Context: an optimization exercise on an open-source flow, tuned for small area and a short achievable clock period. The choices shown serve that exercise and are no tape-out recipe. At most, simulation tests tie the RTL to the original design; equivalence was not proved. The series may have gaps, and a smaller design here may also do less where the tests do not look. No functional check of the RTL was part of runs 2 and 3. Power figures rest on the tool's default switching activity, not on a simulated workload.

## flow/run.sh

```bash
#!/bin/bash
# synth_recipe.tcl (not shown) runs the flow's synth.tcl, then flattens the netlist and writes it again
# the make line also repeats each setting of config.mk as NAME=value (left out here)
make -C /OpenROAD-flow-scripts/flow DESIGN_CONFIG=/design/flow/config.mk WORK_HOME=/design/flow/orfs CLKGATE_MAP_FILE= SYNTH_SCRIPT=/design/flow/synth_recipe.tcl finish
```

## flow/config.mk

```make
export PLATFORM = sky130hd
export DESIGN_NAME = vec_multi_core
export DESIGN_NICKNAME = vec_multi_core
export VERILOG_FILES = /design/flow/design.v
export SDC_FILE = /design/flow/constraint.sdc
export NUM_CORES = 4
export LEC_CHECK = 0
export CAP_MARGIN = 20
export CORE_MARGIN = 2
export CORE_UTILIZATION = 40
export SLEW_MARGIN = 20
```

## flow/constraint.sdc

```tcl
create_clock -name core_clock -period 3.0 [get_ports {clk}]
set_input_delay 0.6000 -clock core_clock [delete_from_list [all_inputs] [get_ports {clk}]]
set_output_delay 0.6000 -clock core_clock [all_outputs]
set_load 0.01 [all_outputs]
```

## flow/design.v

```verilog
`timescale 1ns / 1ps
module vec_multi_core #(
    parameter int LEN = 32,
    parameter int DATA_WIDTH = 8
) (
    input logic clk,
    input logic rst_n,
    input logic i_data_valid,
    input logic i_load_weight,
    input logic [LEN*DATA_WIDTH-1:0] i_data,
    input logic [2*LEN-1:0] i_weight,
    output logic o_data_ready,
    output logic signed [31:0] o_result
);
  localparam logic [1:0] W_ZERO = 2'b01;
  localparam logic [1:0] W_POS = 2'b10;
  localparam logic [1:0] W_NEG = 2'b00;
  logic [LEN-1:0][1:0] weight_reg;
  always_ff @(posedge clk or negedge rst_n) begin : blk_weight
    if (!rst_n) begin
      weight_reg <= {LEN{W_ZERO}};
    end else if (i_load_weight) begin
      weight_reg <= i_weight;
    end
  end
  localparam int PROD_WIDTH = DATA_WIDTH + 1;
  logic signed [LEN-1:0][PROD_WIDTH-1:0] product;
  logic product_ready;
  generate
    for (genvar i = 0; i < LEN; i++) begin : gen_PE
      always_ff @(posedge clk) begin
        if (i_data_valid) begin
          case (weight_reg[i])
            W_POS:   product[i] <= {i_data[i*DATA_WIDTH+DATA_WIDTH-1], i_data[i*DATA_WIDTH+:DATA_WIDTH]};
            W_NEG:   product[i] <= -{i_data[i*DATA_WIDTH+DATA_WIDTH-1], i_data[i*DATA_WIDTH+:DATA_WIDTH]};
            W_ZERO:  product[i] <= 'sb0;
            default: product[i] <= 'sb0;
          endcase
        end
      end
    end
  endgenerate
  always_ff @(posedge clk or negedge rst_n) begin
    if (!rst_n) product_ready <= 1'b0;
    else product_ready <= i_data_valid;
  end
  localparam int TREE_DEPTH = $clog2(LEN);
  logic [TREE_DEPTH-1:0] tree_valid;
  localparam int MAX_WIDTH = PROD_WIDTH + TREE_DEPTH;
  logic [TREE_DEPTH-1:0][LEN/2-1:0][MAX_WIDTH-1:0] tree_data;
  generate
    for (genvar level = 0; level < TREE_DEPTH; level++) begin : gen_tree
      localparam int OUT_WIDTH = PROD_WIDTH + level + 1;
      localparam int NUM_NODES = LEN >> (level + 1);
      if (level == 0) begin : g_level_zero
        for (genvar k = 0; k < NUM_NODES; k++) begin : gen_loop_l0
          always_ff @(posedge clk) begin
            if (product_ready) begin
              tree_data[level][k][OUT_WIDTH-1:0] <= {product[2*k][PROD_WIDTH-1], product[2*k]} +
                                                    {product[2*k+1][PROD_WIDTH-1], product[2*k+1]};
            end
          end
        end
      end else begin : g_level_upper
        for (genvar k = 0; k < NUM_NODES; k++) begin : gen_loop_lx
          always_ff @(posedge clk) begin
            if (tree_valid[level-1]) begin
              tree_data[level][k][OUT_WIDTH-1:0] <=
                  {tree_data[level-1][2*k][OUT_WIDTH-2], tree_data[level-1][2*k][OUT_WIDTH-2:0]} +
                  {tree_data[level-1][2*k+1][OUT_WIDTH-2], tree_data[level-1][2*k+1][OUT_WIDTH-2:0]};
            end
          end
        end
      end
      if (level == 0) begin : g_valid_0
        always_ff @(posedge clk or negedge rst_n) begin
          if (!rst_n) begin
            tree_valid[level] <= 1'b0;
          end else begin
            tree_valid[level] <= product_ready;
          end
        end
      end else begin : g_valid_upper
        always_ff @(posedge clk or negedge rst_n) begin
          if (!rst_n) begin
            tree_valid[level] <= 1'b0;
          end else begin
            tree_valid[level] <= tree_valid[level-1];
          end
        end
      end
    end
  endgenerate
  assign o_result     = {{(32-MAX_WIDTH){tree_data[TREE_DEPTH-1][0][MAX_WIDTH-1]}},
                         tree_data[TREE_DEPTH-1][0][MAX_WIDTH-1:0]};
  assign o_data_ready = tree_valid[TREE_DEPTH-1];
endmodule
```

==> flow_metrics.tcl, run 1 <==
set metrics [dict create \
    pwr-share-clk 0.273 \
    swShare 0.314 \
    power_density_nw_per_um2 785 \
    worstSetupStartpointType "register" \
    max-vdd-ir-drop_mv 0.360 \
    dp_cells 5161 \
    finalHoldViolations 0 \
    largest_reg_flops 322 \
    cp.required_ps 2400 \
    cts_root_buf "clkbuf_16" \
    antenna_found_initial 13 \
    fp.dieH_um 321 \
    total_power_mw 37.6 \
    syn_inst 3596 \
    fin_worst_skew_ps 28.8 \
    ant_nets 0 \
    dp_hpwl_um 64300 \
    seq_area_um2 20500 \
    synth-main-ff-cell "edfxtp_1" \
    gr-total-overflow 0 \
    max_stage_delay_ps 640 \
    final-max-slew-violation-count 0 \
    period_share 0.834 \
    io_buffers 356 \
    slew_headroom 0.557 \
    sequentialPowerShare 0.393 \
    final_cell_mix "edfxtp_1 (624), nor2_1 (438), clkdlybuf4s50_1 (353), a21oi_1 (348), ha_1 (337)" \
    drt_iter0_drc 1199 \
    cts_setup_buffers 0 \
    fmax_mhz 400 \
    grt_pass1_vias 26478 \
    dieArea_um2 103000 \
    status "no timing/DRC/antenna violations" \
    synth_seq_area_share 0.512 \
    start_util 0.402 \
    rsz0062_at_grt "no" \
    vias_per_cell 5.07 \
    p_switching_mw 11.8 \
    rows 116 \
    worst-setup-path-type "reg -> out" \
    pwr-share-comb 0.335 \
    maxCapViolations 0 \
    cts-buffers-inserted 81 \
    async_reset_ff_frac 0.101 \
    cp_max_fo 19 \
    drc 0 \
    p_leak_nw 18.4 \
    cp-end-kind "primary output" \
    cts_max_level 3 \
    final_common_cell "edfxtp_1" \
    drive_gt1_frac 0.0658 \
    crit_chain "clkdlybuf4s50_1" \
    worstMarginPinSlew_ps 664 \
    synth_seq_cells 694 \
    critPathArrivalTime_ps 1900 \
    setup_viol 0 \
    gp_routability_congestion 0.810 \
    clockBufferDepth 3 \
    fin_cells 5315 \
    crit_buf_inv 1 \
    crit_family "flip-flops" \
    synth_edf_count 624 \
    p_int_mw 25.8 \
    syn_area_um2 40100 \
    fin_crit_ps 2500 \
    multi_input_area_um2 18100 \
    ys_warn_count 1 \
    finalSetupTns_ps 0 \
    clock_latency_ps 650 \
    netlist_top_cells_area "edfxtp_1 (47%), ha_1 (11%), xnor2_1 (5.8%)" \
    utilization 0.480 \
    grt_pass1_wl_um 136000 \
]
-- run 1: logic make-up after synthesis --
group           count (synthesis)  synth area share
mux                           102            0.0275
compound gates                840             0.125
flops                         694             0.512
fa+ha+maj                     368             0.121
simple gates                  911             0.107
buf+inv                       355            0.0364
xor+xnor                      326            0.0712
-- run 1: power by group through the flow --
stage | clock, mW | sequential (mW) | combinational [mW]
2_1_floorplan | 0 | 14.2 | 9.79
3_3_place_gp | 0 | 15.0 | 12.5
3_5_place_dp | 0 | 15.0 | 12.6
4_1_cts | 10.6 | 14.8 | 12.7
5_1_grt | 10.9 | 15.0 | 14.3
6_report | 10.2 | 14.8 | 12.6
-- run 1: metal layers --
layer,vias up,routed length (um),GRT usage
li1,13776,-,-
met2,440,40300,0.282
met1,12595,38900,0.216
met3,126,3310,0.0283
met5,-,61,0
met4,8,2170,0.0483
-- run 1: worst reg2reg max path: stages (launching register included) --
cell       delay [ps]
edfxtp_1          440
ha_1              400
o21ai_0           260
o21ai_1           140
a2111oi_0         460
nor3_1            140
xor2_1            170
-- run 1: stage by stage --
| step | worst slack [ps] | hold slack [ps] | area [um2] |
|---|---|---|---|
| after floorplan | 468 | 304 | 40100 |
| after global placement | 518 | 479 | 45000 |
| after detailed placement | 502 | 476 | 45000 |
| after CTS | 410 | 313 | 47800 |
| after global routing | 347 | 323 | 47800 |
| final | 497 | 353 | 47800 |
-- run 1: repair_timing --
item / in CTS / in global routing
hold buffers: 1 / 0
endpoints found under the setup margin: 0 / 0
resized for setup: 0 / 0
endpoints found under the hold margin: 5 / 0
-- run 1: worst paths after layout --
kind	startpoint	end	slack, ps	depth (start not counted)
worst max register to register	tree_data[674]	o_result[11]	710	6
max in group asynchronous	rst_n	weight_reg[38]	1860	3
worst max-delay path	o_result[13]	o_result[29]	500	1
worst min-delay path	i_data_valid	product[264]	350	1
worst min register to register	product[153]	tree_data[112]	540	1
min in group asynchronous	rst_n	weight_reg[59]	360	2
-- run 1: cell type report --
cell class	instances	share of cell area
clock inverters	48	0.0121
clock buffers	102	0.0464
inverters	252	0.0198
repair buffers	371	0.0793
flip-flops and latches	694	0.430
well taps	1298	0.0340
multi-input cells	2547	0.379
diodes	3	0.000157
Fig. 1: run 1, congestion heat map
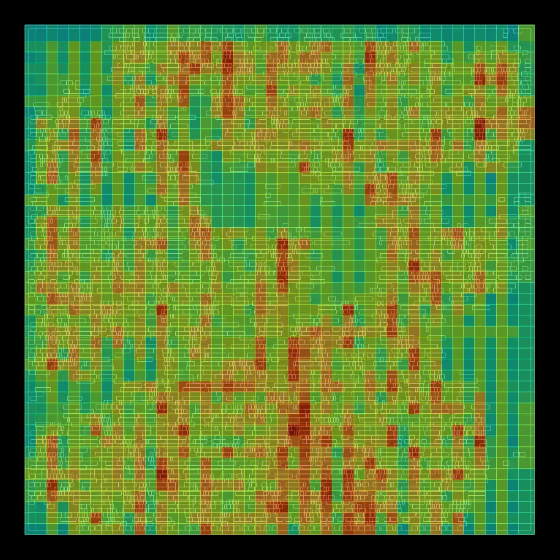
met2 usage: 0.282
Total GRT Usage: 0.165
grt met1 use: 0.216
global routing's busiest layer: met2

Fig. 2: run 1, routed metal per tile
Scale bar: 100 um. 32 x 32 tiles, from white (low) to dark blue (high), scaled to the fullest tile. Values are wire area over tile area, all layers added.
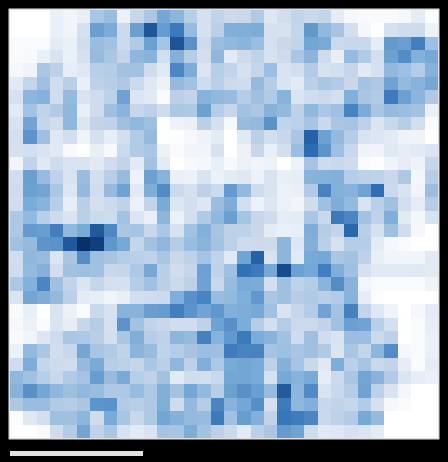
The fullest tile reaches 0.44. The densest ninth of the die: bottom centre. The mean over all tiles is 0.13. 13% of the tiles are over half the peak. 4.4% of the tiles are nearly empty.
DR WL/cell: 15.9 um
routed vias: 26945
final WL: 84700 um

Fig. 3: run 1, signal routing as the flow saved it
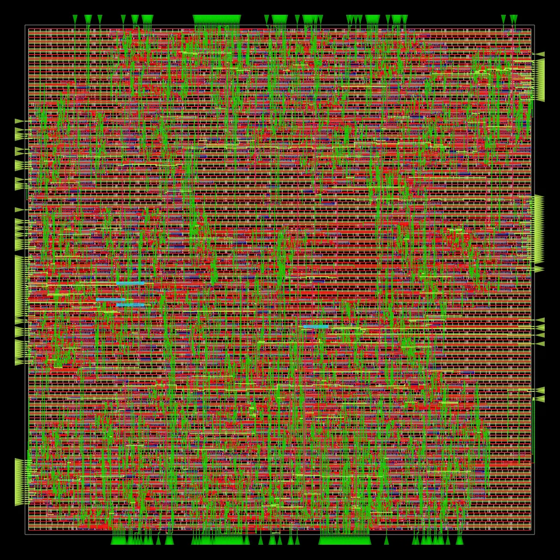
top sig layer: met5
met2 WL: 40300 um
Metal-1 WL: 38900 um
met3 WL post-DR: 3310 um

--- run 2 (changed files replaced; the others as in run 1) ---
==> flow/design.v <==
`timescale 1ns / 1ps
module vec_multi_core #(
    parameter int LEN = 32,
    parameter int DATA_WIDTH = 8
) (
    input logic clk,
    input logic rst_n,
    input logic i_data_valid,
    input logic i_load_weight,
    input logic [LEN*DATA_WIDTH-1:0] i_data,
    input logic [2*LEN-1:0] i_weight,
    output logic o_data_ready,
    output logic signed [31:0] o_result
);
  logic [LEN-1:0] wp, wn;
  logic wv;
  always_ff @(posedge clk) begin
    if (i_load_weight) begin
      for (int i = 0; i < LEN; i++) begin
        wp[i] <= i_weight[2*i+1] & ~i_weight[2*i];
        wn[i] <= ~i_weight[2*i+1] & ~i_weight[2*i];
      end
    end
  end
  always_ff @(posedge clk or negedge rst_n) begin
    if (!rst_n) wv <= 1'b0;
    else if (i_load_weight) wv <= 1'b1;
  end
  logic [LEN*DATA_WIDTH-1:0] zq;
  always_comb begin
    for (int i = 0; i < LEN; i++) begin
      for (int j = 0; j < DATA_WIDTH; j++) begin
        if (j == DATA_WIDTH - 1) zq[8*i+j] = i_data[8*i+j] ? wp[i] : wn[i];
        else zq[8*i+j] = ~(i_data[8*i+j] ? wp[i] : wn[i]);
      end
    end
  end
  logic [89:0] r1;
  logic [28:0] r2;
  logic s1;
  logic c2;
  logic s3;
  logic c4;
  logic s5;
  logic c6;
  logic s7;
  logic c8;
  logic s9;
  logic c10;
  logic s11;
  logic c12;
  logic s13;
  logic c14;
  logic s15;
  logic c16;
  logic s17;
  logic c18;
  logic s19;
  logic c20;
  logic i21;
  logic s22;
  logic c23;
  logic s24;
  logic c25;
  logic s26;
  logic c27;
  logic s28;
  logic c29;
  logic s30;
  logic c31;
  logic s32;
  logic c33;
  logic s34;
  logic c35;
  logic s36;
  logic c37;
  logic s38;
  logic c39;
  logic s40;
  logic c41;
  logic s42;
  logic c43;
  logic s44;
  logic c45;
  logic s46;
  logic c47;
  logic s48;
  logic c49;
  logic s50;
  logic c51;
  logic s52;
  logic c53;
  logic s54;
  logic c55;
  logic i56;
  logic s57;
  logic c58;
  logic s59;
  logic c60;
  logic s61;
  logic c62;
  logic s63;
  logic c64;
  logic s65;
  logic c66;
  logic s67;
  logic c68;
  logic s69;
  logic c70;
  logic s71;
  logic c72;
  logic s73;
  logic c74;
  logic s75;
  logic c76;
  logic s77;
  logic c78;
  logic s79;
  logic c80;
  logic s81;
  logic c82;
  logic i83;
  logic s84;
  logic c85;
  logic s86;
  logic c87;
  logic s88;
  logic c89;
  logic s90;
  logic c91;
  logic s92;
  logic c93;
  logic s94;
  logic c95;
  logic s96;
  logic c97;
  logic s98;
  logic c99;
  logic s100;
  logic c101;
  logic s102;
  logic c103;
  logic i104;
  logic s105;
  logic c106;
  logic s107;
  logic c108;
  logic s109;
  logic c110;
  logic s111;
  logic c112;
  logic s113;
  logic c114;
  logic s115;
  logic c116;
  logic i117;
  logic s118;
  logic c119;
  logic s120;
  logic c121;
  logic s122;
  logic c123;
  logic s124;
  logic c125;
  logic s126;
  logic c127;
  logic s128;
  logic c129;
  logic s130;
  logic c131;
  logic s132;
  logic c133;
  logic s134;
  logic c135;
  logic s136;
  logic c137;
  logic s138;
  logic c139;
  logic s140;
  logic c141;
  logic s142;
  logic c143;
  logic s144;
  logic c145;
  logic s146;
  logic c147;
  logic s148;
  logic c149;
  logic s150;
  logic c151;
  logic s152;
  logic c153;
  logic s154;
  logic c155;
  logic s156;
  logic c157;
  logic s158;
  logic c159;
  logic s160;
  logic c161;
  logic s162;
  logic c163;
  logic i164;
  logic s165;
  logic c166;
  logic i167;
  logic s168;
  logic c169;
  logic s170;
  logic c171;
  logic s172;
  logic c173;
  logic s174;
  logic c175;
  logic s176;
  logic c177;
  logic s178;
  logic c179;
  logic s180;
  logic c181;
  logic s182;
  logic c183;
  logic s184;
  logic c185;
  logic s186;
  logic c187;
  logic s188;
  logic c189;
  logic s190;
  logic c191;
  logic s192;
  logic c193;
  logic s194;
  logic c195;
  logic s196;
  logic c197;
  logic s198;
  logic c199;
  logic s200;
  logic c201;
  logic s202;
  logic c203;
  logic s204;
  logic c205;
  logic s206;
  logic c207;
  logic s208;
  logic c209;
  logic s210;
  logic c211;
  logic s212;
  logic c213;
  logic s214;
  logic c215;
  logic s216;
  logic c217;
  logic s218;
  logic c219;
  logic s220;
  logic c221;
  logic s222;
  logic c223;
  logic s224;
  logic c225;
  logic s226;
  logic c227;
  logic s228;
  logic c229;
  logic s230;
  logic c231;
  logic s232;
  logic c233;
  logic s234;
  logic c235;
  logic s236;
  logic c237;
  logic s238;
  logic c239;
  logic s240;
  logic c241;
  logic s242;
  logic c243;
  logic s244;
  logic c245;
  logic s246;
  logic c247;
  logic s248;
  logic c249;
  logic s250;
  logic c251;
  logic s252;
  logic c253;
  logic s254;
  logic c255;
  logic s256;
  logic c257;
  logic s258;
  logic c259;
  logic s260;
  logic c261;
  logic s262;
  logic c263;
  logic s264;
  logic c265;
  logic s266;
  logic c267;
  logic s268;
  logic c269;
  logic s270;
  logic c271;
  logic s272;
  logic c273;
  logic s274;
  logic c275;
  logic s276;
  logic c277;
  logic s278;
  logic c279;
  logic s280;
  logic c281;
  logic s282;
  logic c283;
  logic s284;
  logic c285;
  logic s286;
  logic c287;
  logic s288;
  logic c289;
  logic s290;
  logic c291;
  logic s292;
  logic c293;
  logic s294;
  logic c295;
  logic s296;
  logic c297;
  logic s298;
  logic c299;
  logic s300;
  logic c301;
  logic s302;
  logic c303;
  logic s304;
  logic c305;
  logic s306;
  logic c307;
  logic s308;
  logic c309;
  logic s310;
  logic c311;
  logic s312;
  logic c313;
  logic s314;
  logic c315;
  logic s316;
  logic c317;
  logic s318;
  logic c319;
  logic s320;
  logic c321;
  logic s322;
  logic c323;
  logic s324;
  logic c325;
  logic s326;
  logic c327;
  logic s328;
  logic c329;
  logic s330;
  logic c331;
  logic s332;
  logic c333;
  logic s334;
  logic c335;
  logic s336;
  logic c337;
  logic s338;
  logic c339;
  logic s340;
  logic c341;
  logic s342;
  logic c343;
  logic s344;
  logic c345;
  logic s346;
  logic c347;
  logic s348;
  logic c349;
  logic s350;
  logic c351;
  logic s352;
  logic c353;
  logic s354;
  logic c355;
  logic s356;
  logic c357;
  logic s358;
  logic c359;
  logic s360;
  logic c361;
  logic s362;
  logic c363;
  logic s364;
  logic c365;
  logic s366;
  logic c367;
  logic s368;
  logic c369;
  logic s370;
  logic c371;
  logic s372;
  logic c373;
  logic s374;
  logic c375;
  logic s376;
  logic c377;
  logic s378;
  logic c379;
  logic s380;
  logic c381;
  logic s382;
  logic c383;
  logic s384;
  logic c385;
  logic s386;
  logic c387;
  logic s388;
  logic c389;
  logic s390;
  logic c391;
  logic s392;
  logic c393;
  logic s394;
  logic c395;
  logic s396;
  logic c397;
  logic s398;
  logic c399;
  logic s400;
  logic c401;
  logic s402;
  logic c403;
  logic i404;
  logic s405;
  logic c406;
  logic i407;
  logic s408;
  logic c409;
  logic s410;
  logic c411;
  logic s412;
  logic c413;
  logic i414;
  logic s415;
  logic c416;
  logic s417;
  logic c418;
  logic s419;
  logic c420;
  logic s421;
  logic c422;
  logic i423;
  logic s424;
  logic c425;
  logic s426;
  logic c427;
  logic i428;
  logic s429;
  logic c430;
  logic i431;
  logic s432;
  logic c433;
  logic s434;
  logic c435;
  logic s436;
  logic c437;
  logic s438;
  logic c439;
  logic i440;
  logic s441;
  logic c442;
  logic s443;
  logic c444;
  logic s445;
  logic c446;
  logic s447;
  logic c448;
  logic i449;
  logic s450;
  logic c451;
  logic s452;
  logic c453;
  logic s454;
  logic c455;
  logic s456;
  logic c457;
  logic s458;
  logic c459;
  logic s460;
  logic c461;
  logic i462;
  logic s463;
  logic c464;
  logic s465;
  logic c466;
  logic s467;
  logic c468;
  logic s469;
  logic c470;
  logic s471;
  logic c472;
  logic s473;
  logic c474;
  logic s475;
  logic c476;
  logic s477;
  logic c478;
  logic s479;
  logic c480;
  logic s481;
  logic c482;
  logic s483;
  logic c484;
  logic s485;
  logic c486;
  logic s487;
  logic c488;
  logic s489;
  logic c490;
  logic s491;
  logic c492;
  logic s493;
  logic c494;
  logic s495;
  logic c496;
  logic s497;
  logic c498;
  logic s499;
  logic c500;
  logic s501;
  logic c502;
  logic s503;
  logic c504;
  logic s505;
  logic c506;
  logic s507;
  logic c508;
  logic s509;
  logic c510;
  logic s511;
  logic c512;
  logic s513;
  logic c514;
  logic s515;
  logic c516;
  logic s517;
  logic c518;
  logic s519;
  logic c520;
  logic s521;
  logic c522;
  logic s523;
  logic c524;
  logic s525;
  logic c526;
  logic s527;
  logic c528;
  logic s529;
  logic c530;
  logic s531;
  logic c532;
  logic s533;
  logic c534;
  logic s535;
  logic c536;
  logic s537;
  logic c538;
  logic s539;
  logic c540;
  logic s541;
  logic c542;
  logic s543;
  logic c544;
  logic s545;
  logic c546;
  logic s547;
  logic c548;
  logic s549;
  logic c550;
  logic s551;
  logic c552;
  logic s553;
  logic c554;
  logic s555;
  logic c556;
  logic s557;
  logic c558;
  logic s559;
  logic c560;
  logic s561;
  logic c562;
  logic s563;
  logic c564;
  vmc_fa u_s1 (.a(wn[0]), .b(wn[1]), .c(wn[2]), .s(s1), .co(c2));
  vmc_fa u_s3 (.a(wn[3]), .b(wn[4]), .c(wn[5]), .s(s3), .co(c4));
  vmc_fa u_s5 (.a(wn[6]), .b(wn[7]), .c(wn[8]), .s(s5), .co(c6));
  vmc_fa u_s7 (.a(wn[9]), .b(wn[10]), .c(wn[11]), .s(s7), .co(c8));
  vmc_fa u_s9 (.a(wn[12]), .b(wn[13]), .c(wn[14]), .s(s9), .co(c10));
  vmc_fa u_s11 (.a(wn[15]), .b(wn[16]), .c(wn[17]), .s(s11), .co(c12));
  vmc_fa u_s13 (.a(wn[18]), .b(wn[19]), .c(wn[20]), .s(s13), .co(c14));
  vmc_fa u_s15 (.a(wn[21]), .b(wn[22]), .c(wn[23]), .s(s15), .co(c16));
  vmc_fa u_s17 (.a(wn[24]), .b(wn[25]), .c(wn[26]), .s(s17), .co(c18));
  vmc_fa u_s19 (.a(wn[27]), .b(wn[28]), .c(wn[29]), .s(s19), .co(c20));
  assign i21 = ~zq[0];
  vmc_fa u_s22 (.a(wn[30]), .b(wn[31]), .c(i21), .s(s22), .co(c23));
  vmc_fa u_s24 (.a(zq[8]), .b(zq[16]), .c(zq[24]), .s(s24), .co(c25));
  vmc_fa u_s26 (.a(zq[32]), .b(zq[40]), .c(zq[48]), .s(s26), .co(c27));
  vmc_fa u_s28 (.a(zq[56]), .b(zq[64]), .c(zq[72]), .s(s28), .co(c29));
  vmc_fa u_s30 (.a(zq[80]), .b(zq[88]), .c(zq[96]), .s(s30), .co(c31));
  vmc_fa u_s32 (.a(zq[104]), .b(zq[112]), .c(zq[120]), .s(s32), .co(c33));
  vmc_fa u_s34 (.a(zq[128]), .b(zq[136]), .c(zq[144]), .s(s34), .co(c35));
  vmc_fa u_s36 (.a(zq[152]), .b(zq[160]), .c(zq[168]), .s(s36), .co(c37));
  vmc_fa u_s38 (.a(zq[176]), .b(zq[184]), .c(zq[192]), .s(s38), .co(c39));
  vmc_fa u_s40 (.a(zq[200]), .b(zq[208]), .c(zq[216]), .s(s40), .co(c41));
  vmc_fa u_s42 (.a(zq[224]), .b(zq[232]), .c(zq[240]), .s(s42), .co(c43));
  vmc_fa u_s44 (.a(s1), .b(s3), .c(s5), .s(s44), .co(c45));
  vmc_fa u_s46 (.a(s7), .b(s9), .c(s11), .s(s46), .co(c47));
  vmc_fa u_s48 (.a(s13), .b(s15), .c(s17), .s(s48), .co(c49));
  vmc_fa u_s50 (.a(zq[248]), .b(s24), .c(s26), .s(s50), .co(c51));
  vmc_fa u_s52 (.a(s28), .b(s30), .c(s32), .s(s52), .co(c53));
  vmc_fa u_s54 (.a(s34), .b(s36), .c(s38), .s(s54), .co(c55));
  assign i56 = ~s19;
  vmc_fa u_s57 (.a(i56), .b(s40), .c(s42), .s(s57), .co(c58));
  vmc_fa u_s59 (.a(s22), .b(s44), .c(s46), .s(s59), .co(c60));
  vmc_fa u_s61 (.a(s50), .b(s52), .c(s54), .s(s61), .co(c62));
  vmc_fa u_s63 (.a(zq[1]), .b(zq[9]), .c(zq[17]), .s(s63), .co(c64));
  vmc_fa u_s65 (.a(zq[25]), .b(zq[33]), .c(zq[41]), .s(s65), .co(c66));
  vmc_fa u_s67 (.a(zq[49]), .b(zq[57]), .c(zq[65]), .s(s67), .co(c68));
  vmc_fa u_s69 (.a(zq[73]), .b(zq[81]), .c(zq[89]), .s(s69), .co(c70));
  vmc_fa u_s71 (.a(zq[97]), .b(zq[105]), .c(zq[113]), .s(s71), .co(c72));
  vmc_fa u_s73 (.a(zq[121]), .b(zq[129]), .c(zq[137]), .s(s73), .co(c74));
  vmc_fa u_s75 (.a(zq[145]), .b(zq[153]), .c(zq[161]), .s(s75), .co(c76));
  vmc_fa u_s77 (.a(zq[169]), .b(zq[177]), .c(zq[185]), .s(s77), .co(c78));
  vmc_fa u_s79 (.a(zq[193]), .b(zq[201]), .c(zq[209]), .s(s79), .co(c80));
  vmc_fa u_s81 (.a(zq[217]), .b(zq[225]), .c(zq[233]), .s(s81), .co(c82));
  assign i83 = ~c2;
  vmc_fa u_s84 (.a(zq[241]), .b(zq[249]), .c(i83), .s(s84), .co(c85));
  vmc_fa u_s86 (.a(c4), .b(c6), .c(c8), .s(s86), .co(c87));
  vmc_fa u_s88 (.a(c10), .b(c12), .c(c14), .s(s88), .co(c89));
  vmc_fa u_s90 (.a(c16), .b(c18), .c(c20), .s(s90), .co(c91));
  vmc_fa u_s92 (.a(c25), .b(c27), .c(c29), .s(s92), .co(c93));
  vmc_fa u_s94 (.a(c31), .b(c33), .c(c35), .s(s94), .co(c95));
  vmc_fa u_s96 (.a(c37), .b(c39), .c(c41), .s(s96), .co(c97));
  vmc_fa u_s98 (.a(c43), .b(s63), .c(s65), .s(s98), .co(c99));
  vmc_fa u_s100 (.a(s67), .b(s69), .c(s71), .s(s100), .co(c101));
  vmc_fa u_s102 (.a(s73), .b(s75), .c(s77), .s(s102), .co(c103));
  assign i104 = ~c23;
  vmc_fa u_s105 (.a(s79), .b(s81), .c(i104), .s(s105), .co(c106));
  vmc_fa u_s107 (.a(c45), .b(c47), .c(c49), .s(s107), .co(c108));
  vmc_fa u_s109 (.a(s86), .b(s88), .c(s90), .s(s109), .co(c110));
  vmc_fa u_s111 (.a(s84), .b(c51), .c(c53), .s(s111), .co(c112));
  vmc_fa u_s113 (.a(c55), .b(c58), .c(s92), .s(s113), .co(c114));
  vmc_fa u_s115 (.a(s94), .b(s96), .c(s98), .s(s115), .co(c116));
  assign i117 = ~s107;
  vmc_fa u_s118 (.a(s100), .b(s102), .c(i117), .s(s118), .co(c119));
  vmc_fa u_s120 (.a(zq[2]), .b(zq[10]), .c(zq[18]), .s(s120), .co(c121));
  vmc_fa u_s122 (.a(zq[26]), .b(zq[34]), .c(zq[42]), .s(s122), .co(c123));
  vmc_fa u_s124 (.a(zq[50]), .b(zq[58]), .c(zq[66]), .s(s124), .co(c125));
  vmc_fa u_s126 (.a(zq[74]), .b(zq[82]), .c(zq[90]), .s(s126), .co(c127));
  vmc_fa u_s128 (.a(zq[98]), .b(zq[106]), .c(zq[114]), .s(s128), .co(c129));
  vmc_fa u_s130 (.a(zq[122]), .b(zq[130]), .c(zq[138]), .s(s130), .co(c131));
  vmc_fa u_s132 (.a(zq[146]), .b(zq[154]), .c(zq[162]), .s(s132), .co(c133));
  vmc_fa u_s134 (.a(zq[170]), .b(zq[178]), .c(zq[186]), .s(s134), .co(c135));
  vmc_fa u_s136 (.a(zq[194]), .b(zq[202]), .c(zq[210]), .s(s136), .co(c137));
  vmc_fa u_s138 (.a(zq[218]), .b(zq[226]), .c(zq[234]), .s(s138), .co(c139));
  vmc_fa u_s140 (.a(zq[242]), .b(zq[250]), .c(c64), .s(s140), .co(c141));
  vmc_fa u_s142 (.a(c66), .b(c68), .c(c70), .s(s142), .co(c143));
  vmc_fa u_s144 (.a(c72), .b(c74), .c(c76), .s(s144), .co(c145));
  vmc_fa u_s146 (.a(c78), .b(c80), .c(c82), .s(s146), .co(c147));
  vmc_fa u_s148 (.a(c87), .b(c89), .c(c91), .s(s148), .co(c149));
  vmc_fa u_s150 (.a(s120), .b(s122), .c(s124), .s(s150), .co(c151));
  vmc_fa u_s152 (.a(s126), .b(s128), .c(s130), .s(s152), .co(c153));
  vmc_fa u_s154 (.a(s132), .b(s134), .c(s136), .s(s154), .co(c155));
  vmc_fa u_s156 (.a(s138), .b(c85), .c(c93), .s(s156), .co(c157));
  vmc_fa u_s158 (.a(c95), .b(c97), .c(c99), .s(s158), .co(c159));
  vmc_fa u_s160 (.a(c101), .b(c103), .c(s140), .s(s160), .co(c161));
  vmc_fa u_s162 (.a(s142), .b(s144), .c(s146), .s(s162), .co(c163));
  assign i164 = ~s150;
  vmc_fa u_s165 (.a(c108), .b(s148), .c(i164), .s(s165), .co(c166));
  assign i167 = ~c110;
  vmc_fa u_s168 (.a(s152), .b(s154), .c(i167), .s(s168), .co(c169));
  vmc_fa u_s170 (.a(zq[3]), .b(zq[11]), .c(zq[19]), .s(s170), .co(c171));
  vmc_fa u_s172 (.a(zq[27]), .b(zq[35]), .c(zq[43]), .s(s172), .co(c173));
  vmc_fa u_s174 (.a(zq[51]), .b(zq[59]), .c(zq[67]), .s(s174), .co(c175));
  vmc_fa u_s176 (.a(zq[75]), .b(zq[83]), .c(zq[91]), .s(s176), .co(c177));
  vmc_fa u_s178 (.a(zq[99]), .b(zq[107]), .c(zq[115]), .s(s178), .co(c179));
  vmc_fa u_s180 (.a(zq[123]), .b(zq[131]), .c(zq[139]), .s(s180), .co(c181));
  vmc_fa u_s182 (.a(zq[147]), .b(zq[155]), .c(zq[163]), .s(s182), .co(c183));
  vmc_fa u_s184 (.a(zq[171]), .b(zq[179]), .c(zq[187]), .s(s184), .co(c185));
  vmc_fa u_s186 (.a(zq[195]), .b(zq[203]), .c(zq[211]), .s(s186), .co(c187));
  vmc_fa u_s188 (.a(zq[219]), .b(zq[227]), .c(zq[235]), .s(s188), .co(c189));
  vmc_fa u_s190 (.a(zq[243]), .b(zq[251]), .c(c121), .s(s190), .co(c191));
  vmc_fa u_s192 (.a(c123), .b(c125), .c(c127), .s(s192), .co(c193));
  vmc_fa u_s194 (.a(c129), .b(c131), .c(c133), .s(s194), .co(c195));
  vmc_fa u_s196 (.a(c135), .b(c137), .c(c139), .s(s196), .co(c197));
  vmc_fa u_s198 (.a(s170), .b(s172), .c(s174), .s(s198), .co(c199));
  vmc_fa u_s200 (.a(s176), .b(s178), .c(s180), .s(s200), .co(c201));
  vmc_fa u_s202 (.a(s182), .b(s184), .c(s186), .s(s202), .co(c203));
  vmc_fa u_s204 (.a(s188), .b(c141), .c(c143), .s(s204), .co(c205));
  vmc_fa u_s206 (.a(c145), .b(c147), .c(c151), .s(s206), .co(c207));
  vmc_fa u_s208 (.a(c153), .b(c155), .c(s190), .s(s208), .co(c209));
  vmc_fa u_s210 (.a(s192), .b(s194), .c(s196), .s(s210), .co(c211));
  vmc_fa u_s212 (.a(s198), .b(s200), .c(s202), .s(s212), .co(c213));
  vmc_fa u_s214 (.a(zq[4]), .b(zq[12]), .c(zq[20]), .s(s214), .co(c215));
  vmc_fa u_s216 (.a(zq[28]), .b(zq[36]), .c(zq[44]), .s(s216), .co(c217));
  vmc_fa u_s218 (.a(zq[52]), .b(zq[60]), .c(zq[68]), .s(s218), .co(c219));
  vmc_fa u_s220 (.a(zq[76]), .b(zq[84]), .c(zq[92]), .s(s220), .co(c221));
  vmc_fa u_s222 (.a(zq[100]), .b(zq[108]), .c(zq[116]), .s(s222), .co(c223));
  vmc_fa u_s224 (.a(zq[124]), .b(zq[132]), .c(zq[140]), .s(s224), .co(c225));
  vmc_fa u_s226 (.a(zq[148]), .b(zq[156]), .c(zq[164]), .s(s226), .co(c227));
  vmc_fa u_s228 (.a(zq[172]), .b(zq[180]), .c(zq[188]), .s(s228), .co(c229));
  vmc_fa u_s230 (.a(zq[196]), .b(zq[204]), .c(zq[212]), .s(s230), .co(c231));
  vmc_fa u_s232 (.a(zq[220]), .b(zq[228]), .c(zq[236]), .s(s232), .co(c233));
  vmc_fa u_s234 (.a(zq[244]), .b(zq[252]), .c(c171), .s(s234), .co(c235));
  vmc_fa u_s236 (.a(c173), .b(c175), .c(c177), .s(s236), .co(c237));
  vmc_fa u_s238 (.a(c179), .b(c181), .c(c183), .s(s238), .co(c239));
  vmc_fa u_s240 (.a(c185), .b(c187), .c(c189), .s(s240), .co(c241));
  vmc_fa u_s242 (.a(s214), .b(s216), .c(s218), .s(s242), .co(c243));
  vmc_fa u_s244 (.a(s220), .b(s222), .c(s224), .s(s244), .co(c245));
  vmc_fa u_s246 (.a(s226), .b(s228), .c(s230), .s(s246), .co(c247));
  vmc_fa u_s248 (.a(s232), .b(c191), .c(c193), .s(s248), .co(c249));
  vmc_fa u_s250 (.a(c195), .b(c197), .c(c199), .s(s250), .co(c251));
  vmc_fa u_s252 (.a(c201), .b(c203), .c(s234), .s(s252), .co(c253));
  vmc_fa u_s254 (.a(s236), .b(s238), .c(s240), .s(s254), .co(c255));
  vmc_fa u_s256 (.a(s242), .b(s244), .c(s246), .s(s256), .co(c257));
  vmc_fa u_s258 (.a(zq[5]), .b(zq[13]), .c(zq[21]), .s(s258), .co(c259));
  vmc_fa u_s260 (.a(zq[29]), .b(zq[37]), .c(zq[45]), .s(s260), .co(c261));
  vmc_fa u_s262 (.a(zq[53]), .b(zq[61]), .c(zq[69]), .s(s262), .co(c263));
  vmc_fa u_s264 (.a(zq[77]), .b(zq[85]), .c(zq[93]), .s(s264), .co(c265));
  vmc_fa u_s266 (.a(zq[101]), .b(zq[109]), .c(zq[117]), .s(s266), .co(c267));
  vmc_fa u_s268 (.a(zq[125]), .b(zq[133]), .c(zq[141]), .s(s268), .co(c269));
  vmc_fa u_s270 (.a(zq[149]), .b(zq[157]), .c(zq[165]), .s(s270), .co(c271));
  vmc_fa u_s272 (.a(zq[173]), .b(zq[181]), .c(zq[189]), .s(s272), .co(c273));
  vmc_fa u_s274 (.a(zq[197]), .b(zq[205]), .c(zq[213]), .s(s274), .co(c275));
  vmc_fa u_s276 (.a(zq[221]), .b(zq[229]), .c(zq[237]), .s(s276), .co(c277));
  vmc_fa u_s278 (.a(zq[245]), .b(zq[253]), .c(c215), .s(s278), .co(c279));
  vmc_fa u_s280 (.a(c217), .b(c219), .c(c221), .s(s280), .co(c281));
  vmc_fa u_s282 (.a(c223), .b(c225), .c(c227), .s(s282), .co(c283));
  vmc_fa u_s284 (.a(c229), .b(c231), .c(c233), .s(s284), .co(c285));
  vmc_fa u_s286 (.a(s258), .b(s260), .c(s262), .s(s286), .co(c287));
  vmc_fa u_s288 (.a(s264), .b(s266), .c(s268), .s(s288), .co(c289));
  vmc_fa u_s290 (.a(s270), .b(s272), .c(s274), .s(s290), .co(c291));
  vmc_fa u_s292 (.a(s276), .b(c235), .c(c237), .s(s292), .co(c293));
  vmc_fa u_s294 (.a(c239), .b(c241), .c(c243), .s(s294), .co(c295));
  vmc_fa u_s296 (.a(c245), .b(c247), .c(s278), .s(s296), .co(c297));
  vmc_fa u_s298 (.a(s280), .b(s282), .c(s284), .s(s298), .co(c299));
  vmc_fa u_s300 (.a(s286), .b(s288), .c(s290), .s(s300), .co(c301));
  vmc_fa u_s302 (.a(zq[6]), .b(zq[14]), .c(zq[22]), .s(s302), .co(c303));
  vmc_fa u_s304 (.a(zq[30]), .b(zq[38]), .c(zq[46]), .s(s304), .co(c305));
  vmc_fa u_s306 (.a(zq[54]), .b(zq[62]), .c(zq[70]), .s(s306), .co(c307));
  vmc_fa u_s308 (.a(zq[78]), .b(zq[86]), .c(zq[94]), .s(s308), .co(c309));
  vmc_fa u_s310 (.a(zq[102]), .b(zq[110]), .c(zq[118]), .s(s310), .co(c311));
  vmc_fa u_s312 (.a(zq[126]), .b(zq[134]), .c(zq[142]), .s(s312), .co(c313));
  vmc_fa u_s314 (.a(zq[150]), .b(zq[158]), .c(zq[166]), .s(s314), .co(c315));
  vmc_fa u_s316 (.a(zq[174]), .b(zq[182]), .c(zq[190]), .s(s316), .co(c317));
  vmc_fa u_s318 (.a(zq[198]), .b(zq[206]), .c(zq[214]), .s(s318), .co(c319));
  vmc_fa u_s320 (.a(zq[222]), .b(zq[230]), .c(zq[238]), .s(s320), .co(c321));
  vmc_fa u_s322 (.a(zq[246]), .b(zq[254]), .c(c259), .s(s322), .co(c323));
  vmc_fa u_s324 (.a(c261), .b(c263), .c(c265), .s(s324), .co(c325));
  vmc_fa u_s326 (.a(c267), .b(c269), .c(c271), .s(s326), .co(c327));
  vmc_fa u_s328 (.a(c273), .b(c275), .c(c277), .s(s328), .co(c329));
  vmc_fa u_s330 (.a(s302), .b(s304), .c(s306), .s(s330), .co(c331));
  vmc_fa u_s332 (.a(s308), .b(s310), .c(s312), .s(s332), .co(c333));
  vmc_fa u_s334 (.a(s314), .b(s316), .c(s318), .s(s334), .co(c335));
  vmc_fa u_s336 (.a(s320), .b(c279), .c(c281), .s(s336), .co(c337));
  vmc_fa u_s338 (.a(c283), .b(c285), .c(c287), .s(s338), .co(c339));
  vmc_fa u_s340 (.a(c289), .b(c291), .c(s322), .s(s340), .co(c341));
  vmc_fa u_s342 (.a(s324), .b(s326), .c(s328), .s(s342), .co(c343));
  vmc_fa u_s344 (.a(s330), .b(s332), .c(s334), .s(s344), .co(c345));
  vmc_fa u_s346 (.a(zq[7]), .b(zq[15]), .c(zq[23]), .s(s346), .co(c347));
  vmc_fa u_s348 (.a(zq[31]), .b(zq[39]), .c(zq[47]), .s(s348), .co(c349));
  vmc_fa u_s350 (.a(zq[55]), .b(zq[63]), .c(zq[71]), .s(s350), .co(c351));
  vmc_fa u_s352 (.a(zq[79]), .b(zq[87]), .c(zq[95]), .s(s352), .co(c353));
  vmc_fa u_s354 (.a(zq[103]), .b(zq[111]), .c(zq[119]), .s(s354), .co(c355));
  vmc_fa u_s356 (.a(zq[127]), .b(zq[135]), .c(zq[143]), .s(s356), .co(c357));
  vmc_fa u_s358 (.a(zq[151]), .b(zq[159]), .c(zq[167]), .s(s358), .co(c359));
  vmc_fa u_s360 (.a(zq[175]), .b(zq[183]), .c(zq[191]), .s(s360), .co(c361));
  vmc_fa u_s362 (.a(zq[199]), .b(zq[207]), .c(zq[215]), .s(s362), .co(c363));
  vmc_fa u_s364 (.a(zq[223]), .b(zq[231]), .c(zq[239]), .s(s364), .co(c365));
  vmc_fa u_s366 (.a(zq[247]), .b(zq[255]), .c(c303), .s(s366), .co(c367));
  vmc_fa u_s368 (.a(c305), .b(c307), .c(c309), .s(s368), .co(c369));
  vmc_fa u_s370 (.a(c311), .b(c313), .c(c315), .s(s370), .co(c371));
  vmc_fa u_s372 (.a(c317), .b(c319), .c(c321), .s(s372), .co(c373));
  vmc_fa u_s374 (.a(s346), .b(s348), .c(s350), .s(s374), .co(c375));
  vmc_fa u_s376 (.a(s352), .b(s354), .c(s356), .s(s376), .co(c377));
  vmc_fa u_s378 (.a(s358), .b(s360), .c(s362), .s(s378), .co(c379));
  vmc_fa u_s380 (.a(s364), .b(c323), .c(c325), .s(s380), .co(c381));
  vmc_fa u_s382 (.a(c327), .b(c329), .c(c331), .s(s382), .co(c383));
  vmc_fa u_s384 (.a(c333), .b(c335), .c(s366), .s(s384), .co(c385));
  vmc_fa u_s386 (.a(s368), .b(s370), .c(s372), .s(s386), .co(c387));
  vmc_fa u_s388 (.a(s374), .b(s376), .c(s378), .s(s388), .co(c389));
  vmc_fa u_s390 (.a(c347), .b(c349), .c(c351), .s(s390), .co(c391));
  vmc_fa u_s392 (.a(c353), .b(c355), .c(c357), .s(s392), .co(c393));
  vmc_fa u_s394 (.a(c359), .b(c361), .c(c363), .s(s394), .co(c395));
  vmc_fa u_s396 (.a(c365), .b(c367), .c(c369), .s(s396), .co(c397));
  vmc_fa u_s398 (.a(c371), .b(c373), .c(c375), .s(s398), .co(c399));
  vmc_fa u_s400 (.a(c377), .b(c379), .c(s390), .s(s400), .co(c401));
  vmc_fa u_s402 (.a(c391), .b(c393), .c(c395), .s(s402), .co(c403));
  assign i404 = ~r1[1];
  vmc_fa u_s405 (.a(r1[0]), .b(i404), .c(r1[2]), .s(s405), .co(c406));
  assign i407 = ~r1[6];
  vmc_fa u_s408 (.a(r1[4]), .b(r1[5]), .c(i407), .s(s408), .co(c409));
  vmc_fa u_s410 (.a(r1[7]), .b(r1[8]), .c(r1[9]), .s(s410), .co(c411));
  vmc_fa u_s412 (.a(r1[10]), .b(r1[11]), .c(s410), .s(s412), .co(c413));
  assign i414 = ~s412;
  vmc_fa u_s415 (.a(c406), .b(s408), .c(i414), .s(s415), .co(c416));
  vmc_fa u_s417 (.a(r1[12]), .b(r1[13]), .c(r1[14]), .s(s417), .co(c418));
  vmc_fa u_s419 (.a(r1[15]), .b(r1[16]), .c(r1[17]), .s(s419), .co(c420));
  vmc_fa u_s421 (.a(r1[18]), .b(r1[19]), .c(r1[20]), .s(s421), .co(c422));
  assign i423 = ~r1[21];
  vmc_fa u_s424 (.a(i423), .b(r1[22]), .c(c411), .s(s424), .co(c425));
  vmc_fa u_s426 (.a(s417), .b(s419), .c(s421), .s(s426), .co(c427));
  assign i428 = ~c409;
  vmc_fa u_s429 (.a(i428), .b(c413), .c(s424), .s(s429), .co(c430));
  assign i431 = ~c416;
  vmc_fa u_s432 (.a(s426), .b(s429), .c(i431), .s(s432), .co(c433));
  vmc_fa u_s434 (.a(r1[24]), .b(r1[25]), .c(r1[26]), .s(s434), .co(c435));
  vmc_fa u_s436 (.a(r1[27]), .b(r1[28]), .c(r1[29]), .s(s436), .co(c437));
  vmc_fa u_s438 (.a(r1[30]), .b(r1[31]), .c(r1[32]), .s(s438), .co(c439));
  assign i440 = ~r1[34];
  vmc_fa u_s441 (.a(r1[23]), .b(r1[33]), .c(i440), .s(s441), .co(c442));
  vmc_fa u_s443 (.a(c418), .b(c420), .c(c422), .s(s443), .co(c444));
  vmc_fa u_s445 (.a(s434), .b(s436), .c(s438), .s(s445), .co(c446));
  vmc_fa u_s447 (.a(c425), .b(c427), .c(s443), .s(s447), .co(c448));
  assign i449 = ~s441;
  vmc_fa u_s450 (.a(i449), .b(s445), .c(c430), .s(s450), .co(c451));
  vmc_fa u_s452 (.a(r1[35]), .b(r1[36]), .c(r1[37]), .s(s452), .co(c453));
  vmc_fa u_s454 (.a(r1[38]), .b(r1[39]), .c(r1[40]), .s(s454), .co(c455));
  vmc_fa u_s456 (.a(r1[41]), .b(r1[42]), .c(r1[43]), .s(s456), .co(c457));
  vmc_fa u_s458 (.a(r1[44]), .b(c435), .c(c437), .s(s458), .co(c459));
  vmc_fa u_s460 (.a(c439), .b(s452), .c(s454), .s(s460), .co(c461));
  assign i462 = ~c442;
  vmc_fa u_s463 (.a(s456), .b(i462), .c(c444), .s(s463), .co(c464));
  vmc_fa u_s465 (.a(c446), .b(s458), .c(s460), .s(s465), .co(c466));
  vmc_fa u_s467 (.a(c448), .b(s463), .c(s465), .s(s467), .co(c468));
  vmc_fa u_s469 (.a(r1[45]), .b(r1[46]), .c(r1[47]), .s(s469), .co(c470));
  vmc_fa u_s471 (.a(r1[48]), .b(r1[49]), .c(r1[50]), .s(s471), .co(c472));
  vmc_fa u_s473 (.a(r1[51]), .b(r1[52]), .c(r1[53]), .s(s473), .co(c474));
  vmc_fa u_s475 (.a(r1[54]), .b(c453), .c(c455), .s(s475), .co(c476));
  vmc_fa u_s477 (.a(c457), .b(s469), .c(s471), .s(s477), .co(c478));
  vmc_fa u_s479 (.a(s473), .b(c459), .c(c461), .s(s479), .co(c480));
  vmc_fa u_s481 (.a(s475), .b(s477), .c(c464), .s(s481), .co(c482));
  vmc_fa u_s483 (.a(r1[55]), .b(r1[56]), .c(r1[57]), .s(s483), .co(c484));
  vmc_fa u_s485 (.a(r1[58]), .b(r1[59]), .c(r1[60]), .s(s485), .co(c486));
  vmc_fa u_s487 (.a(r1[61]), .b(r1[62]), .c(r1[63]), .s(s487), .co(c488));
  vmc_fa u_s489 (.a(r1[64]), .b(c470), .c(c472), .s(s489), .co(c490));
  vmc_fa u_s491 (.a(c474), .b(s483), .c(s485), .s(s491), .co(c492));
  vmc_fa u_s493 (.a(s487), .b(c476), .c(c478), .s(s493), .co(c494));
  vmc_fa u_s495 (.a(s489), .b(s491), .c(c480), .s(s495), .co(c496));
  vmc_fa u_s497 (.a(r1[65]), .b(r1[66]), .c(r1[67]), .s(s497), .co(c498));
  vmc_fa u_s499 (.a(r1[68]), .b(r1[69]), .c(r1[70]), .s(s499), .co(c500));
  vmc_fa u_s501 (.a(r1[71]), .b(r1[72]), .c(r1[73]), .s(s501), .co(c502));
  vmc_fa u_s503 (.a(r1[74]), .b(c484), .c(c486), .s(s503), .co(c504));
  vmc_fa u_s505 (.a(c488), .b(s497), .c(s499), .s(s505), .co(c506));
  vmc_fa u_s507 (.a(s501), .b(c490), .c(c492), .s(s507), .co(c508));
  vmc_fa u_s509 (.a(s503), .b(s505), .c(c494), .s(s509), .co(c510));
  vmc_fa u_s511 (.a(r1[75]), .b(r1[76]), .c(r1[77]), .s(s511), .co(c512));
  vmc_fa u_s513 (.a(r1[78]), .b(r1[79]), .c(r1[80]), .s(s513), .co(c514));
  vmc_fa u_s515 (.a(r1[81]), .b(r1[82]), .c(r1[83]), .s(s515), .co(c516));
  vmc_fa u_s517 (.a(r1[84]), .b(c498), .c(c500), .s(s517), .co(c518));
  vmc_fa u_s519 (.a(c502), .b(s511), .c(s513), .s(s519), .co(c520));
  vmc_fa u_s521 (.a(s515), .b(c504), .c(c506), .s(s521), .co(c522));
  vmc_fa u_s523 (.a(s517), .b(s519), .c(c508), .s(s523), .co(c524));
  vmc_fa u_s525 (.a(r1[85]), .b(r1[86]), .c(r1[87]), .s(s525), .co(c526));
  vmc_fa u_s527 (.a(r1[88]), .b(c512), .c(c514), .s(s527), .co(c528));
  vmc_fa u_s529 (.a(c516), .b(s525), .c(c518), .s(s529), .co(c530));
  vmc_fa u_s531 (.a(c520), .b(s527), .c(c522), .s(s531), .co(c532));
  vmc_fa u_s533 (.a(r1[89]), .b(c526), .c(c528), .s(s533), .co(c534));
  assign s535 = ~(r2[9] ^ r2[10]);
  assign c536 = r2[9] | r2[10];
  assign s537 = ~(r2[13] ^ r2[14]);
  assign c538 = r2[13] | r2[14];
  assign s539 = ~(r2[16] ^ r2[17]);
  assign c540 = r2[16] | r2[17];
  assign s541 = ~(r2[19] ^ r2[20]);
  assign c542 = r2[19] | r2[20];
  assign s543 = ~(r2[22] ^ r2[23]);
  assign c544 = r2[22] | r2[23];
  assign s545 = ~(r2[25] ^ r2[26]);
  assign c546 = r2[25] | r2[26];
  assign s547 = ~(r2[4] ^ r2[5]);
  assign c548 = r2[4] | r2[5];
  assign s549 = ~(r2[7] ^ r2[8]);
  assign c550 = r2[7] | r2[8];
  vmc_fa u_s551 (.a(r2[11]), .b(r2[12]), .c(s535), .s(s551), .co(c552));
  vmc_fa u_s553 (.a(r2[15]), .b(c536), .c(s537), .s(s553), .co(c554));
  vmc_fa u_s555 (.a(r2[18]), .b(c538), .c(s539), .s(s555), .co(c556));
  vmc_fa u_s557 (.a(r2[21]), .b(c540), .c(s541), .s(s557), .co(c558));
  vmc_fa u_s559 (.a(r2[24]), .b(c542), .c(s543), .s(s559), .co(c560));
  vmc_fa u_s561 (.a(r2[27]), .b(c544), .c(s545), .s(s561), .co(c562));
  assign s563 = ~(r2[28] ^ c546);
  assign c564 = r2[28] | c546;
  logic [3:1] vld;
  logic [3:1] wvp;
  always_ff @(posedge clk or negedge rst_n) begin
    if (!rst_n) vld <= '0;
    else vld <= {vld[2:1], i_data_valid};
  end
  always_ff @(posedge clk) begin
    wvp <= {wvp[2:1], wv};
  end
  always_ff @(posedge clk) begin
      r1[0] <= s48;
      r1[1] <= s57;
      r1[2] <= s59;
      r1[3] <= s61;
      r1[4] <= c60;
      r1[5] <= s109;
      r1[6] <= s105;
      r1[7] <= c62;
      r1[8] <= s111;
      r1[9] <= s113;
      r1[10] <= s115;
      r1[11] <= s118;
      r1[12] <= c106;
      r1[13] <= c112;
      r1[14] <= c114;
      r1[15] <= s156;
      r1[16] <= c116;
      r1[17] <= s158;
      r1[18] <= s160;
      r1[19] <= s162;
      r1[20] <= c119;
      r1[21] <= s165;
      r1[22] <= s168;
      r1[23] <= c149;
      r1[24] <= c157;
      r1[25] <= c159;
      r1[26] <= c161;
      r1[27] <= c163;
      r1[28] <= s204;
      r1[29] <= s206;
      r1[30] <= s208;
      r1[31] <= s210;
      r1[32] <= s212;
      r1[33] <= c166;
      r1[34] <= c169;
      r1[35] <= c205;
      r1[36] <= c207;
      r1[37] <= c209;
      r1[38] <= c211;
      r1[39] <= s248;
      r1[40] <= c213;
      r1[41] <= s250;
      r1[42] <= s252;
      r1[43] <= s254;
      r1[44] <= s256;
      r1[45] <= c249;
      r1[46] <= c251;
      r1[47] <= c253;
      r1[48] <= c255;
      r1[49] <= s292;
      r1[50] <= c257;
      r1[51] <= s294;
      r1[52] <= s296;
      r1[53] <= s298;
      r1[54] <= s300;
      r1[55] <= c293;
      r1[56] <= c295;
      r1[57] <= c297;
      r1[58] <= c299;
      r1[59] <= s336;
      r1[60] <= c301;
      r1[61] <= s338;
      r1[62] <= s340;
      r1[63] <= s342;
      r1[64] <= s344;
      r1[65] <= c337;
      r1[66] <= c339;
      r1[67] <= c341;
      r1[68] <= c343;
      r1[69] <= s380;
      r1[70] <= c345;
      r1[71] <= s382;
      r1[72] <= s384;
      r1[73] <= s386;
      r1[74] <= s388;
      r1[75] <= s392;
      r1[76] <= s394;
      r1[77] <= c381;
      r1[78] <= c383;
      r1[79] <= c385;
      r1[80] <= c387;
      r1[81] <= s396;
      r1[82] <= c389;
      r1[83] <= s398;
      r1[84] <= s400;
      r1[85] <= c397;
      r1[86] <= c399;
      r1[87] <= c401;
      r1[88] <= s402;
      r1[89] <= c403;
  end
  always_ff @(posedge clk) begin
      r2[0] <= r1[3];
      r2[1] <= s405;
      r2[2] <= s415;
      r2[3] <= s432;
      r2[4] <= s447;
      r2[5] <= s450;
      r2[6] <= c433;
      r2[7] <= c451;
      r2[8] <= s467;
      r2[9] <= s479;
      r2[10] <= c466;
      r2[11] <= s481;
      r2[12] <= c468;
      r2[13] <= s493;
      r2[14] <= c482;
      r2[15] <= s495;
      r2[16] <= s507;
      r2[17] <= c496;
      r2[18] <= s509;
      r2[19] <= s521;
      r2[20] <= c510;
      r2[21] <= s523;
      r2[22] <= s529;
      r2[23] <= c524;
      r2[24] <= s531;
      r2[25] <= c530;
      r2[26] <= s533;
      r2[27] <= c532;
      r2[28] <= c534;
  end
  logic [13:0] fa, fb, res;
  assign fa = {1'b1, 1'b1, ~s563, ~s561, ~s559, ~s557, ~s555, ~s553, ~s551, ~s549, ~r2[6], ~r2[3], r2[2], ~r2[0]};
  assign fb = {1'b0, ~c564, ~c562, ~c560, ~c558, ~c556, ~c554, ~c552, ~c550, ~c548, ~s547, 1'b0, 1'b0, r2[1]};
  always_ff @(posedge clk) res <= wvp[2] ? fa + fb : '0;
  assign o_result = {{18{res[13]}}, res};
  assign o_data_ready = vld[3];
endmodule
module vmc_fa (
    input  logic a,
    input  logic b,
    input  logic c,
    output logic s,
    output logic co
);
  assign s  = a ^ b ^ c;
  assign co = (a & b) | (a & c) | (b & c);
endmodule
module vmc_ha (
    input  logic a,
    input  logic b,
    output logic s,
    output logic co
);
  assign s  = a ^ b;
  assign co = a & b;
endmodule
==> flow/config.mk <==
export PLATFORM = sky130hd
export DESIGN_NAME = vec_multi_core
export DESIGN_NICKNAME = vec_multi_core
export VERILOG_FILES = /design/flow/design.v
export SDC_FILE = /design/flow/constraint.sdc
export NUM_CORES = 4
export LEC_CHECK = 0
export CAP_MARGIN = 20
export CORE_MARGIN = 2
export CORE_UTILIZATION = 40
export SLEW_MARGIN = 20
export SYNTH_HIERARCHICAL = 1
Fig. 4: run 2, the metal 1 layer
Supply wires on this layer in grey.
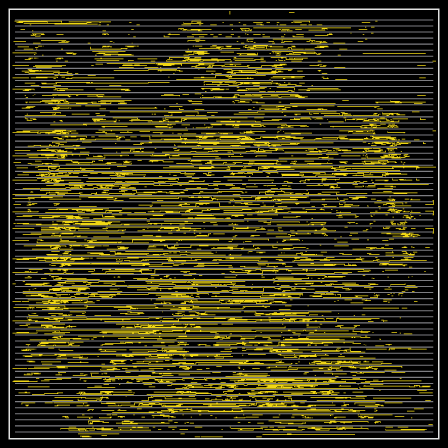
The longest straight run is 85.6 um. The layer carries 18700 um of wire. The layer holds 42% of the routed length. 1755 nets have wire on it.
routed vias: 8849
grt met1 use: 0.318
final WL: 44800 um

Fig. 5: run 2, signal routing as the flow saved it
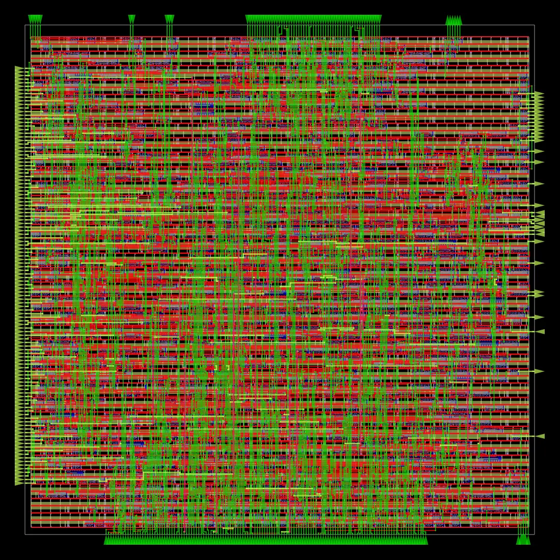
Metal-1 WL: 18700 um
top sig layer: met4
Total GRT Usage: 0.250
met3 WL post-DR: 2260 um
met2 WL: 23100 um

Fig. 6: run 2, register map, names as in the netlist
Scale bar: 50 um. Other sequential cells in the stronger grey, the rest of the logic in the fainter grey.
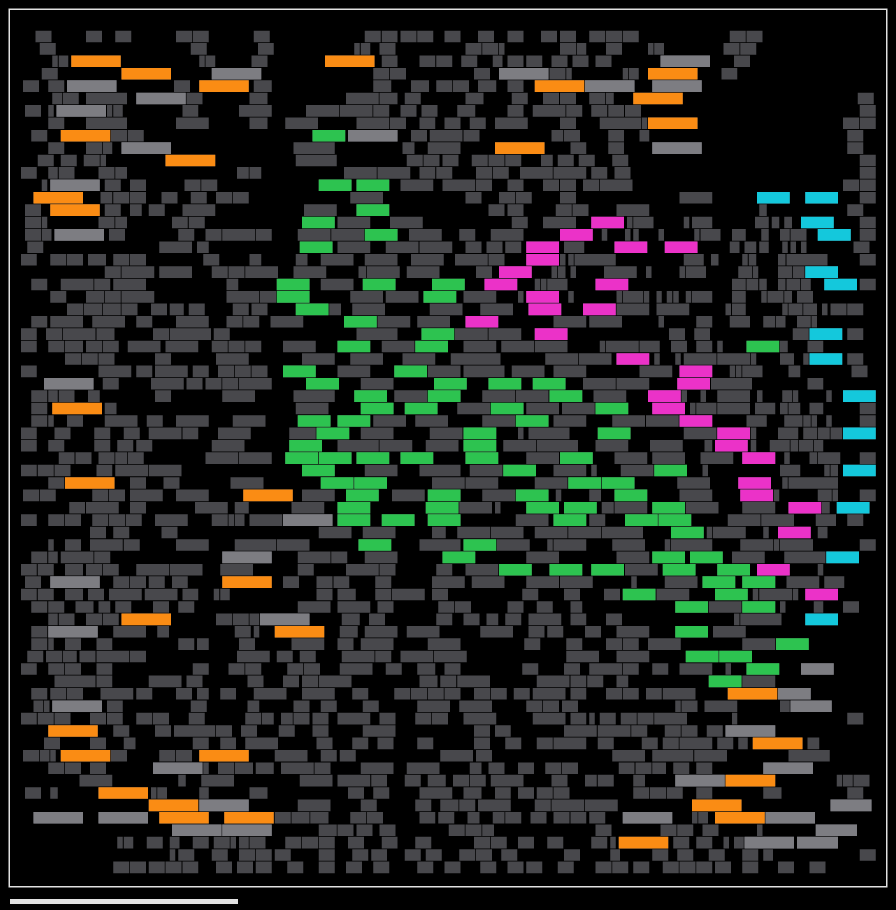
Key: `wn` = orange [sequential cells 32, where spread over the die]; `res` = cyan [sequential cells 14]; `r2` = magenta [sequential cells 29]; `r1` = green [sequential cells 90]
Another 38 sequential cells are not coloured.
fin util: 0.552
Seq area share: 0.247
Power Sequential: 4.86 mW
FF+latch area: 4720 um2

==> run 2 against run 1 <==
Die area decreased by 64%; combinational power decreased by 8%; core utilization is 7.2 points higher; still clean; critical path type is now reg -> reg; first-iteration DRC count decreased by 64%; non-clock buffer count up 23; sequential power decreased by 67%; cell count decreased by 65%; synthesized cell count is 73% lower.
==> flow_metrics.tcl, run 2 <==
set metrics [dict create \
    syn_inst 987 \
    fin_cells 1834 \
    critPathArrivalTime_ps 3210 \
    dieArea_um2 36900 \
    p_int_mw 11.5 \
    cts-buffers-inserted 24 \
    hold_ws_ps 268 \
    swShare 0.407 \
    p_leak_nw 7.94 \
    ant_nets 0 \
    final-max-slew-violation-count 0 \
    maxCapViolations 0 \
    cts_max_level 1 \
    cp-end-kind "register" \
    cts_root_buf "clkbuf_16" \
    dp_cells 1785 \
    synth_seq_area_share 0.334 \
    io_buffers 356 \
    pwr-share-comb 0.595 \
    fp.dieH_um 192 \
    max_stage_delay_ps 600 \
    drc 0 \
    cp.required_ps 3400 \
    clock_latency_ps 530 \
    r2r-end "r1[11]" \
    crit_chain "fa_1, fa_1, fa_1, inv_1, fa_1" \
    final_cell_mix "clkdlybuf4s50_1 (355), fa_1 (266), mux2i_1 (225), dfxtp_1 (135), edfxtp_1 (64)" \
    cts.repair.resized 0 \
    synth_edf_count 64 \
    startpoint "wn[1]" \
    r2r-start "wn[1]" \
    crit_family "adder cells" \
    finalHoldViolations 0 \
    period_share 0.934 \
    crit_buf_inv 1 \
    cts_hold_buf 0 \
    pwr-share-clk 0.155 \
    largest_reg_flops 90 \
    syn_area_um2 14200 \
    cp_num_cells 5 \
    final_common_cell "clkdlybuf4s50_1" \
    gp_routability_congestion 0.859 \
    dp_hpwl_um 39200 \
    async_reset_ff_frac 0.0197 \
    status "no timing/DRC/antenna violations" \
    p_switching_mw 7.91 \
    worst-setup-path-type "reg -> reg" \
    slew_headroom 0.579 \
    cts_setup_buffers 0 \
    ys_warn_count 7 \
    rsz0062_at_grt "no" \
    fin_crit_ps 2800 \
    worstSetupStartpointType "register" \
    clockBufferDepth 3 \
    worstMarginPinSlew_ps 632 \
    rows 68 \
]
[run 2: layer usage]
metal	vias up	track usage	wire length, um	part of all wire
met1	4506	0.318	18700	0.42
li1	4033	-	-	-
met5	-	0	0	0
met4	0	0.0520	815	0.018
met3	45	0.0444	2260	0.050
met2	265	0.448	23100	0.52
[run 2: through the flow]
stage          total power, mW  TNS (ps)  area, um2  setup WS [ps]
6_report                  19.4         0      19100            197
5_1_grt                   21.3         0      19100           64.6
4_1_cts                   19.7         0      19100            194
3_5_place_dp              16.6     -2590      18300           -200
3_3_place_gp              16.3     -2120      18300           -185
2_1_floorplan             12.3         0      14200            425
[run 2: worst min-delay path by stage]
stage | slack, ps | to | from
after floorplan | 300 | vld[1] | rst_n
after global placement | 320 | wvp[1] | wvp[0]
after detailed placement | 320 | wvp[1] | wvp[0]
after CTS | 260 | wv | rst_n
after global routing | 270 | vld[3] | rst_n
final | 270 | vld[3] | rst_n
[run 2: final cells by class]
| cell class | instances | area (um2) | area share |
|---|---|---|---|
| repair buffers | 394 | 3860 | 0.201 |
| flip-flops and latches | 203 | 4720 | 0.247 |
| inverters | 59 | 221 | 0.0116 |
| clock inverters | 17 | 165 | 0.00863 |
| clock buffers | 27 | 654 | 0.0342 |
| multi-input cells | 674 | 8940 | 0.467 |
| diodes | 5 | 12.5 | 0.000654 |
| well taps | 455 | 569 | 0.0297 |
[run 2: cell families (layout without fill, tap and decap cells)]
| kind of cell | count (synthesis) | count (layout) | synth area share |
|---|---|---|---|
| adders and majority gates | 286 | 286 | 0.394 |
| muxes | 258 | 258 | 0.185 |
| DFF | 203 | 203 | 0.334 |
| buffers and inverters | 110 | 497 | 0.0346 |
| and+or+nand+nor | 101 | 101 | 0.0380 |
| AOI/OAI and AO/OA | 22 | 22 | 0.0102 |
| xor gates and xnor gates | 7 | 7 | 0.00433 |
| other | 0 | 5 | 0 |
[run 2: power by group through the flow]
stage                     logic (mW)  registers (mW)  clock network, mW
after floorplan                 7.55            4.75                  0
after global placement          11.4            4.91                  0
after detailed placement        11.6            4.94                  0
after CTS                       11.7            4.88               3.08
after global routing            13.1            4.98               3.18
final                           11.6            4.86               3.01
[run 2: Yosys stat by module, one instance, submodules excluded]
module          cells  flops+latches  copies in the design  area (um2)
vmc_fa              1              0                   265        20.0
vec_multi_core    722            203                     1        8850
==> run 3: too many edits to list; what changed since run 2 <==
flow/design.v: 1060 -> 1089 lines; modules unchanged: 2
  vec_multi_core: edited, 1040 -> 1069 lines
==> flow/flow/run.sh (new file) <==
#!/bin/bash
# Standard layout (standard.sh, unchanged synthesis) with two changes:
#  - the port buffers are buf_1 cells rather than the clkdlybuf4s50 delay cells
#    that buffer_ports picks by default (every port still gets its own buffer);
#  - clock tree synthesis runs without dummy loads, with the buffers listed below.
export BUFFER_PORTS_ARGS="-buffer_cell sky130_fd_sc_hd__buf_1"
export CTS_ARGS="-sink_clustering_enable -repair_clock_nets -dont_use_dummy_load -buf_list sky130_fd_sc_hd__clkbuf_16 -sink_clustering_size 30 -sink_clustering_max_diameter 100"
bash standard.sh > standard.log 2>&1
==> flow/standard.sh (new file) <==
#!/bin/bash
# synth_recipe.tcl (not shown) runs the flow's synth.tcl, then flattens the netlist and writes it again
# the make line also repeats each setting of config.mk as NAME=value (left out here)
make -C /OpenROAD-flow-scripts/flow DESIGN_CONFIG=/design/flow/config.mk WORK_HOME=/design/flow/orfs CLKGATE_MAP_FILE= SYNTH_SCRIPT=/design/flow/synth_recipe.tcl "${@:-finish}"
--- a/flow/config.mk
+++ b/flow/config.mk
@@ -9,4 +9,5 @@
 export CORE_MARGIN = 2
 export CORE_UTILIZATION = 40
+export SETUP_SLACK_MARGIN = 0.8
 export SLEW_MARGIN = 20
 export SYNTH_HIERARCHICAL = 1
removed: flow/run.sh
Fig. 7: run 3, signal routing as the flow saved it
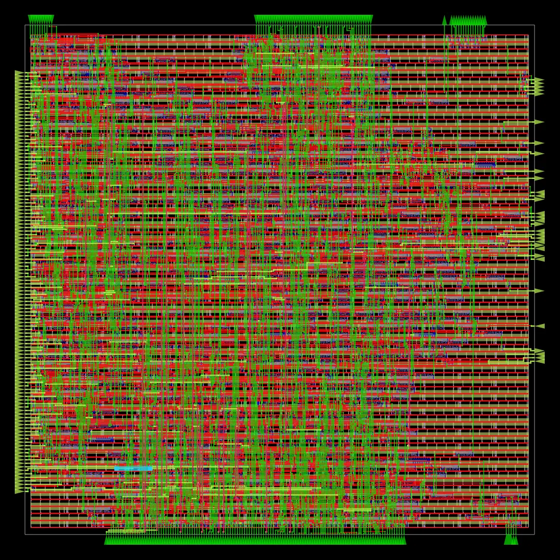
top sig layer: met5
final WL: 45900 um
routed vias: 9448
met3 WL post-DR: 2170 um

Fig. 8: run 3, congestion heat map
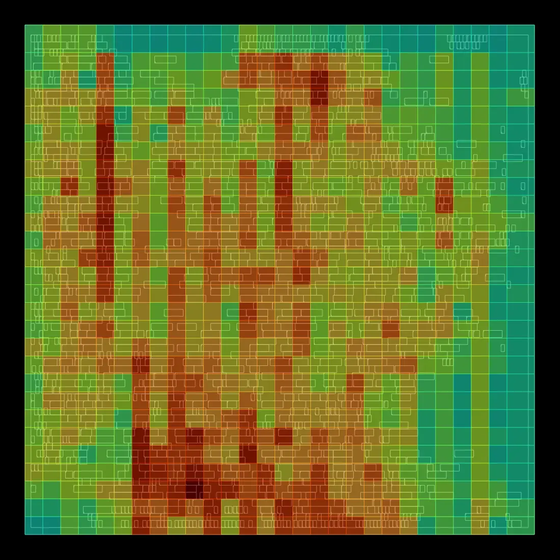
grt met1 use: 0.299
fin util: 0.517
met3 global-route usage: 0.0358
DR WL/cell: 23.5 um

Fig. 9: run 3, metal 3
Cells faint in the background.
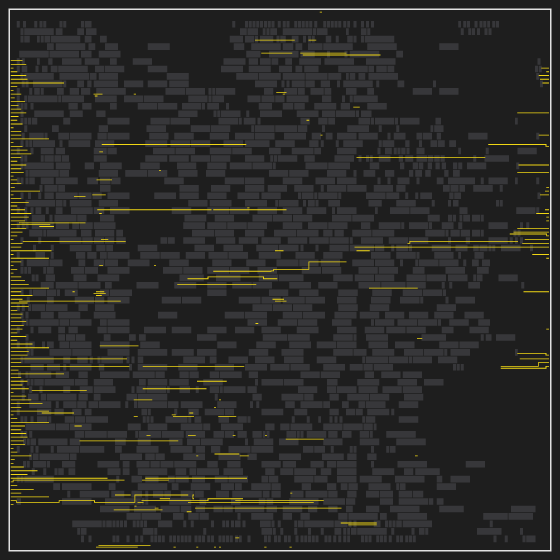
The wires run mostly horizontal. The longest straight run is 70.6 um. The layer carries 2170 um of wire. The layer holds 4.7% of the routed length. 212 nets have wire on it.

==> run 3 against run 2 <==
Clock power down 39%; via count up 6.8%; critical path type unchanged; critical endpoint is now r1[25]; hold slack worse by 42 ps; still clean on timing, DRC and antenna; worst setup slack better by 230 ps; largest power group unchanged.
==> flow_metrics.tcl, run 3 <==
set metrics [dict create \
    avgSynthCellArea_um2 14.4 \
    fmax_mhz 389 \
    fp.dieH_um 197 \
    status "no timing/DRC/antenna violations" \
    dp_hpwl_um 38500 \
    rsz0062_at_grt "yes" \
    max-vdd-ir-drop_mv 0.526 \
    synth_top_cell_area_share 0.355 \
    cp-end-kind "register" \
    startpoint "wp[7]" \
    drive_gt1_frac 0.276 \
    netlist_top_cells_area "fa_1 (35%), dfxtp_1 (23%), mux2i_1 (15%)" \
    drt_iter0_drc 460 \
    cts_root_buf "clkbuf_16" \
    worstSetupStartpointType "register" \
    fin_crit_ps 2570 \
    syn_to_final_growth_pct 27.1 \
    clock_latency_ps 490 \
    synth.most_common_cell "fa_1" \
    met2_length_um 23600 \
    critPathSlowestCell "fa_2" \
    max_flop_register "r1" \
    p_leak_nw 7.33 \
    syn_area_um2 14900 \
    critPathArrivalTime_ps 2950 \
    synthTopCellsByCount "fa_1 (264), mux2i_1 (225), dfxtp_1 (170)" \
    power_density_nw_per_um2 876 \
    setup_viol 0 \
    path_clk_slew_ps 110 \
    synth_area_leader_cell "fa_1" \
    total_power_mw 16.6 \
    fin_worst_skew_ps 49.2 \
    hp-class "in -> reg" \
    grt_pass1_vias 10645 \
    synthDistinctLibCells 40 \
    final_cell_mix "buf_1 (355), dfxtp_1 (170), fa_1 (134), fa_2 (130), mux2i_1 (126)" \
    grt_max_degree 41 \
    gr-total-overflow 0 \
    largest_reg_flops 92 \
    dieArea_um2 38800 \
    first_pass_iters 5 \
    max_stage_delay_ps 610 \
    drc 0 \
    cts_max_level 1 \
    worst-setup-path-type "reg -> reg" \
    vias_per_cell 4.85 \
    synth_seq_cells 239 \
    r2r-start "wp[7]" \
    clockBufferDepth 3 \
    io_buffers 356 \
    maxCapViolations 0 \
    clock-sinks 239 \
    grtUsageTotal 0.239 \
    cp.required_ps 3380 \
    fin_nets 2089 \
    cts_tree "yes" \
    final-max-slew-violation-count 0 \
    worstMarginPinSlew_ps 700 \
    nFillCells 3211 \
    antenna_found_initial 4 \
    grt_pass1_wl_um 65700 \
    crit_chain "mux2i_2, fa_1, fa_2, fa_2" \
    die_w_um 197 \
    ys_warn_count 7 \
    cp_max_fo 8 \
    core-area_um2 36600 \
    rows 70 \
    start_util 0.407 \
    hold_ws_ps 226 \
    hp-start "i_data_valid" \
    slew_headroom 0.533 \
    cts-buffers-inserted 13 \
    cpMostUsedCell "fa_2" \
    drt-met1-wl_um 18500 \
    final_common_cell "buf_1" \
    syn_nets 1641 \
    async_reset_ff_frac 0.0209 \
    gp_routability_congestion 0.886 \
    period_share 0.856 \
    synth_edf_count 64 \
    finalSetupTns_ps 0 \
    syn_inst 1031 \
    ant_nets 0 \
    finalHoldViolations 0 \
    dp_cells 1820 \
    ios 357 \
    synth_seq_area_share 0.366 \
    fin_cells 1950 \
    synth-main-ff-cell "dfxtp_1" \
]
run 3: layer usage:
metal | track usage | vias to the layer above
met3 | 0.0358 | 69
met4 | 0.0721 | 2
met1 | 0.299 | 4806
li1 | - | 4284
met2 | 0.430 | 287
met5 | 0 | -
run 3: final cells by class:
cell class | instances | area [um2] | area share
antenna | 5 | 12.5 | 0.000661
clock buffer | 13 | 325 | 0.0172
multi-input combinational | 676 | 9890 | 0.522
timing repair buffer | 482 | 2410 | 0.127
inverter | 67 | 251 | 0.0133
tap | 468 | 586 | 0.0309
sequential | 239 | 5450 | 0.288
run 3: worst paths after layout:
check	endpoint	slack (ps)	depth (start not counted)
min in group asynchronous	vld[4]	490	2
hold reg to reg	r3[2]	330	0
max in group asynchronous	wv	2300	2
setup reg to reg	r1[25]	430	4
hold / removal	vld[1]	230	1
setup / recovery	r1[25]	430	4
run 3: worst max-delay path, delay by kind of cell, from the launching register on:
family                     cells  cell delay, ps
DFF                            1             580
adders and majority gates      3            1550
muxes                          1             330
run 3: cells by family after synthesis:
group,share of synthesized area
fa+ha+maj,0.373
mux,0.176
flops,0.366
buf+inv,0.0338
simple gates,0.0356
compound gates,0.0116
xor+xnor,0.00353
run 3: per-stage QoR:
stage	instance area (um2)	setup WS, ps
after floorplan	15400	508
after global placement	17100	216
after detailed placement	17100	206
after CTS	18400	468
after global routing	18900	405
final	18900	432
run 3: Yosys stat by module (local to each module, per instance):
| module | times used | flops+latches | cells inside |
|---|---|---|---|
| vec_multi_core | 1 | 239 | 767 |
| vmc_fa | 264 | 0 | 1 |
run 3: report_power, final:
part / internal [mW] / switching [mW]
Combinational: 4.33 / 4.89
Sequential: 4.85 / 0.682
Clock: 0.784 / 1.05
Total: 9.96 / 6.62
run 3: what timing repair did:
item | 4_1_cts | 5_1_grt
hold buffers | 1 | 0
endpoints found under the setup margin | 82 | 81
gates resized for setup | 71 | 80
setup buffers | 96 | 15
pin swaps | 28 | 42
endpoints found under the hold margin | 5 | 0
--- run 4: outline of the changes from run 3 ---
flow/design.v: 1089 -> 1147 lines; modules unchanged: 2
  vec_multi_core: edited, 1069 -> 1127 lines
==> flow/run.sh (new file) <==
#!/bin/bash
# synth_recipe.tcl (not shown) runs the flow's synth.tcl, then flattens the netlist and writes it again
# the make line also repeats each setting of config.mk as NAME=value (left out here)
make -C /OpenROAD-flow-scripts/flow DESIGN_CONFIG=/design/flow/config.mk WORK_HOME=/design/flow/orfs CLKGATE_MAP_FILE= SYNTH_SCRIPT=/design/flow/synth_recipe.tcl finish
--- a/flow/config.mk
+++ b/flow/config.mk
@@ -9,5 +9,4 @@
 export CORE_MARGIN = 2
 export CORE_UTILIZATION = 40
-export SETUP_SLACK_MARGIN = 0.8
 export SLEW_MARGIN = 20
 export SYNTH_HIERARCHICAL = 1
removed: flow/flow/run.sh
removed: flow/standard.sh
Fig. 10: run 4, signal routing as the flow saved it
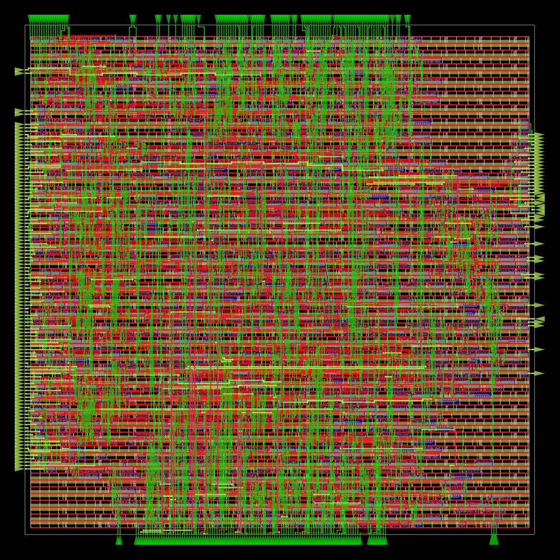
Metal-1 WL: 18100 um
met2 WL: 22800 um
Total GRT Usage: 0.221
routed vias: 9166

Fig. 11: run 4, routed metal per tile
Scale bar: 50 um. 20 x 20 tiles, from white (low) to dark blue (high), scaled to the fullest tile. Values are wire area over tile area, all layers added.
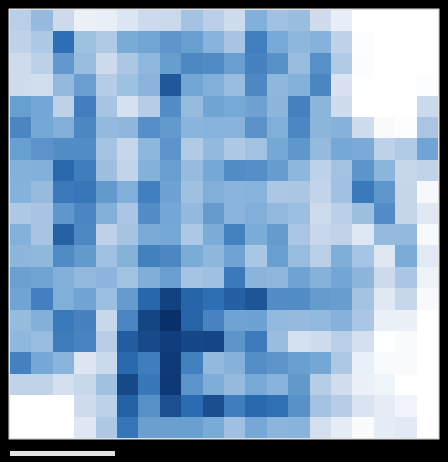
The mean over all tiles is 0.17. The densest ninth of the die: bottom centre. 36% of the tiles are over half the peak.
DR WL/cell: 22.8 um
final WL: 44300 um

Fig. 12: run 4, register map, names as in the netlist
Scale bar: 50 um. Other sequential cells in the stronger grey, the rest of the logic in the fainter grey.
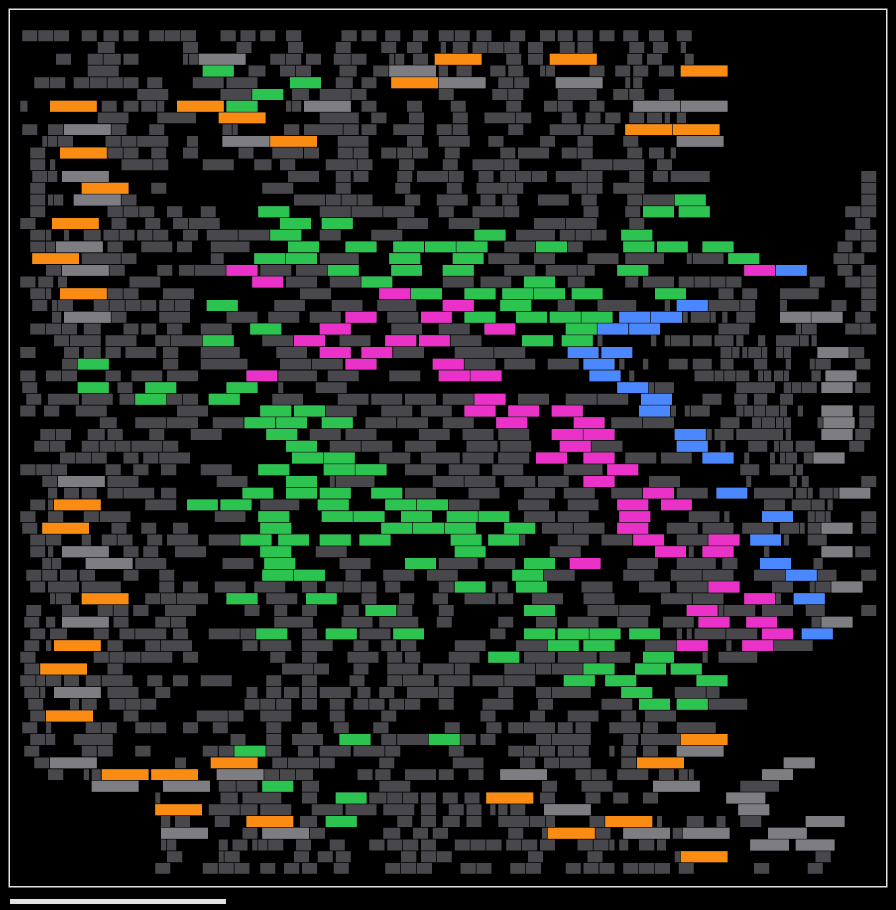
Key: `r2` = magenta [sequential cells 50]; `r3` = blue [sequential cells 23, where middle right]; `r1` = green [sequential cells 135]; `wn` = orange [sequential cells 32, where spread over the die]
Another 54 sequential cells are not coloured.
Power Sequential: 7.00 mW
fin util: 0.541
FF+latch area: 6550 um2
Seq area share: 0.311

==> run 4 against run 3 <==
Global-route usage fell by 1.8 points; via count fell by 3.0%; largest power group unchanged; sequential share of layout area rose by 2.3 points; still clean; hold slack improved by 52 ps; wire length fell by 3.4%; total power rose by 21%; worst setup slack improved by 170 ps; count of clock-buffer cells in the layout rose by 37; largest cell class unchanged; first-iteration DRC count fell by 17%; core utilization rose by 2.4 points; critical path depth fell by 3; cell count fell by 0.21%.
==> flow_metrics.tcl, run 4 <==
set metrics [dict create \
    ant_nets 0 \
    grt_pass1_vias 10732 \
    nFillCells 3287 \
    cp_max_fo 19 \
    dp_hpwl_um 37700 \
    cp.required_ps 2400 \
    syn_area_um2 15900 \
    cp-end-kind "primary output" \
    gr-total-overflow 0 \
    drive_gt1_frac 0.0696 \
    cts-buffers-inserted 35 \
    max_flop_register "r1" \
    synthTopCellsByCount "fa_1 (266), dfxtp_1 (225), mux2i_1 (225)" \
    clock_latency_ps 540 \
    io_buffers 356 \
    core-area_um2 38900 \
    syn_inst 1050 \
    crit_family "buffers and inverters" \
    max-vdd-ir-drop_mv 0.451 \
    crit_buf_inv 1 \
    fmax_mhz 418 \
    grt_pass1_wl_um 65400 \
    final_cell_mix "clkdlybuf4s50_1 (355), fa_1 (266), mux2i_1 (225), dfxtp_1 (225), edfxtp_1 (64)" \
    rsz0062_at_grt "no" \
    syn_nets 1661 \
    async_reset_ff_frac 0.0170 \
    vias_per_cell 4.71 \
    finalHoldViolations 0 \
    setup_viol 0 \
    period_share 0.798 \
    synth_edf_count 64 \
    ios 357 \
    r2r-start "wn[12]" \
    crit_chain "clkdlybuf4s50_1" \
    fp.dieH_um 203 \
    syn_to_final_growth_pct 32.7 \
    r2r_cells 3 \
    cts_max_level 2 \
    hp-class "in -> async" \
    synth_seq_cells 294 \
    synthDistinctLibCells 38 \
    cts_root_buf "clkbuf_16" \
    critPathSlowestCell "clkdlybuf4s50_1" \
    clockBufferDepth 3 \
    first_pass_iters 4 \
    power_density_nw_per_um2 951 \
    slew_headroom 0.549 \
    regToRegSetupSlack_ps 790 \
    total_power_mw 20.0 \
    ys_warn_count 7 \
    rows 72 \
    critPathArrivalTime_ps 1790 \
    p_leak_nw 8.60 \
    fin_crit_ps 2390 \
    finalSetupTns_ps 0 \
    max_stage_delay_ps 640 \
    netlist_top_cells_area "fa_1 (34%), dfxtp_1 (28%), mux2i_1 (14%)" \
    synth-main-ff-cell "dfxtp_1" \
    drt_iter0_drc 383 \
    die_w_um 203 \
    drc 0 \
    synth_top_cell_area_share 0.336 \
    cts_hold_buf 0 \
    cts_tree "yes" \
    final_common_cell "clkdlybuf4s50_1" \
    clock-sinks 294 \
    cts_setup_buffers 0 \
    start_util 0.408 \
    synth_seq_area_share 0.413 \
    maxCapViolations 0 \
    avgSynthCellArea_um2 15.1 \
    status "no timing/DRC/antenna violations" \
    largest_reg_flops 135 \
    fin_worst_skew_ps 13.4 \
    synth.most_common_cell "fa_1" \
    r2r-end "r1[41]" \
    worstSetupStartpointType "register" \
    dieArea_um2 41300 \
    final-max-slew-violation-count 0 \
    grt_max_degree 31 \
    path_clk_slew_ps 60 \
    fin_nets 2008 \
    gp_routability_congestion 0.911 \
    worstMarginPinSlew_ps 676 \
    antenna_found_initial 6 \
    synth_area_leader_cell "fa_1" \
    multi_input_area_um2 8940 \
    worst-setup-path-type "reg -> out" \
    cts.repair.resized 0 \
]
## run 4: power breakdown
group	internal [mW]	total [mW]	leakage, nW	switching, mW
Sequential	5.79	7.00	2.57	1.21
Clock	2.66	4.36	0.596	1.70
Combinational	4.40	8.67	5.43	4.27
Total	12.9	20.0	8.60	7.18
## run 4: Yosys stat by module (local to each module, per instance)
module / flip-flops and latches / area, um2
vec_multi_core: 294 / 10600
vmc_fa: 0 / 20.0
vmc_ha: 0 / 12.5
## run 4: final cells by class
| class | count | share of cell area |
|---|---|---|
| Tap cell | 518 | 0.0308 |
| Antenna cell | 6 | 0.000713 |
| Clock inverter | 12 | 0.00642 |
| Timing Repair Buffer | 359 | 0.170 |
| Multi-Input combinational cell | 673 | 0.424 |
| Inverter | 34 | 0.00606 |
| Sequential cell | 294 | 0.311 |
| Clock buffer | 50 | 0.0506 |
## run 4: routing by layer
| layer | routed length [um] | vias up | GRT usage |
|---|---|---|---|
| met5 | 0 | - | 0 |
| met3 | 2270 | 55 | 0.0486 |
| met4 | 1200 | 0 | 0.0709 |
| met1 | 18100 | 4638 | 0.271 |
| li1 | - | 4200 | - |
| met2 | 22800 | 273 | 0.387 |
## run 4: metrics by stage
step,cell area (um2),hold slack (ps),util,setup slack [ps],instances
2_1_floorplan,15900,304,-,982,1050
3_3_place_gp,19800,314,0.510,400,1878
3_5_place_dp,19800,312,0.510,348,1878
4_1_cts,21000,262,0.541,542,1940
5_1_grt,21100,280,0.541,468,1946
6_report,21100,278,0.541,606,1946
## run 4: worst max-delay path by stage
| stage | startpoint | to | cells past startpoint |
|---|---|---|---|
| 2_1_floorplan | i_data[7] | r1[118] | 3 |
| 3_3_place_gp | i_data[103] | r1[119] | 4 |
| 5_1_grt | res[13] | o_result[13] | 1 |
| 4_1_cts | res[13] | o_result[17] | 1 |
| 3_5_place_dp | i_data[103] | r1[119] | 4 |
| 6_report | res[13] | o_result[17] | 1 |
## run 4: kinds of logic (layout without fill, tap and decap cells)
kind of cell / after synthesis / in the layout / share of synthesized area
AOI/OAI and AO/OA: 22 / 22 / 0.0101
xor gates and xnor gates: 7 / 7 / 0.00386
adders and majority gates: 287 / 287 / 0.352
buffers and inverters: 83 / 455 / 0.0239
DFF: 294 / 294 / 0.413
muxes: 258 / 258 / 0.165
other: 0 / 6 / 0
and+or+nand+nor: 99 / 99 / 0.0319
==> run 5, diff against run 4 <==
==> flow/flow/run.sh (new file) <==
#!/bin/bash
# Standard layout, except that the port buffers are buf_1 cells instead of the delay cells
# buffer_ports picks by default.
export BUFFER_PORTS_ARGS="-buffer_cell sky130_fd_sc_hd__buf_1"
bash standard.sh > standard.log 2>&1
==> flow/standard.sh (new file) <==
#!/bin/bash
# synth_recipe.tcl (not shown) runs the flow's synth.tcl, then flattens the netlist and writes it again
# the make line also repeats each setting of config.mk as NAME=value (left out here)
make -C /OpenROAD-flow-scripts/flow DESIGN_CONFIG=/design/flow/config.mk WORK_HOME=/design/flow/orfs CLKGATE_MAP_FILE= SYNTH_SCRIPT=/design/flow/synth_recipe.tcl "${@:-finish}"
removed: flow/run.sh
Fig. 13: run 5, routed metal per tile
Scale bar: 50 um. 20 x 20 tiles, from white (low) to dark blue (high), scaled to the fullest tile. Values are wire area over tile area, all layers added.
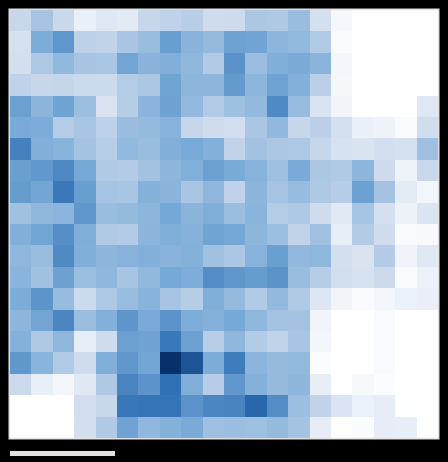
17% of the tiles are over half the peak. The emptiest ninth of the die: lower right. The densest ninth of the die: bottom centre. 12% of the tiles are nearly empty. The mean over all tiles is 0.16.
final WL: 42200 um
Total GRT Usage: 0.213
routed vias: 9099

Fig. 14: run 5, register map, names as in the netlist
Scale bar: 50 um. Other sequential cells in the stronger grey, the rest of the logic in the fainter grey.
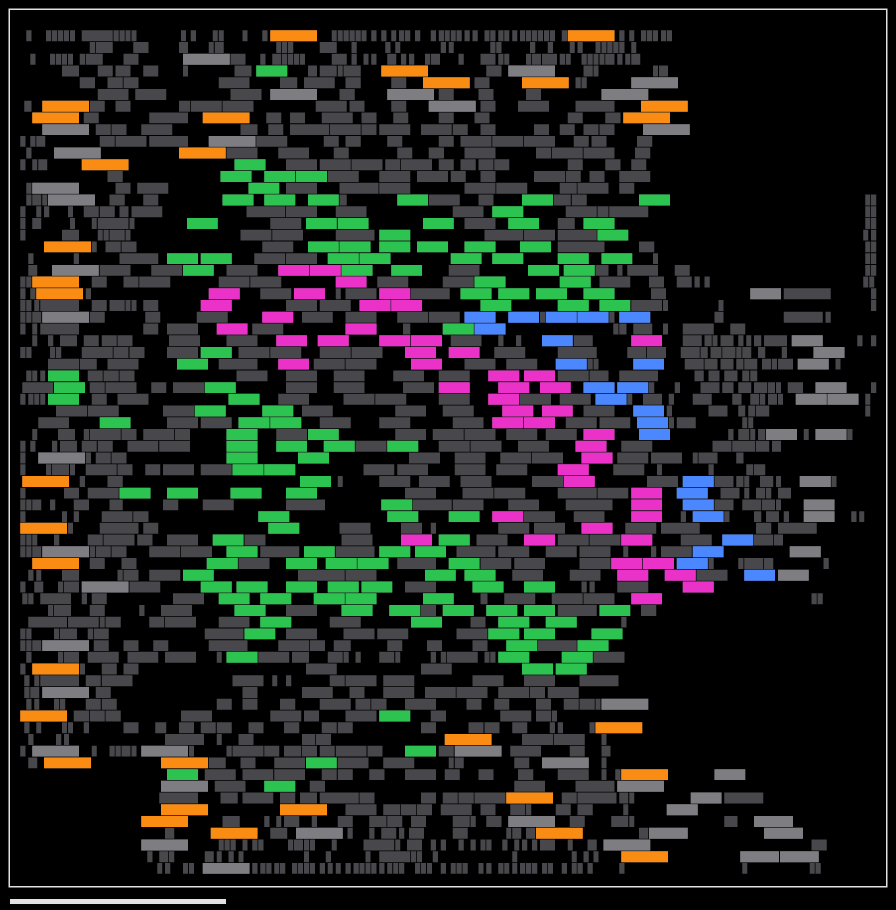
Key: `r1` = green [sequential cells 135]; `r3` = blue [sequential cells 23, where middle right]; `r2` = magenta [sequential cells 50]; `wn` = orange [sequential cells 32, where spread over the die]
Another 54 sequential cells are not coloured.
Seq area share: 0.347
fin util: 0.486
Power Sequential: 6.98 mW

Fig. 15: run 5, congestion heat map
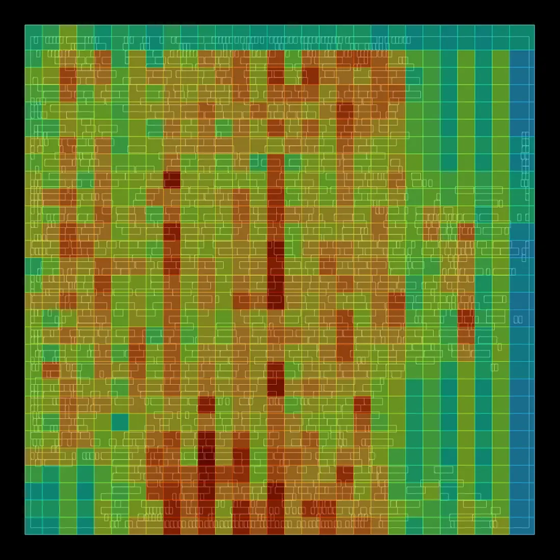
grt met1 use: 0.261
DR WL/cell: 21.8 um
met2 usage: 0.380

==> run 5 against run 4 <==
Fmax is 9.9% higher; still clean; highest routed layer unchanged; worst setup slack better by 220 ps; synthesized cell count stayed put; largest power group unchanged; critical path depth is 2 higher; largest cell class unchanged; flip-flop and latch count stayed put; total power is 0.93% lower.
==> flow_metrics.tcl, run 5 <==
set metrics [dict create \
    gp_routability_congestion 0.873 \
    synth_fa_ha_area_frac 0.352 \
    met2_length_um 22100 \
    syn_to_final_growth_pct 19.1 \
    synth-simple-area-share 0.0319 \
    maxCapViolations 0 \
    fp.dieH_um 203 \
    pwr-share-comb 0.419 \
    largest_reg_flops 135 \
    clockBufferDepth 3 \
    muxShareOfSynthArea 0.165 \
    fin_worst_skew_ps 18.8 \
    grt_pass1_wl_um 63200 \
    first_pass_iters 4 \
    clock_latency_ps 530 \
    crit_buf_inv 0 \
    fin_ws_ps 822 \
    status "no timing/DRC/antenna violations" \
    sequentialPowerShare 0.352 \
    synth_top_family_by_area "adder cells" \
    cp-end-kind "register" \
    syn_inst 1050 \
    final-max-slew-violation-count 0 \
    synthDistinctLibCells 38 \
    p_switching_mw 7.27 \
    final_common_cell "buf_1" \
    rsz0062_at_grt "no" \
    slew_headroom 0.580 \
    gr-total-overflow 0 \
    num_antenna_cells 0 \
    fmax_mhz 459 \
    synth-xor-area-share 0.00386 \
    grt_max_degree 28 \
    cp_max_fo 9 \
    synth-compound-area-share 0.0101 \
    avgSynthCellArea_um2 15.1 \
    path_clk_slew_ps 60 \
    synth_edf_count 64 \
    r2r-start "wn[3]" \
    fin_cells 1939 \
    vias_per_cell 4.69 \
    grt_pass1_vias 10619 \
    synthTopCellsByCount "fa_1 (266), dfxtp_1 (225), mux2i_1 (225)" \
    finalSetupTns_ps 0 \
    setup_viol 0 \
    netlist_top_cells_area "fa_1 (34%), dfxtp_1 (28%), mux2i_1 (14%)" \
    syn_area_um2 15900 \
    power_density_nw_per_um2 1050 \
    start_util 0.408 \
    synth_seq_cells 294 \
    hp-start "i_data_valid" \
    dp_hpwl_um 36000 \
    fin_crit_ps 2180 \
    final_cell_mix "buf_1 (355), fa_1 (266), mux2i_1 (225), dfxtp_1 (225), edfxtp_1 (64)" \
    drt_iter0_drc 297 \
    drt-met1-wl_um 17100 \
    critPathSlowestCell "edfxtp_1" \
    highest_layer "met4" \
    cts_max_level 2 \
    syn_nets 1661 \
    cp.required_ps 3420 \
    final_cell_area_um2 18900 \
    synth_top_cell_area_share 0.336 \
    critPathArrivalTime_ps 2590 \
    ys_warn_count 7 \
]
## run 5: path summary, 6_finish.rpt
kind | endpoint | slack [ps] | depth (start not counted)
min | vld[1] | 170 | 1
max reg2reg | r1[41] | 820 | 3
min reg2reg | wvp[1] | 320 | 0
min in group asynchronous | wv | 460 | 2
max in group asynchronous | vld[2] | 2330 | 2
max | r1[41] | 820 | 3
## run 5: metal layers
layer	vias up	track usage
met4	0	0.0615
li1	4187	-
met2	265	0.380
met3	55	0.0419
met5	-	0
met1	4592	0.261
## run 5: per-module statistics from Yosys (local to each module, per instance)
module | flops+latches | cells | area (um2) | copies in the design
vec_multi_core | 294 | 784 | 10600 | 1
vmc_ha | 0 | 1 | 12.5 | 1
vmc_fa | 0 | 1 | 20.0 | 265
## run 5: power by group through the flow
stage,registers (mW),logic [mW],clock network [mW]
floorplan,6.55,5.68,0
global placement,7.11,8.21,0
detailed placement,7.13,8.41,0
CTS,7.04,8.49,4.66
global route,7.14,9.71,4.84
finish,6.98,8.32,4.55
## run 5: timing repair
action                                  in CTS  in global routing
setup buffers                                0                  0
endpoints found under the setup margin       0                  0
endpoints found under the hold margin        5                  0
hold buffers                                 1                  0
## run 5: logic make-up after synthesis
group                    count (synthesis)
flip-flops                             294
adder cells (fa/ha/maj)                287
multiplexers                           258
AND/OR/NAND/NOR                         99
buffers and inverters                   83
AO/OA/AOI/OAI                           22
XOR/XNOR                                 7
## run 5: layout make-up
| type | count | area, um2 | area share |
|---|---|---|---|
| Multi-Input combinational cell | 673 | 8940 | 0.473 |
| Inverter | 34 | 128 | 0.00675 |
| Tap cell | 518 | 648 | 0.0343 |
| Timing Repair Buffer | 360 | 1370 | 0.0725 |
| Sequential cell | 294 | 6550 | 0.347 |
| Clock buffer | 44 | 1060 | 0.0559 |
| Clock inverter | 16 | 203 | 0.0107 |
## run 5: worst register-to-register path, cell delays in order (launching register included)
cell and delay [ps]:
edfxtp_1 560, fa_1 530, fa_1 500, fa_1 480
==> run 6, diff against run 5 <==
--- a/flow/config.mk
+++ b/flow/config.mk
@@ -10,2 +10,3 @@
 export CORE_UTILIZATION = 40
+export SETUP_SLACK_MARGIN = 1.1
 export SLEW_MARGIN = 20
Fig. 16: run 6, the metal 1 layer
Supply wires on this layer in grey.
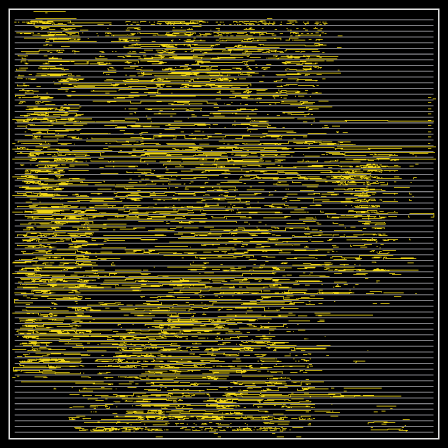
The layer carries 18200 um of wire. The longest straight run is 75.4 um. 1890 nets have wire on it. The layer holds 40% of the routed length.
final WL: 45400 um
grt met1 use: 0.269

Fig. 17: run 6, metal 3
Cells faint in the background.
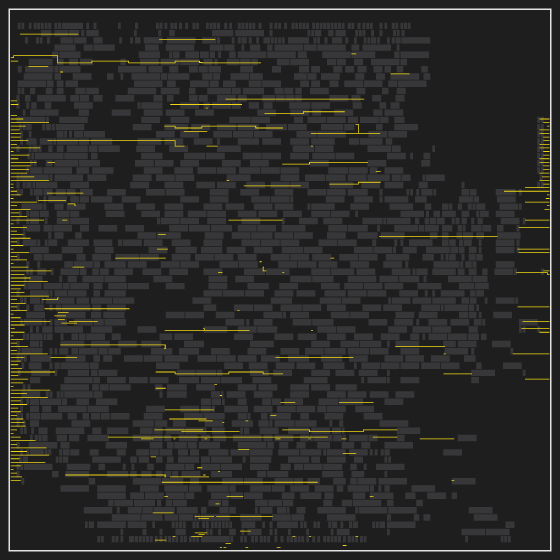
204 nets have wire on it. The layer carries 2090 um of wire. The layer holds 4.6% of the routed length. The wires run mostly horizontal.
met3 global-route usage: 0.0436
routed vias: 9758

Fig. 18: run 6, congestion heat map
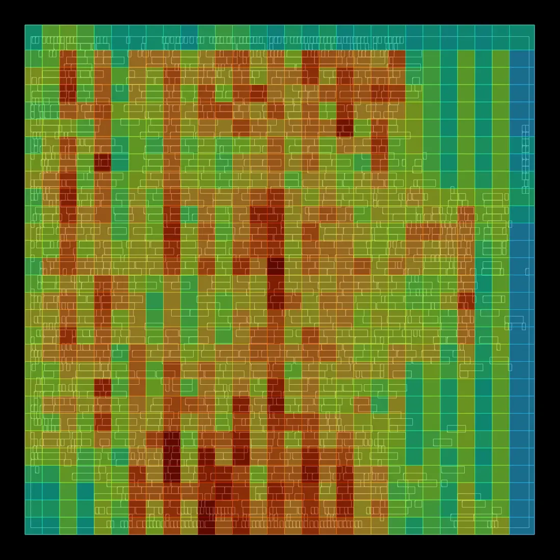
Total GRT Usage: 0.221
fin util: 0.539
met2 usage: 0.393
DR WL/cell: 22.0 um

==> run 6 against run 5 <==
Still clean; hold slack improved by 5.8 ps; clock power is 6.2% lower; total power is 7.3% higher; final area grew 11%; highest routed layer unchanged.
==> flow_metrics.tcl, run 6 <==
set metrics [dict create \
    fp.dieH_um 203 \
    grt.busiest_layer "met2" \
    synth-main-ff-cell "dfxtp_1" \
    final_common_cell "buf_1" \
    syn_nets 1661 \
    core-area_um2 38900 \
    clock_latency_ps 540 \
    setup_viol 0 \
    final-max-slew-violation-count 0 \
    cp_max_fo 8 \
    ios 357 \
    status "no timing/DRC/antenna violations" \
    drive_gt1_frac 0.286 \
    slew_headroom 0.567 \
    clock-sinks 294 \
    crit_family "adder cells" \
    finalSetupTns_ps 0 \
    vias_per_cell 4.74 \
    avgSynthCellArea_um2 15.1 \
    synth_area_leader_cell "fa_1" \
    final_cell_mix "buf_1 (355), dfxtp_1 (197), fa_1 (189), mux2i_1 (140), buf_4 (87)" \
    cts_root_buf "clkbuf_16" \
    gr-total-overflow 0 \
    maxCapViolations 0 \
    ant_nets 0 \
    pwr-share-comb 0.471 \
    cp.required_ps 3420 \
    rsz0062_at_grt "yes" \
    worst-setup-path-type "reg -> reg" \
    syn_to_final_growth_pct 32.1 \
    cts-buffers-inserted 35 \
    grt_pass1_wl_um 65700 \
    pwr-share-clk 0.201 \
    path_clk_slew_ps 60 \
    holdPathStages 1 \
    clockBufferDepth 3 \
    drt_iter0_drc 315 \
    antenna_found_initial 2 \
    gp_routability_congestion 0.855 \
    cp_num_cells 3 \
    crit_buf_inv 0 \
    r2r_cells 3 \
    fin_crit_ps 2030 \
    fin_nets 2124 \
    dp_hpwl_um 36200 \
    cp-end-kind "register" \
    dieArea_um2 41300 \
    async_reset_ff_frac 0.0170 \
    largest_reg_flops 135 \
    synthTopCellsByCount "fa_1 (266), dfxtp_1 (225), mux2i_1 (225)" \
    rows 72 \
    die_w_um 203 \
    io_buffers 356 \
    p_int_mw 13.4 \
    fmax_mhz 493 \
    placed_cell_area_um2 17800 \
    finalHoldViolations 0 \
    crit_chain "mux2_4, fa_2, fa_2" \
    synth.most_common_cell "fa_1" \
    cts_max_level 2 \
    dp_cells 1878 \
    drc 0 \
    max_flop_register "r1" \
    netlist_top_cells_area "fa_1 (34%), dfxtp_1 (28%), mux2i_1 (14%)" \
    max_stage_delay_ps 580 \
    hp-class "in -> reg" \
    worstSetupStartpointType "register" \
    syn_inst 1050 \
    max-vdd-ir-drop_mv 0.473 \
    p_switching_mw 7.88 \
    synthDistinctLibCells 38 \
    sequentialPowerShare 0.329 \
    cpMostUsedCell "fa_2" \
    grt_pass1_vias 11019 \
    critPathSlowestCell "fa_2" \
    period_share 0.676 \
    synth_top_cell_area_share 0.336 \
    fin_cells 2059 \
    synth_edf_count 64 \
    worstMarginPinSlew_ps 650 \
    swShare 0.370 \
    ys_warn_count 7 \
    start_util 0.408 \
    synth_seq_cells 294 \
    power_density_nw_per_um2 1020 \
    p_leak_nw 8.12 \
    nFillCells 3246 \
    grt_max_degree 28 \
    final_cell_area_um2 21000 \
    critPathArrivalTime_ps 2450 \
    synth_seq_area_share 0.413 \
    syn_area_um2 15900 \
    cts_tree "yes" \
    first_pass_iters 4 \
    fin_worst_skew_ps 18.3 \
]
-- run 6: logic make-up after synthesis --
group,after synthesis,synth area share
AO/OA/AOI/OAI,22,0.0101
XOR/XNOR,7,0.00386
adder cells (fa/ha/maj),287,0.352
buffers and inverters,83,0.0239
flip-flops,294,0.413
multiplexers,258,0.165
AND/OR/NAND/NOR,99,0.0319
-- run 6: repair_timing --
item / in CTS / in global routing
setup buffers: 82 / 33
endpoints found under the hold margin: 5 / 0
gates cloned: 0 / 0
gates resized for setup: 102 / 186
pin swaps: 50 / 78
setup endpoints to repair: 93 / 90
hold buffers: 1 / 0
-- run 6: path summary, 6_finish.rpt --
path	endpoint	start	slack [ps]
max	r1[118]	wp[1]	970
min	vld[1]	i_data_valid	170
max reg2reg	r1[118]	wp[1]	970
min reg2reg	wvp[2]	wvp[1]	330
max in group asynchronous	vld[3]	rst_n	2320
min in group asynchronous	wv	rst_n	470
-- run 6: metal layers --
| metal | share of wire | up-vias |
|---|---|---|
| li1 | - | 4438 |
| met1 | 0.40 | 4945 |
| met2 | 0.52 | 297 |
| met3 | 0.046 | 78 |
| met4 | 0.030 | 0 |
| met5 | 0 | - |
-- run 6: power groups by stage --
stage	combinational (mW)	clock [mW]	sequential, mW
global route	11.5	4.52	7.14
finish	10.0	4.27	7.00
CTS	9.63	4.35	7.04
floorplan	5.90	0	6.55
global placement	8.32	0	7.15
detailed placement	8.57	0	7.15
-- run 6: layout make-up --
| class | count | area [um2] | area share |
|---|---|---|---|
| multi-input combinational | 673 | 10100 | 0.481 |
| tap | 518 | 648 | 0.0309 |
| clock inverter | 18 | 173 | 0.00824 |
| clock buffer | 45 | 986 | 0.0470 |
| antenna | 2 | 5.00 | 0.000239 |
| timing repair buffer | 475 | 2330 | 0.111 |
| sequential | 294 | 6600 | 0.315 |
| inverter | 34 | 128 | 0.00609 |
-- run 6: per-module statistics from Yosys, one instance, submodules excluded --
module          area (um2)  cells inside  flip-flops and latches  times used
vmc_ha                12.5             1                       0           1
vec_multi_core       10600           784                     294           1
vmc_fa                20.0             1                       0         265
-- run 6: through the flow --
stage | setup WS (ps) | power [mW] | hold WS [ps] | util
finish | 972 | 21.3 | 172 | 0.539
global route | 948 | 23.2 | 148 | 0.539
CTS | 994 | 21.0 | 144 | 0.513
detailed placement | 766 | 15.7 | 318 | 0.457
global placement | 771 | 15.5 | 313 | 0.457
floorplan | 1020 | 12.4 | 304 | -
==> run 7, diff against run 6 <==
--- a/flow/config.mk
+++ b/flow/config.mk
@@ -10,3 +10,3 @@
 export CORE_UTILIZATION = 40
-export SETUP_SLACK_MARGIN = 1.1
+export CTS_BUF_LIST = sky130_fd_sc_hd__clkbuf_4
 export SLEW_MARGIN = 20
Fig. 19: run 7, the metal 1 layer
Supply wires on this layer in grey.
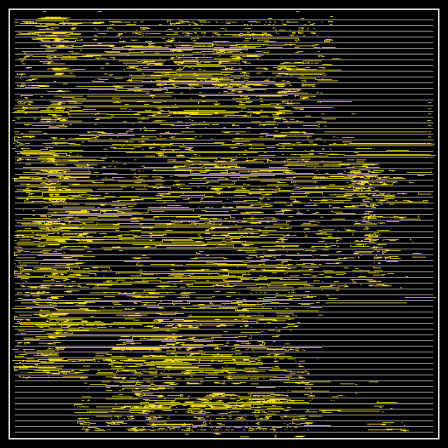
The layer holds 40% of the routed length. The longest straight run is 82.3 um. The wires run mostly horizontal. 1815 nets have wire on it.
routed vias: 9425
final WL: 42700 um

Fig. 20: run 7, routed metal per tile
Scale bar: 50 um. 20 x 20 tiles, from white (low) to dark blue (high), scaled to the fullest tile. Values are wire area over tile area, all layers added.
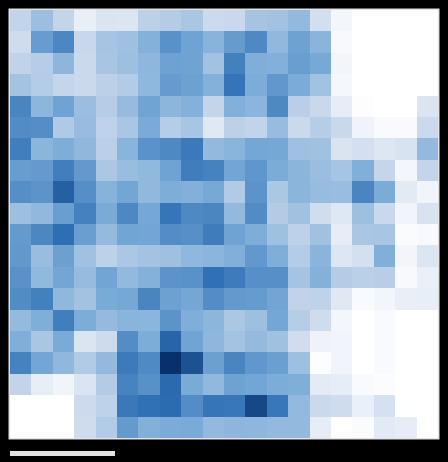
The fullest tile reaches 0.45. The emptiest ninth of the die: lower right. 29% of the tiles are over half the peak. 11% of the tiles are nearly empty. The mean over all tiles is 0.16.
Total GRT Usage: 0.215
DR WL/cell: 21.1 um

Fig. 21: run 7, signal routing as the flow saved it
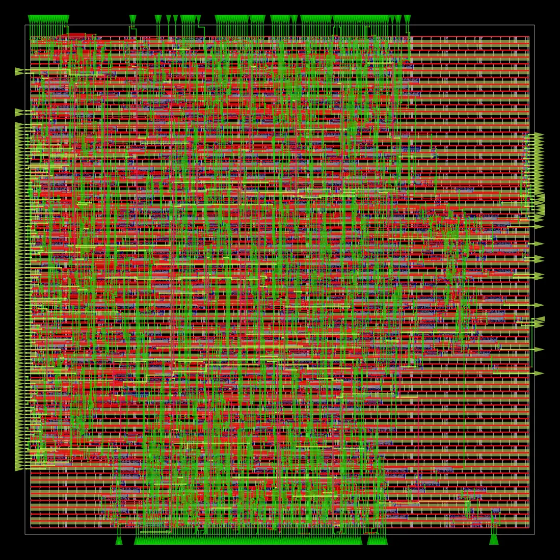
Metal-1 WL: 16900 um
top sig layer: met4

==> run 7 against run 6 <==
Synthesized cell count unchanged; hold slack worse by 41 ps; worst setup slack got worse by 180 ps; area after synthesis unchanged; cell count down 1.7%; wire length shrank 5.9%; flip-flop and latch count is the same.
==> flow_metrics.tcl, run 7 <==
set metrics [dict create \
    finalSetupTns_ps 0 \
    cts_max_level 3 \
    synth_seq_cells 294 \
    ios 357 \
    die_w_um 203 \
    antenna_found_initial 3 \
    clockBufferDepth 3 \
    cp_max_fo 4 \
    syn_inst 1050 \
    rsz0062_at_grt "no" \
    cts-buffers-inserted 80 \
    drive_gt1_frac 0.109 \
    cts_hold_buf 2 \
    fmax_mhz 453 \
    synthDistinctLibCells 38 \
    synth_top_cell_area_share 0.336 \
    avgSynthCellArea_um2 15.1 \
    ys_warn_count 7 \
    gp_routability_congestion 0.873 \
    finalHoldViolations 0 \
    hp-class "in -> reg" \
    slew_headroom 0.577 \
    cp-end-kind "register" \
    utilization 0.479 \
    worstMarginPinSlew_ps 634 \
    max_flop_register "r1" \
    async_reset_ff_frac 0.0170 \
    clock-sinks 294 \
    fin_crit_ps 2210 \
    drt_iter0_drc 296 \
    status "no timing/DRC/antenna violations" \
    worstSetupStartpointType "register" \
    synth-main-ff-cell "dfxtp_1" \
    first_pass_iters 4 \
    grt_max_degree 28 \
    cts_setup_buffers 0 \
    core-area_um2 38900 \
    syn_area_um2 15900 \
    clock_latency_ps 740 \
    dieArea_um2 41300 \
    cts_root_buf "clkbuf_4" \
    cts.repair.resized 0 \
    fin_worst_skew_ps 41.1 \
    p_leak_nw 7.64 \
    critPathArrivalTime_ps 2800 \
    maxCapViolations 0 \
    fin_cells 2024 \
    period_share 0.736 \
    netlist_top_cells_area "fa_1 (34%), dfxtp_1 (28%), mux2i_1 (14%)" \
    syn_to_final_growth_pct 17.6 \
    cts_tree "yes" \
    synthTopCellsByCount "fa_1 (266), dfxtp_1 (225), mux2i_1 (225)" \
    synth.most_common_cell "fa_1" \
    final-max-slew-violation-count 0 \
    final_cell_area_um2 18700 \
    final_common_cell "buf_1" \
    rows 72 \
    ant_nets 0 \
    hold_ws_ps 132 \
    fin_nets 2055 \
    syn_nets 1661 \
    synth_area_leader_cell "fa_1" \
    fp.dieH_um 203 \
    drc 0 \
    synth_seq_area_share 0.413 \
    gr-total-overflow 0 \
    largest_reg_flops 135 \
    max-vdd-ir-drop_mv 0.424 \
    dp_cells 1878 \
    final_cell_mix "buf_1 (355), fa_1 (266), mux2i_1 (225), dfxtp_1 (225), clkbuf_4 (109)" \
    worst-setup-path-type "reg -> reg" \
    dp_hpwl_um 36000 \
    vias_per_cell 4.66 \
    grt_pass1_wl_um 64100 \
    grt_pass1_vias 11064 \
    nFillCells 3514 \
    cp.required_ps 3590 \
    io_buffers 356 \
    setup_viol 0 \
    path_clk_slew_ps 70 \
    start_util 0.408 \
    power_density_nw_per_um2 1010 \
]
==> run 7: kinds of logic (layout without fill, tap and decap cells) <==
logic type,count (synthesis),count (layout),share of synthesized area
AO/OA/AOI/OAI,22,22,0.0101
XOR/XNOR,7,7,0.00386
adder cells (fa/ha/maj),287,287,0.352
buffers and inverters,83,536,0.0239
flip-flops,294,294,0.413
multiplexers,258,258,0.165
other,0,3,0
AND/OR/NAND/NOR,99,99,0.0319
==> run 7: Yosys stat by module (local to each module, per instance) <==
module	flip-flops and latches	times used
vmc_fa	0	265
vec_multi_core	294	1
vmc_ha	0	1
==> run 7: critical path: stages (launching register included) <==
cell       delay [ps]
dfxtp_1           310
inv_1              30
ha_1              290
ha_1              360
nand3_1           150
a2111oi_2         500
a221oi_1          180
xor2_1            190
nor2_1             60
==> run 7: path summary, 6_finish.rpt <==
check	start	end	slack [ps]	cells after the start
worst max register to register	r3[4]	res[10]	790	8
max in group asynchronous	rst_n	vld[2]	2520	2
worst min register to register	wvp[0]	wvp[1]	330	0
worst max-delay path	r3[4]	res[10]	790	8
worst min-delay path	i_weight[24]	wn[12]	130	2
min in group asynchronous	rst_n	wv	270	2
==> run 7: final cells by class <==
cell class                      count  area [um2]  area share
Clock buffer                      109         818      0.0439
Tap cell                          518         648      0.0347
Timing Repair Buffer              361        1380      0.0740
Sequential cell                   294        6550       0.351
Multi-Input combinational cell    673        8940       0.479
Inverter                           34         128     0.00684
Clock inverter                     32         185     0.00992
Antenna cell                        3        7.51    0.000402
==> run 7: layer usage <==
layer | vias to the layer above | GRT usage | wire, um
li1 | 4331 | - | -
met1 | 4705 | 0.255 | 16900
met2 | 296 | 0.380 | 22100
met3 | 93 | 0.0484 | 2210
met4 | 0 | 0.0847 | 1490
met5 | - | 0 | 0
==> run 7: where the power goes <==
part	leakage, nW	switching [mW]	total (mW)	internal (mW)
clock	0.603	1.68	3.54	1.86
combinational	4.47	4.38	8.30	3.92
sequential	2.57	1.19	6.98	5.79
total	7.64	7.25	18.8	11.6
==> run 7: stage by stage <==
step	setup slack [ps]	power (mW)
global route	633	20.7
floorplan	982	12.2
detailed placement	753	15.5
finish	791	18.8
global placement	780	15.3
CTS	782	19.2
==> run 8, diff against run 7 <==
--- a/flow/config.mk
+++ b/flow/config.mk
@@ -10,3 +10,3 @@
 export CORE_UTILIZATION = 40
-export CTS_BUF_LIST = sky130_fd_sc_hd__clkbuf_4
+export CTS_BUF_LIST = sky130_fd_sc_hd__clkbuf_8
 export SLEW_MARGIN = 20
Fig. 22: run 8, metal 3
Cells faint in the background.
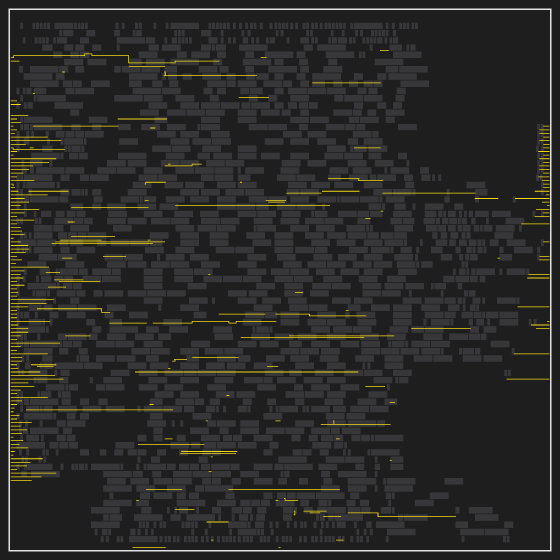
The wires run mostly horizontal. The longest straight run is 83.7 um. The layer holds 5.0% of the routed length.
final WL: 42500 um
met3 global-route usage: 0.0403
routed vias: 9212

Fig. 23: run 8, the metal 1 layer
Supply wires on this layer in grey.
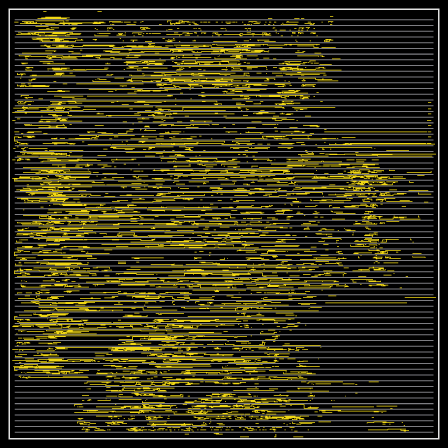
The layer holds 40% of the routed length. The layer carries 17100 um of wire. The longest straight run is 79.1 um.
grt met1 use: 0.259

Fig. 24: run 8, signal routing as the flow saved it
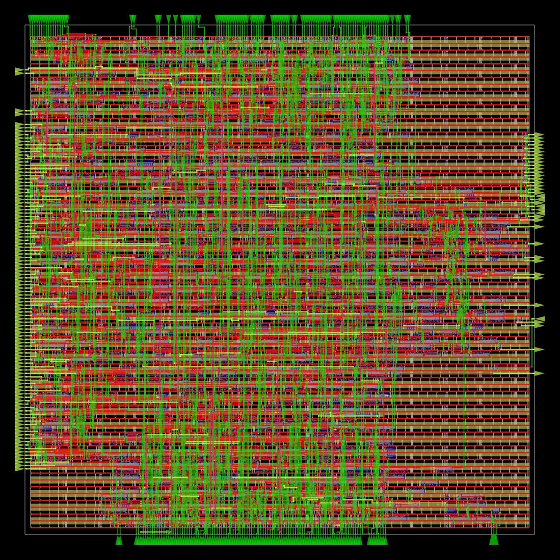
met3 WL post-DR: 2120 um
DR WL/cell: 21.5 um
Total GRT Usage: 0.213

==> run 8 against run 7 <==
Still clean on timing, DRC and antenna; synthesized cell count did not move; total power is 3.2% higher; area after synthesis did not move; global-route usage fell by 0.19 points; final area grew 0.86%; clock power increased by 17%; largest power group unchanged.
==> flow_metrics.tcl, run 8 <==
set metrics [dict create \
    status "no timing/DRC/antenna violations" \
    syn_inst 1050 \
    clockBufferDepth 3 \
    fin_worst_skew_ps 18.2 \
    hold_end "vld[1]" \
    cts_max_level 2 \
    path_clk_slew_ps 60 \
    synth_top_cell_area_share 0.336 \
    cp_max_fo 9 \
    clock_latency_ps 610 \
    r2r-start "wn[3]" \
    synth_top_family_by_area "adder cells" \
    netlist_top_cells_area "fa_1 (34%), dfxtp_1 (28%), mux2i_1 (14%)" \
    fmax_mhz 461 \
    gr-usage-met2 0.382 \
    synth-compound-area-share 0.0101 \
    synth_edf_count 64 \
    r2r_cells 3 \
    synth-xor-area-share 0.00386 \
    core-area_um2 38900 \
    maxCapViolations 0 \
    hold_ws_ps 100 \
    avgSynthCellArea_um2 15.1 \
    final_common_cell "buf_1" \
    syn_area_um2 15900 \
    p_leak_nw 7.69 \
    r2r-end "r1[41]" \
    fin_crit_ps 2170 \
    finalSetupTns_ps 0 \
    drive_gt1_frac 0.0847 \
    antenna_found_initial 1 \
    synth-simple-area-share 0.0319 \
    max-vdd-ir-drop_mv 0.477 \
    dp_cells 1878 \
    io_buffers 356 \
    dp_hpwl_um 36000 \
    critPathArrivalTime_ps 2650 \
    syn_to_final_growth_pct 18.6 \
    grt_pass1_wl_um 63500 \
    dieArea_um2 41300 \
    max_flop_register "r1" \
    hp-start "i_data_valid" \
    cp-end-kind "register" \
    cts-buffers-inserted 51 \
    holdPathStages 1 \
    cts_hold_buf 1 \
    vias_per_cell 4.67 \
    first_pass_iters 4 \
    cts.repair.resized 0 \
    synth_fa_ha_area_frac 0.352 \
    muxShareOfSynthArea 0.165 \
    ios 357 \
    power_density_nw_per_um2 1030 \
    synth_area_leader_cell "fa_1" \
    clock-sinks 294 \
    rows 72 \
    startpoint "wn[3]" \
    fin_cells 1971 \
    final-max-slew-violation-count 0 \
    fp.dieH_um 203 \
    period_share 0.723 \
    drc 0 \
    worstMarginPinSlew_ps 623 \
    synthDistinctLibCells 38 \
    grt_max_degree 28 \
    gp_routability_congestion 0.873 \
    synth_seq_area_share 0.413 \
    slew_headroom 0.585 \
    synth-main-ff-cell "dfxtp_1" \
]
[run 8: how the worst max path moves through the flow]
| stage | endpoint | slack [ps] | cells after the start |
|---|---|---|---|
| floorplan | r1[118] | 980 | 3 |
| detailed placement | r1[119] | 750 | 4 |
| finish | r1[41] | 830 | 3 |
| CTS | r1[41] | 830 | 3 |
| global placement | r1[119] | 780 | 4 |
| global route | res[13] | 670 | 8 |
[run 8: final cells by class]
class                   count  area, um2  area share
multi-input cells         673       8940       0.475
flip-flops and latches    294       6550       0.348
repair buffers            360       1370      0.0728
clock buffers              66        908      0.0483
well taps                 518        648      0.0344
clock inverters            26        273      0.0145
inverters                  34        128     0.00678
[run 8: metrics by stage]
stage | area [um2] | worst slack [ps] | util | power [mW]
after global placement | 17600 | 780 | 0.453 | 15.3
after CTS | 18800 | 831 | 0.484 | 19.8
after floorplan | 15900 | 982 | - | 12.2
after global routing | 18800 | 674 | 0.484 | 21.3
after detailed placement | 17600 | 753 | 0.453 | 15.5
final | 18800 | 832 | 0.484 | 19.4
[run 8: per-module statistics from Yosys, one instance, submodules excluded]
module	times used	flip-flops and latches	area, um2
vec_multi_core	1	294	10600
vmc_fa	265	0	20.0
vmc_ha	1	0	12.5
[run 8: metal layers]
metal  routed length (um)  part of all wire
met4                 1100             0.026
met2                22200              0.52
met1                17100              0.40
met3                 2120             0.050
met5                    0                 0
[run 8: power by group]
part / internal, mW / switching (mW) / total (mW)
registers: 5.79 / 1.20 / 7.00
clock network: 2.49 / 1.66 / 4.15
logic: 3.92 / 4.37 / 8.28
[run 8: logic make-up after synthesis]
kind of cell	after synthesis
adders and majority gates	287
DFF	294
buffers and inverters	83
muxes	258
AOI/OAI and AO/OA	22
and+or+nand+nor	99
xor gates and xnor gates	7
[run 8: critical path, stage by stage (launching register included)]
cell and delay [ps]:
edfxtp_1 550, fa_1 530, fa_1 500, fa_1 480
==> run 9, diff against run 8 <==
--- a/flow/config.mk
+++ b/flow/config.mk
@@ -10,3 +10,3 @@
 export CORE_UTILIZATION = 40
-export CTS_BUF_LIST = sky130_fd_sc_hd__clkbuf_8
+export SETUP_SLACK_MARGIN = 0.9
 export SLEW_MARGIN = 20
Fig. 25: run 9, the metal 1 layer
Supply wires on this layer in grey.
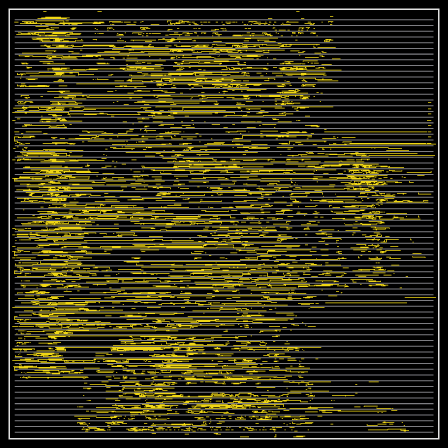
The layer carries 17500 um of wire. The longest straight run is 82.3 um.
grt met1 use: 0.262
routed vias: 9339
final WL: 43100 um

Fig. 26: run 9, metal 3
Cells faint in the background.
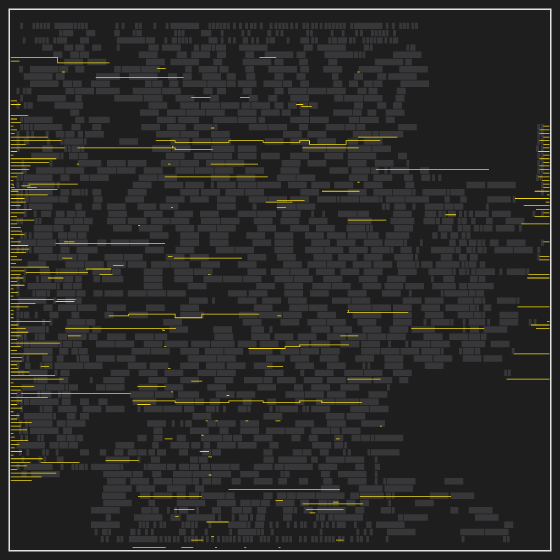
The layer holds 4.5% of the routed length. The layer carries 1950 um of wire.
met3 global-route usage: 0.0422

Fig. 27: run 9, register map, names as in the netlist
Scale bar: 50 um. Other sequential cells in the stronger grey, the rest of the logic in the fainter grey.
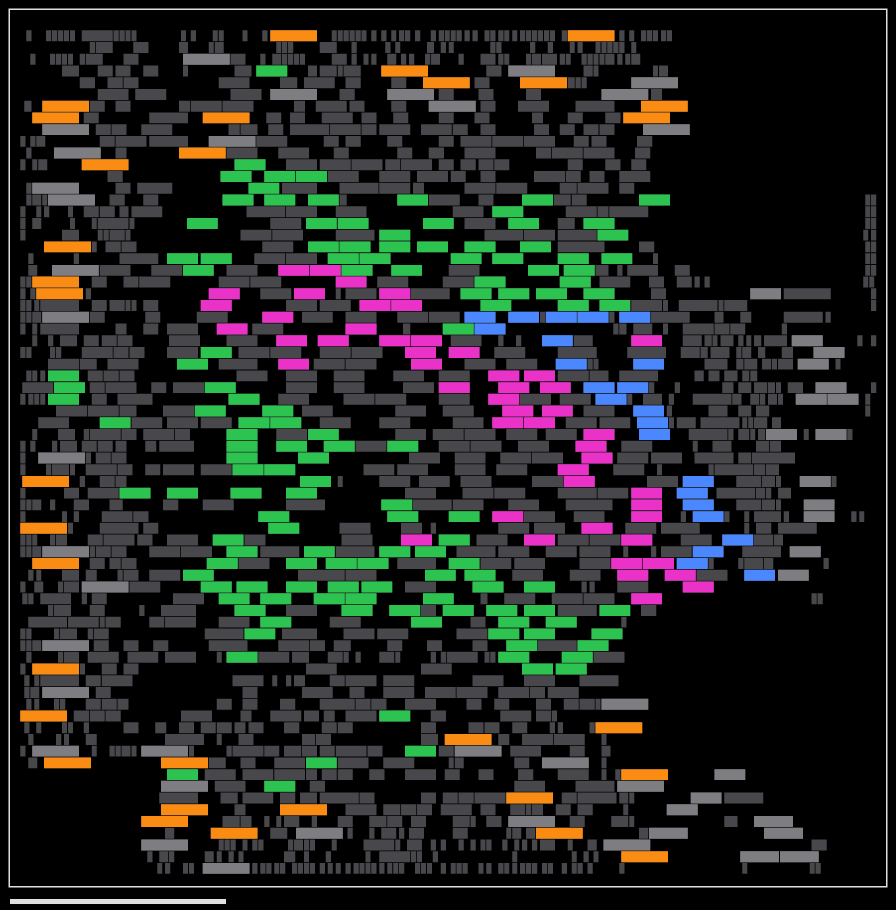
Key: `r2` = magenta [sequential cells 50]; `r3` = blue [sequential cells 23, where middle right]; `wn` = orange [sequential cells 32, where spread over the die]; `r1` = green [sequential cells 135]
Another 54 sequential cells are not coloured.
fin util: 0.497
Seq area share: 0.338

==> run 9 against run 8 <==
Total power increased by 6.5%; hold slack improved by 66 ps; non-clock buffer count is 32 higher; critical endpoint is now r1[7]; largest cell class unchanged.
==> flow_metrics.tcl, run 9 <==
set metrics [dict create \
    status "no timing/DRC/antenna violations" \
    drc 0 \
    start_util 0.408 \
    synth_top_cell_area_share 0.336 \
    max_flop_register "r1" \
    cp_max_fo 5 \
    setup_viol 0 \
    crit_buf_inv 1 \
    path_clk_slew_ps 60 \
    ios 357 \
    ys_warn_count 7 \
    synth_seq_cells 294 \
    clock-sinks 294 \
    syn_to_final_growth_pct 22.0 \
    hp-class "in -> reg" \
    p_int_mw 13.1 \
    clockBufferDepth 3 \
    place_ws_ps 753 \
    drive_gt1_frac 0.110 \
    first_pass_iters 4 \
    cp-end-kind "register" \
    vias_per_cell 4.74 \
    cts_root_buf "clkbuf_16" \
    rows 72 \
    grt_pass1_wl_um 63600 \
    wl_per_cell_um 21.9 \
    largest_reg_flops 135 \
    finalSetupTns_ps 0 \
    antenna_found_initial 1 \
    grt_pass1_vias 10688 \
    synth_fa_ha_area_frac 0.352 \
    async_reset_ff_frac 0.0170 \
    synthTopCellsByCount "fa_1 (266), dfxtp_1 (225), mux2i_1 (225)" \
    syn_area_um2 15900 \
    gr-total-overflow 0 \
    ant_nets 0 \
    final_common_cell "buf_1" \
    syn_nets 1661 \
    fin_worst_skew_ps 20.6 \
    cts-buffers-inserted 34 \
    synthDistinctLibCells 38 \
    cp.required_ps 3410 \
    io_buffers 356 \
    synth_edf_count 64 \
    hold_ws_ps 166 \
    fin_nets 2040 \
    grtUsageTotal 0.214 \
    synth-xor-area-share 0.00386 \
    fp.dieH_um 203 \
    crit_chain "buf_4, mux2i_1, fa_1, fa_1" \
    p_switching_mw 7.62 \
    pwr-share-comb 0.443 \
    fin_crit_ps 2070 \
    dp_hpwl_um 36000 \
    grt_max_degree 28 \
    synth_seq_area_share 0.413 \
    dieArea_um2 41300 \
    rsz0062_at_grt "yes" \
    synth-compound-area-share 0.0101 \
]
-- run 9: cell type report --
class	count	area, um2
clock buffers	44	1060
inverters	34	128
fillers	3420	19600
flip-flops and latches	294	6550
clock inverters	16	203
well taps	518	648
multi-input cells	673	9160
repair buffers	392	1610
-- run 9: power by group through the flow --
stage               Clock (mW)  Sequential [mW]  Combinational (mW)
floorplan                    0             6.55                5.68
global placement             0             7.11                8.21
detailed placement           0             7.13                8.41
CTS                       4.66             7.03                8.72
global route              4.84             7.13                10.5
finish                    4.56             6.98                9.16
-- run 9: repair_timing --
action	4_1_cts	5_1_grt
resized for setup	7	28
pin swaps	2	7
endpoints found under the hold margin	5	0
endpoints found under the setup margin	5	10
hold buffers	1	0
buffers inserted	7	25
-- run 9: per-layer routing --
layer  up-vias  track usage  wire, um
li1       4257            -         -
met1      4728        0.262     17500
met2       297        0.381     22500
met3        57       0.0422      1950
met4         0       0.0636      1130
met5         -            0         0
-- run 9: Yosys stat by module (local to each module, per instance) --
| module | cell area, um2 | flops+latches | copies in the design | cells |
|---|---|---|---|---|
| vmc_ha | 12.5 | 0 | 1 | 1 |
| vmc_fa | 20.0 | 0 | 265 | 1 |
| vec_multi_core | 10600 | 294 | 1 | 784 |
-- run 9: kinds of logic after synthesis --
kind of cell               after synthesis
muxes                                  258
and+or+nand+nor                         99
adders and majority gates              287
AOI/OAI and AO/OA                       22
xor gates and xnor gates                 7
buffers and inverters                   83
DFF                                    294
-- run 9: final timing paths --
kind,startpoint,end,slack (ps),depth (start not counted)
max,wn[6],r1[7],930,4
min,i_data_valid,vld[1],170,1
max reg2reg,wn[6],r1[7],930,4
min reg2reg,wvp[0],wvp[1],320,0
max in group asynchronous,rst_n,vld[2],2330,2
min in group asynchronous,rst_n,wv,460,2
-- run 9: worst reg2reg max path, delay by kind of cell, from the launching register on --
family,cells,cell delay (ps)
adder cells (fa/ha/maj),2,960
multiplexers,1,290
buffers and inverters,1,210
flip-flops,1,500
-- run 9: per-stage QoR --
stage / instances / cell area (um2) / utilization / power [mW]
floorplan: 1050 / 15900 / - / 12.2
global placement: 1878 / 17600 / 0.453 / 15.3
detailed placement: 1878 / 17600 / 0.453 / 15.5
CTS: 1946 / 19000 / 0.488 / 20.4
global route: 1971 / 19400 / 0.497 / 22.5
finish: 1971 / 19400 / 0.497 / 20.7

-- re-timing with driven ports --
No port has a modelled driver above. Below, the same layouts with a new extraction and two added sets of constraints.
Step 1: set_driving_cell puts a clkbuf_16 on clk and a buf_2 on each other input, an assumption about the parent block.
Step 2, shift: input delay + t, output delay - t, t = (earliest + latest rising clock arrival at the registers) / 2. This alone moves slack from input paths to output paths.
Three values: ideal ports, drivers, drivers and shift; two values: the first two.
| run | t, ns | slack for setup (ns) | hold WS [ns] | worst setup path at the end | cell pins on the clock port's net |
|---|---|---|---|---|---|
| run 1 | 0.701 | 0.497 / 0.430 / 0.497 | 0.353 / 0.307 / 0.544 | input to register | 1 |
| run 2 | 0.577 | 0.197 / 0.197 / -0.215 | 0.268 / 0.241 / 0.328 | input to register | 1 |
| run 3 | 0.529 | 0.432 / 0.432 / 0.233 | 0.226 / 0.196 / 0.331 | input to register | 1 |
| run 4 | 0.591 | 0.606 / 0.553 / 0.364 | 0.278 / 0.247 / 0.325 | input to register | 1 |
| run 5 | 0.579 | 0.822 / 0.822 / 0.765 | 0.166 / 0.144 / 0.324 | input to register | 1 |
| run 6 | 0.587 | 0.972 / 0.972 / 0.732 | 0.172 / 0.151 / 0.326 | input to register | 1 |
| run 7 | 0.772 | 0.791 / 0.791 / 0.762 | 0.132 / 0.099 / 0.325 | input to register | 1 |
| run 8 | 0.651 | 0.832 / 0.832 / 0.770 | 0.100 / 0.080 / 0.316 | input to register | 1 |
| run 9 | 0.580 | 0.928 / 0.928 / 0.758 | 0.166 / 0.144 / 0.324 | input to register | 1 |
Met with ideal ports but missed after step 2: setup timing in run 2. The setup slack of run 2, which loses most, moves by 0.000 ns with the drivers and by -0.412 ns with both steps.
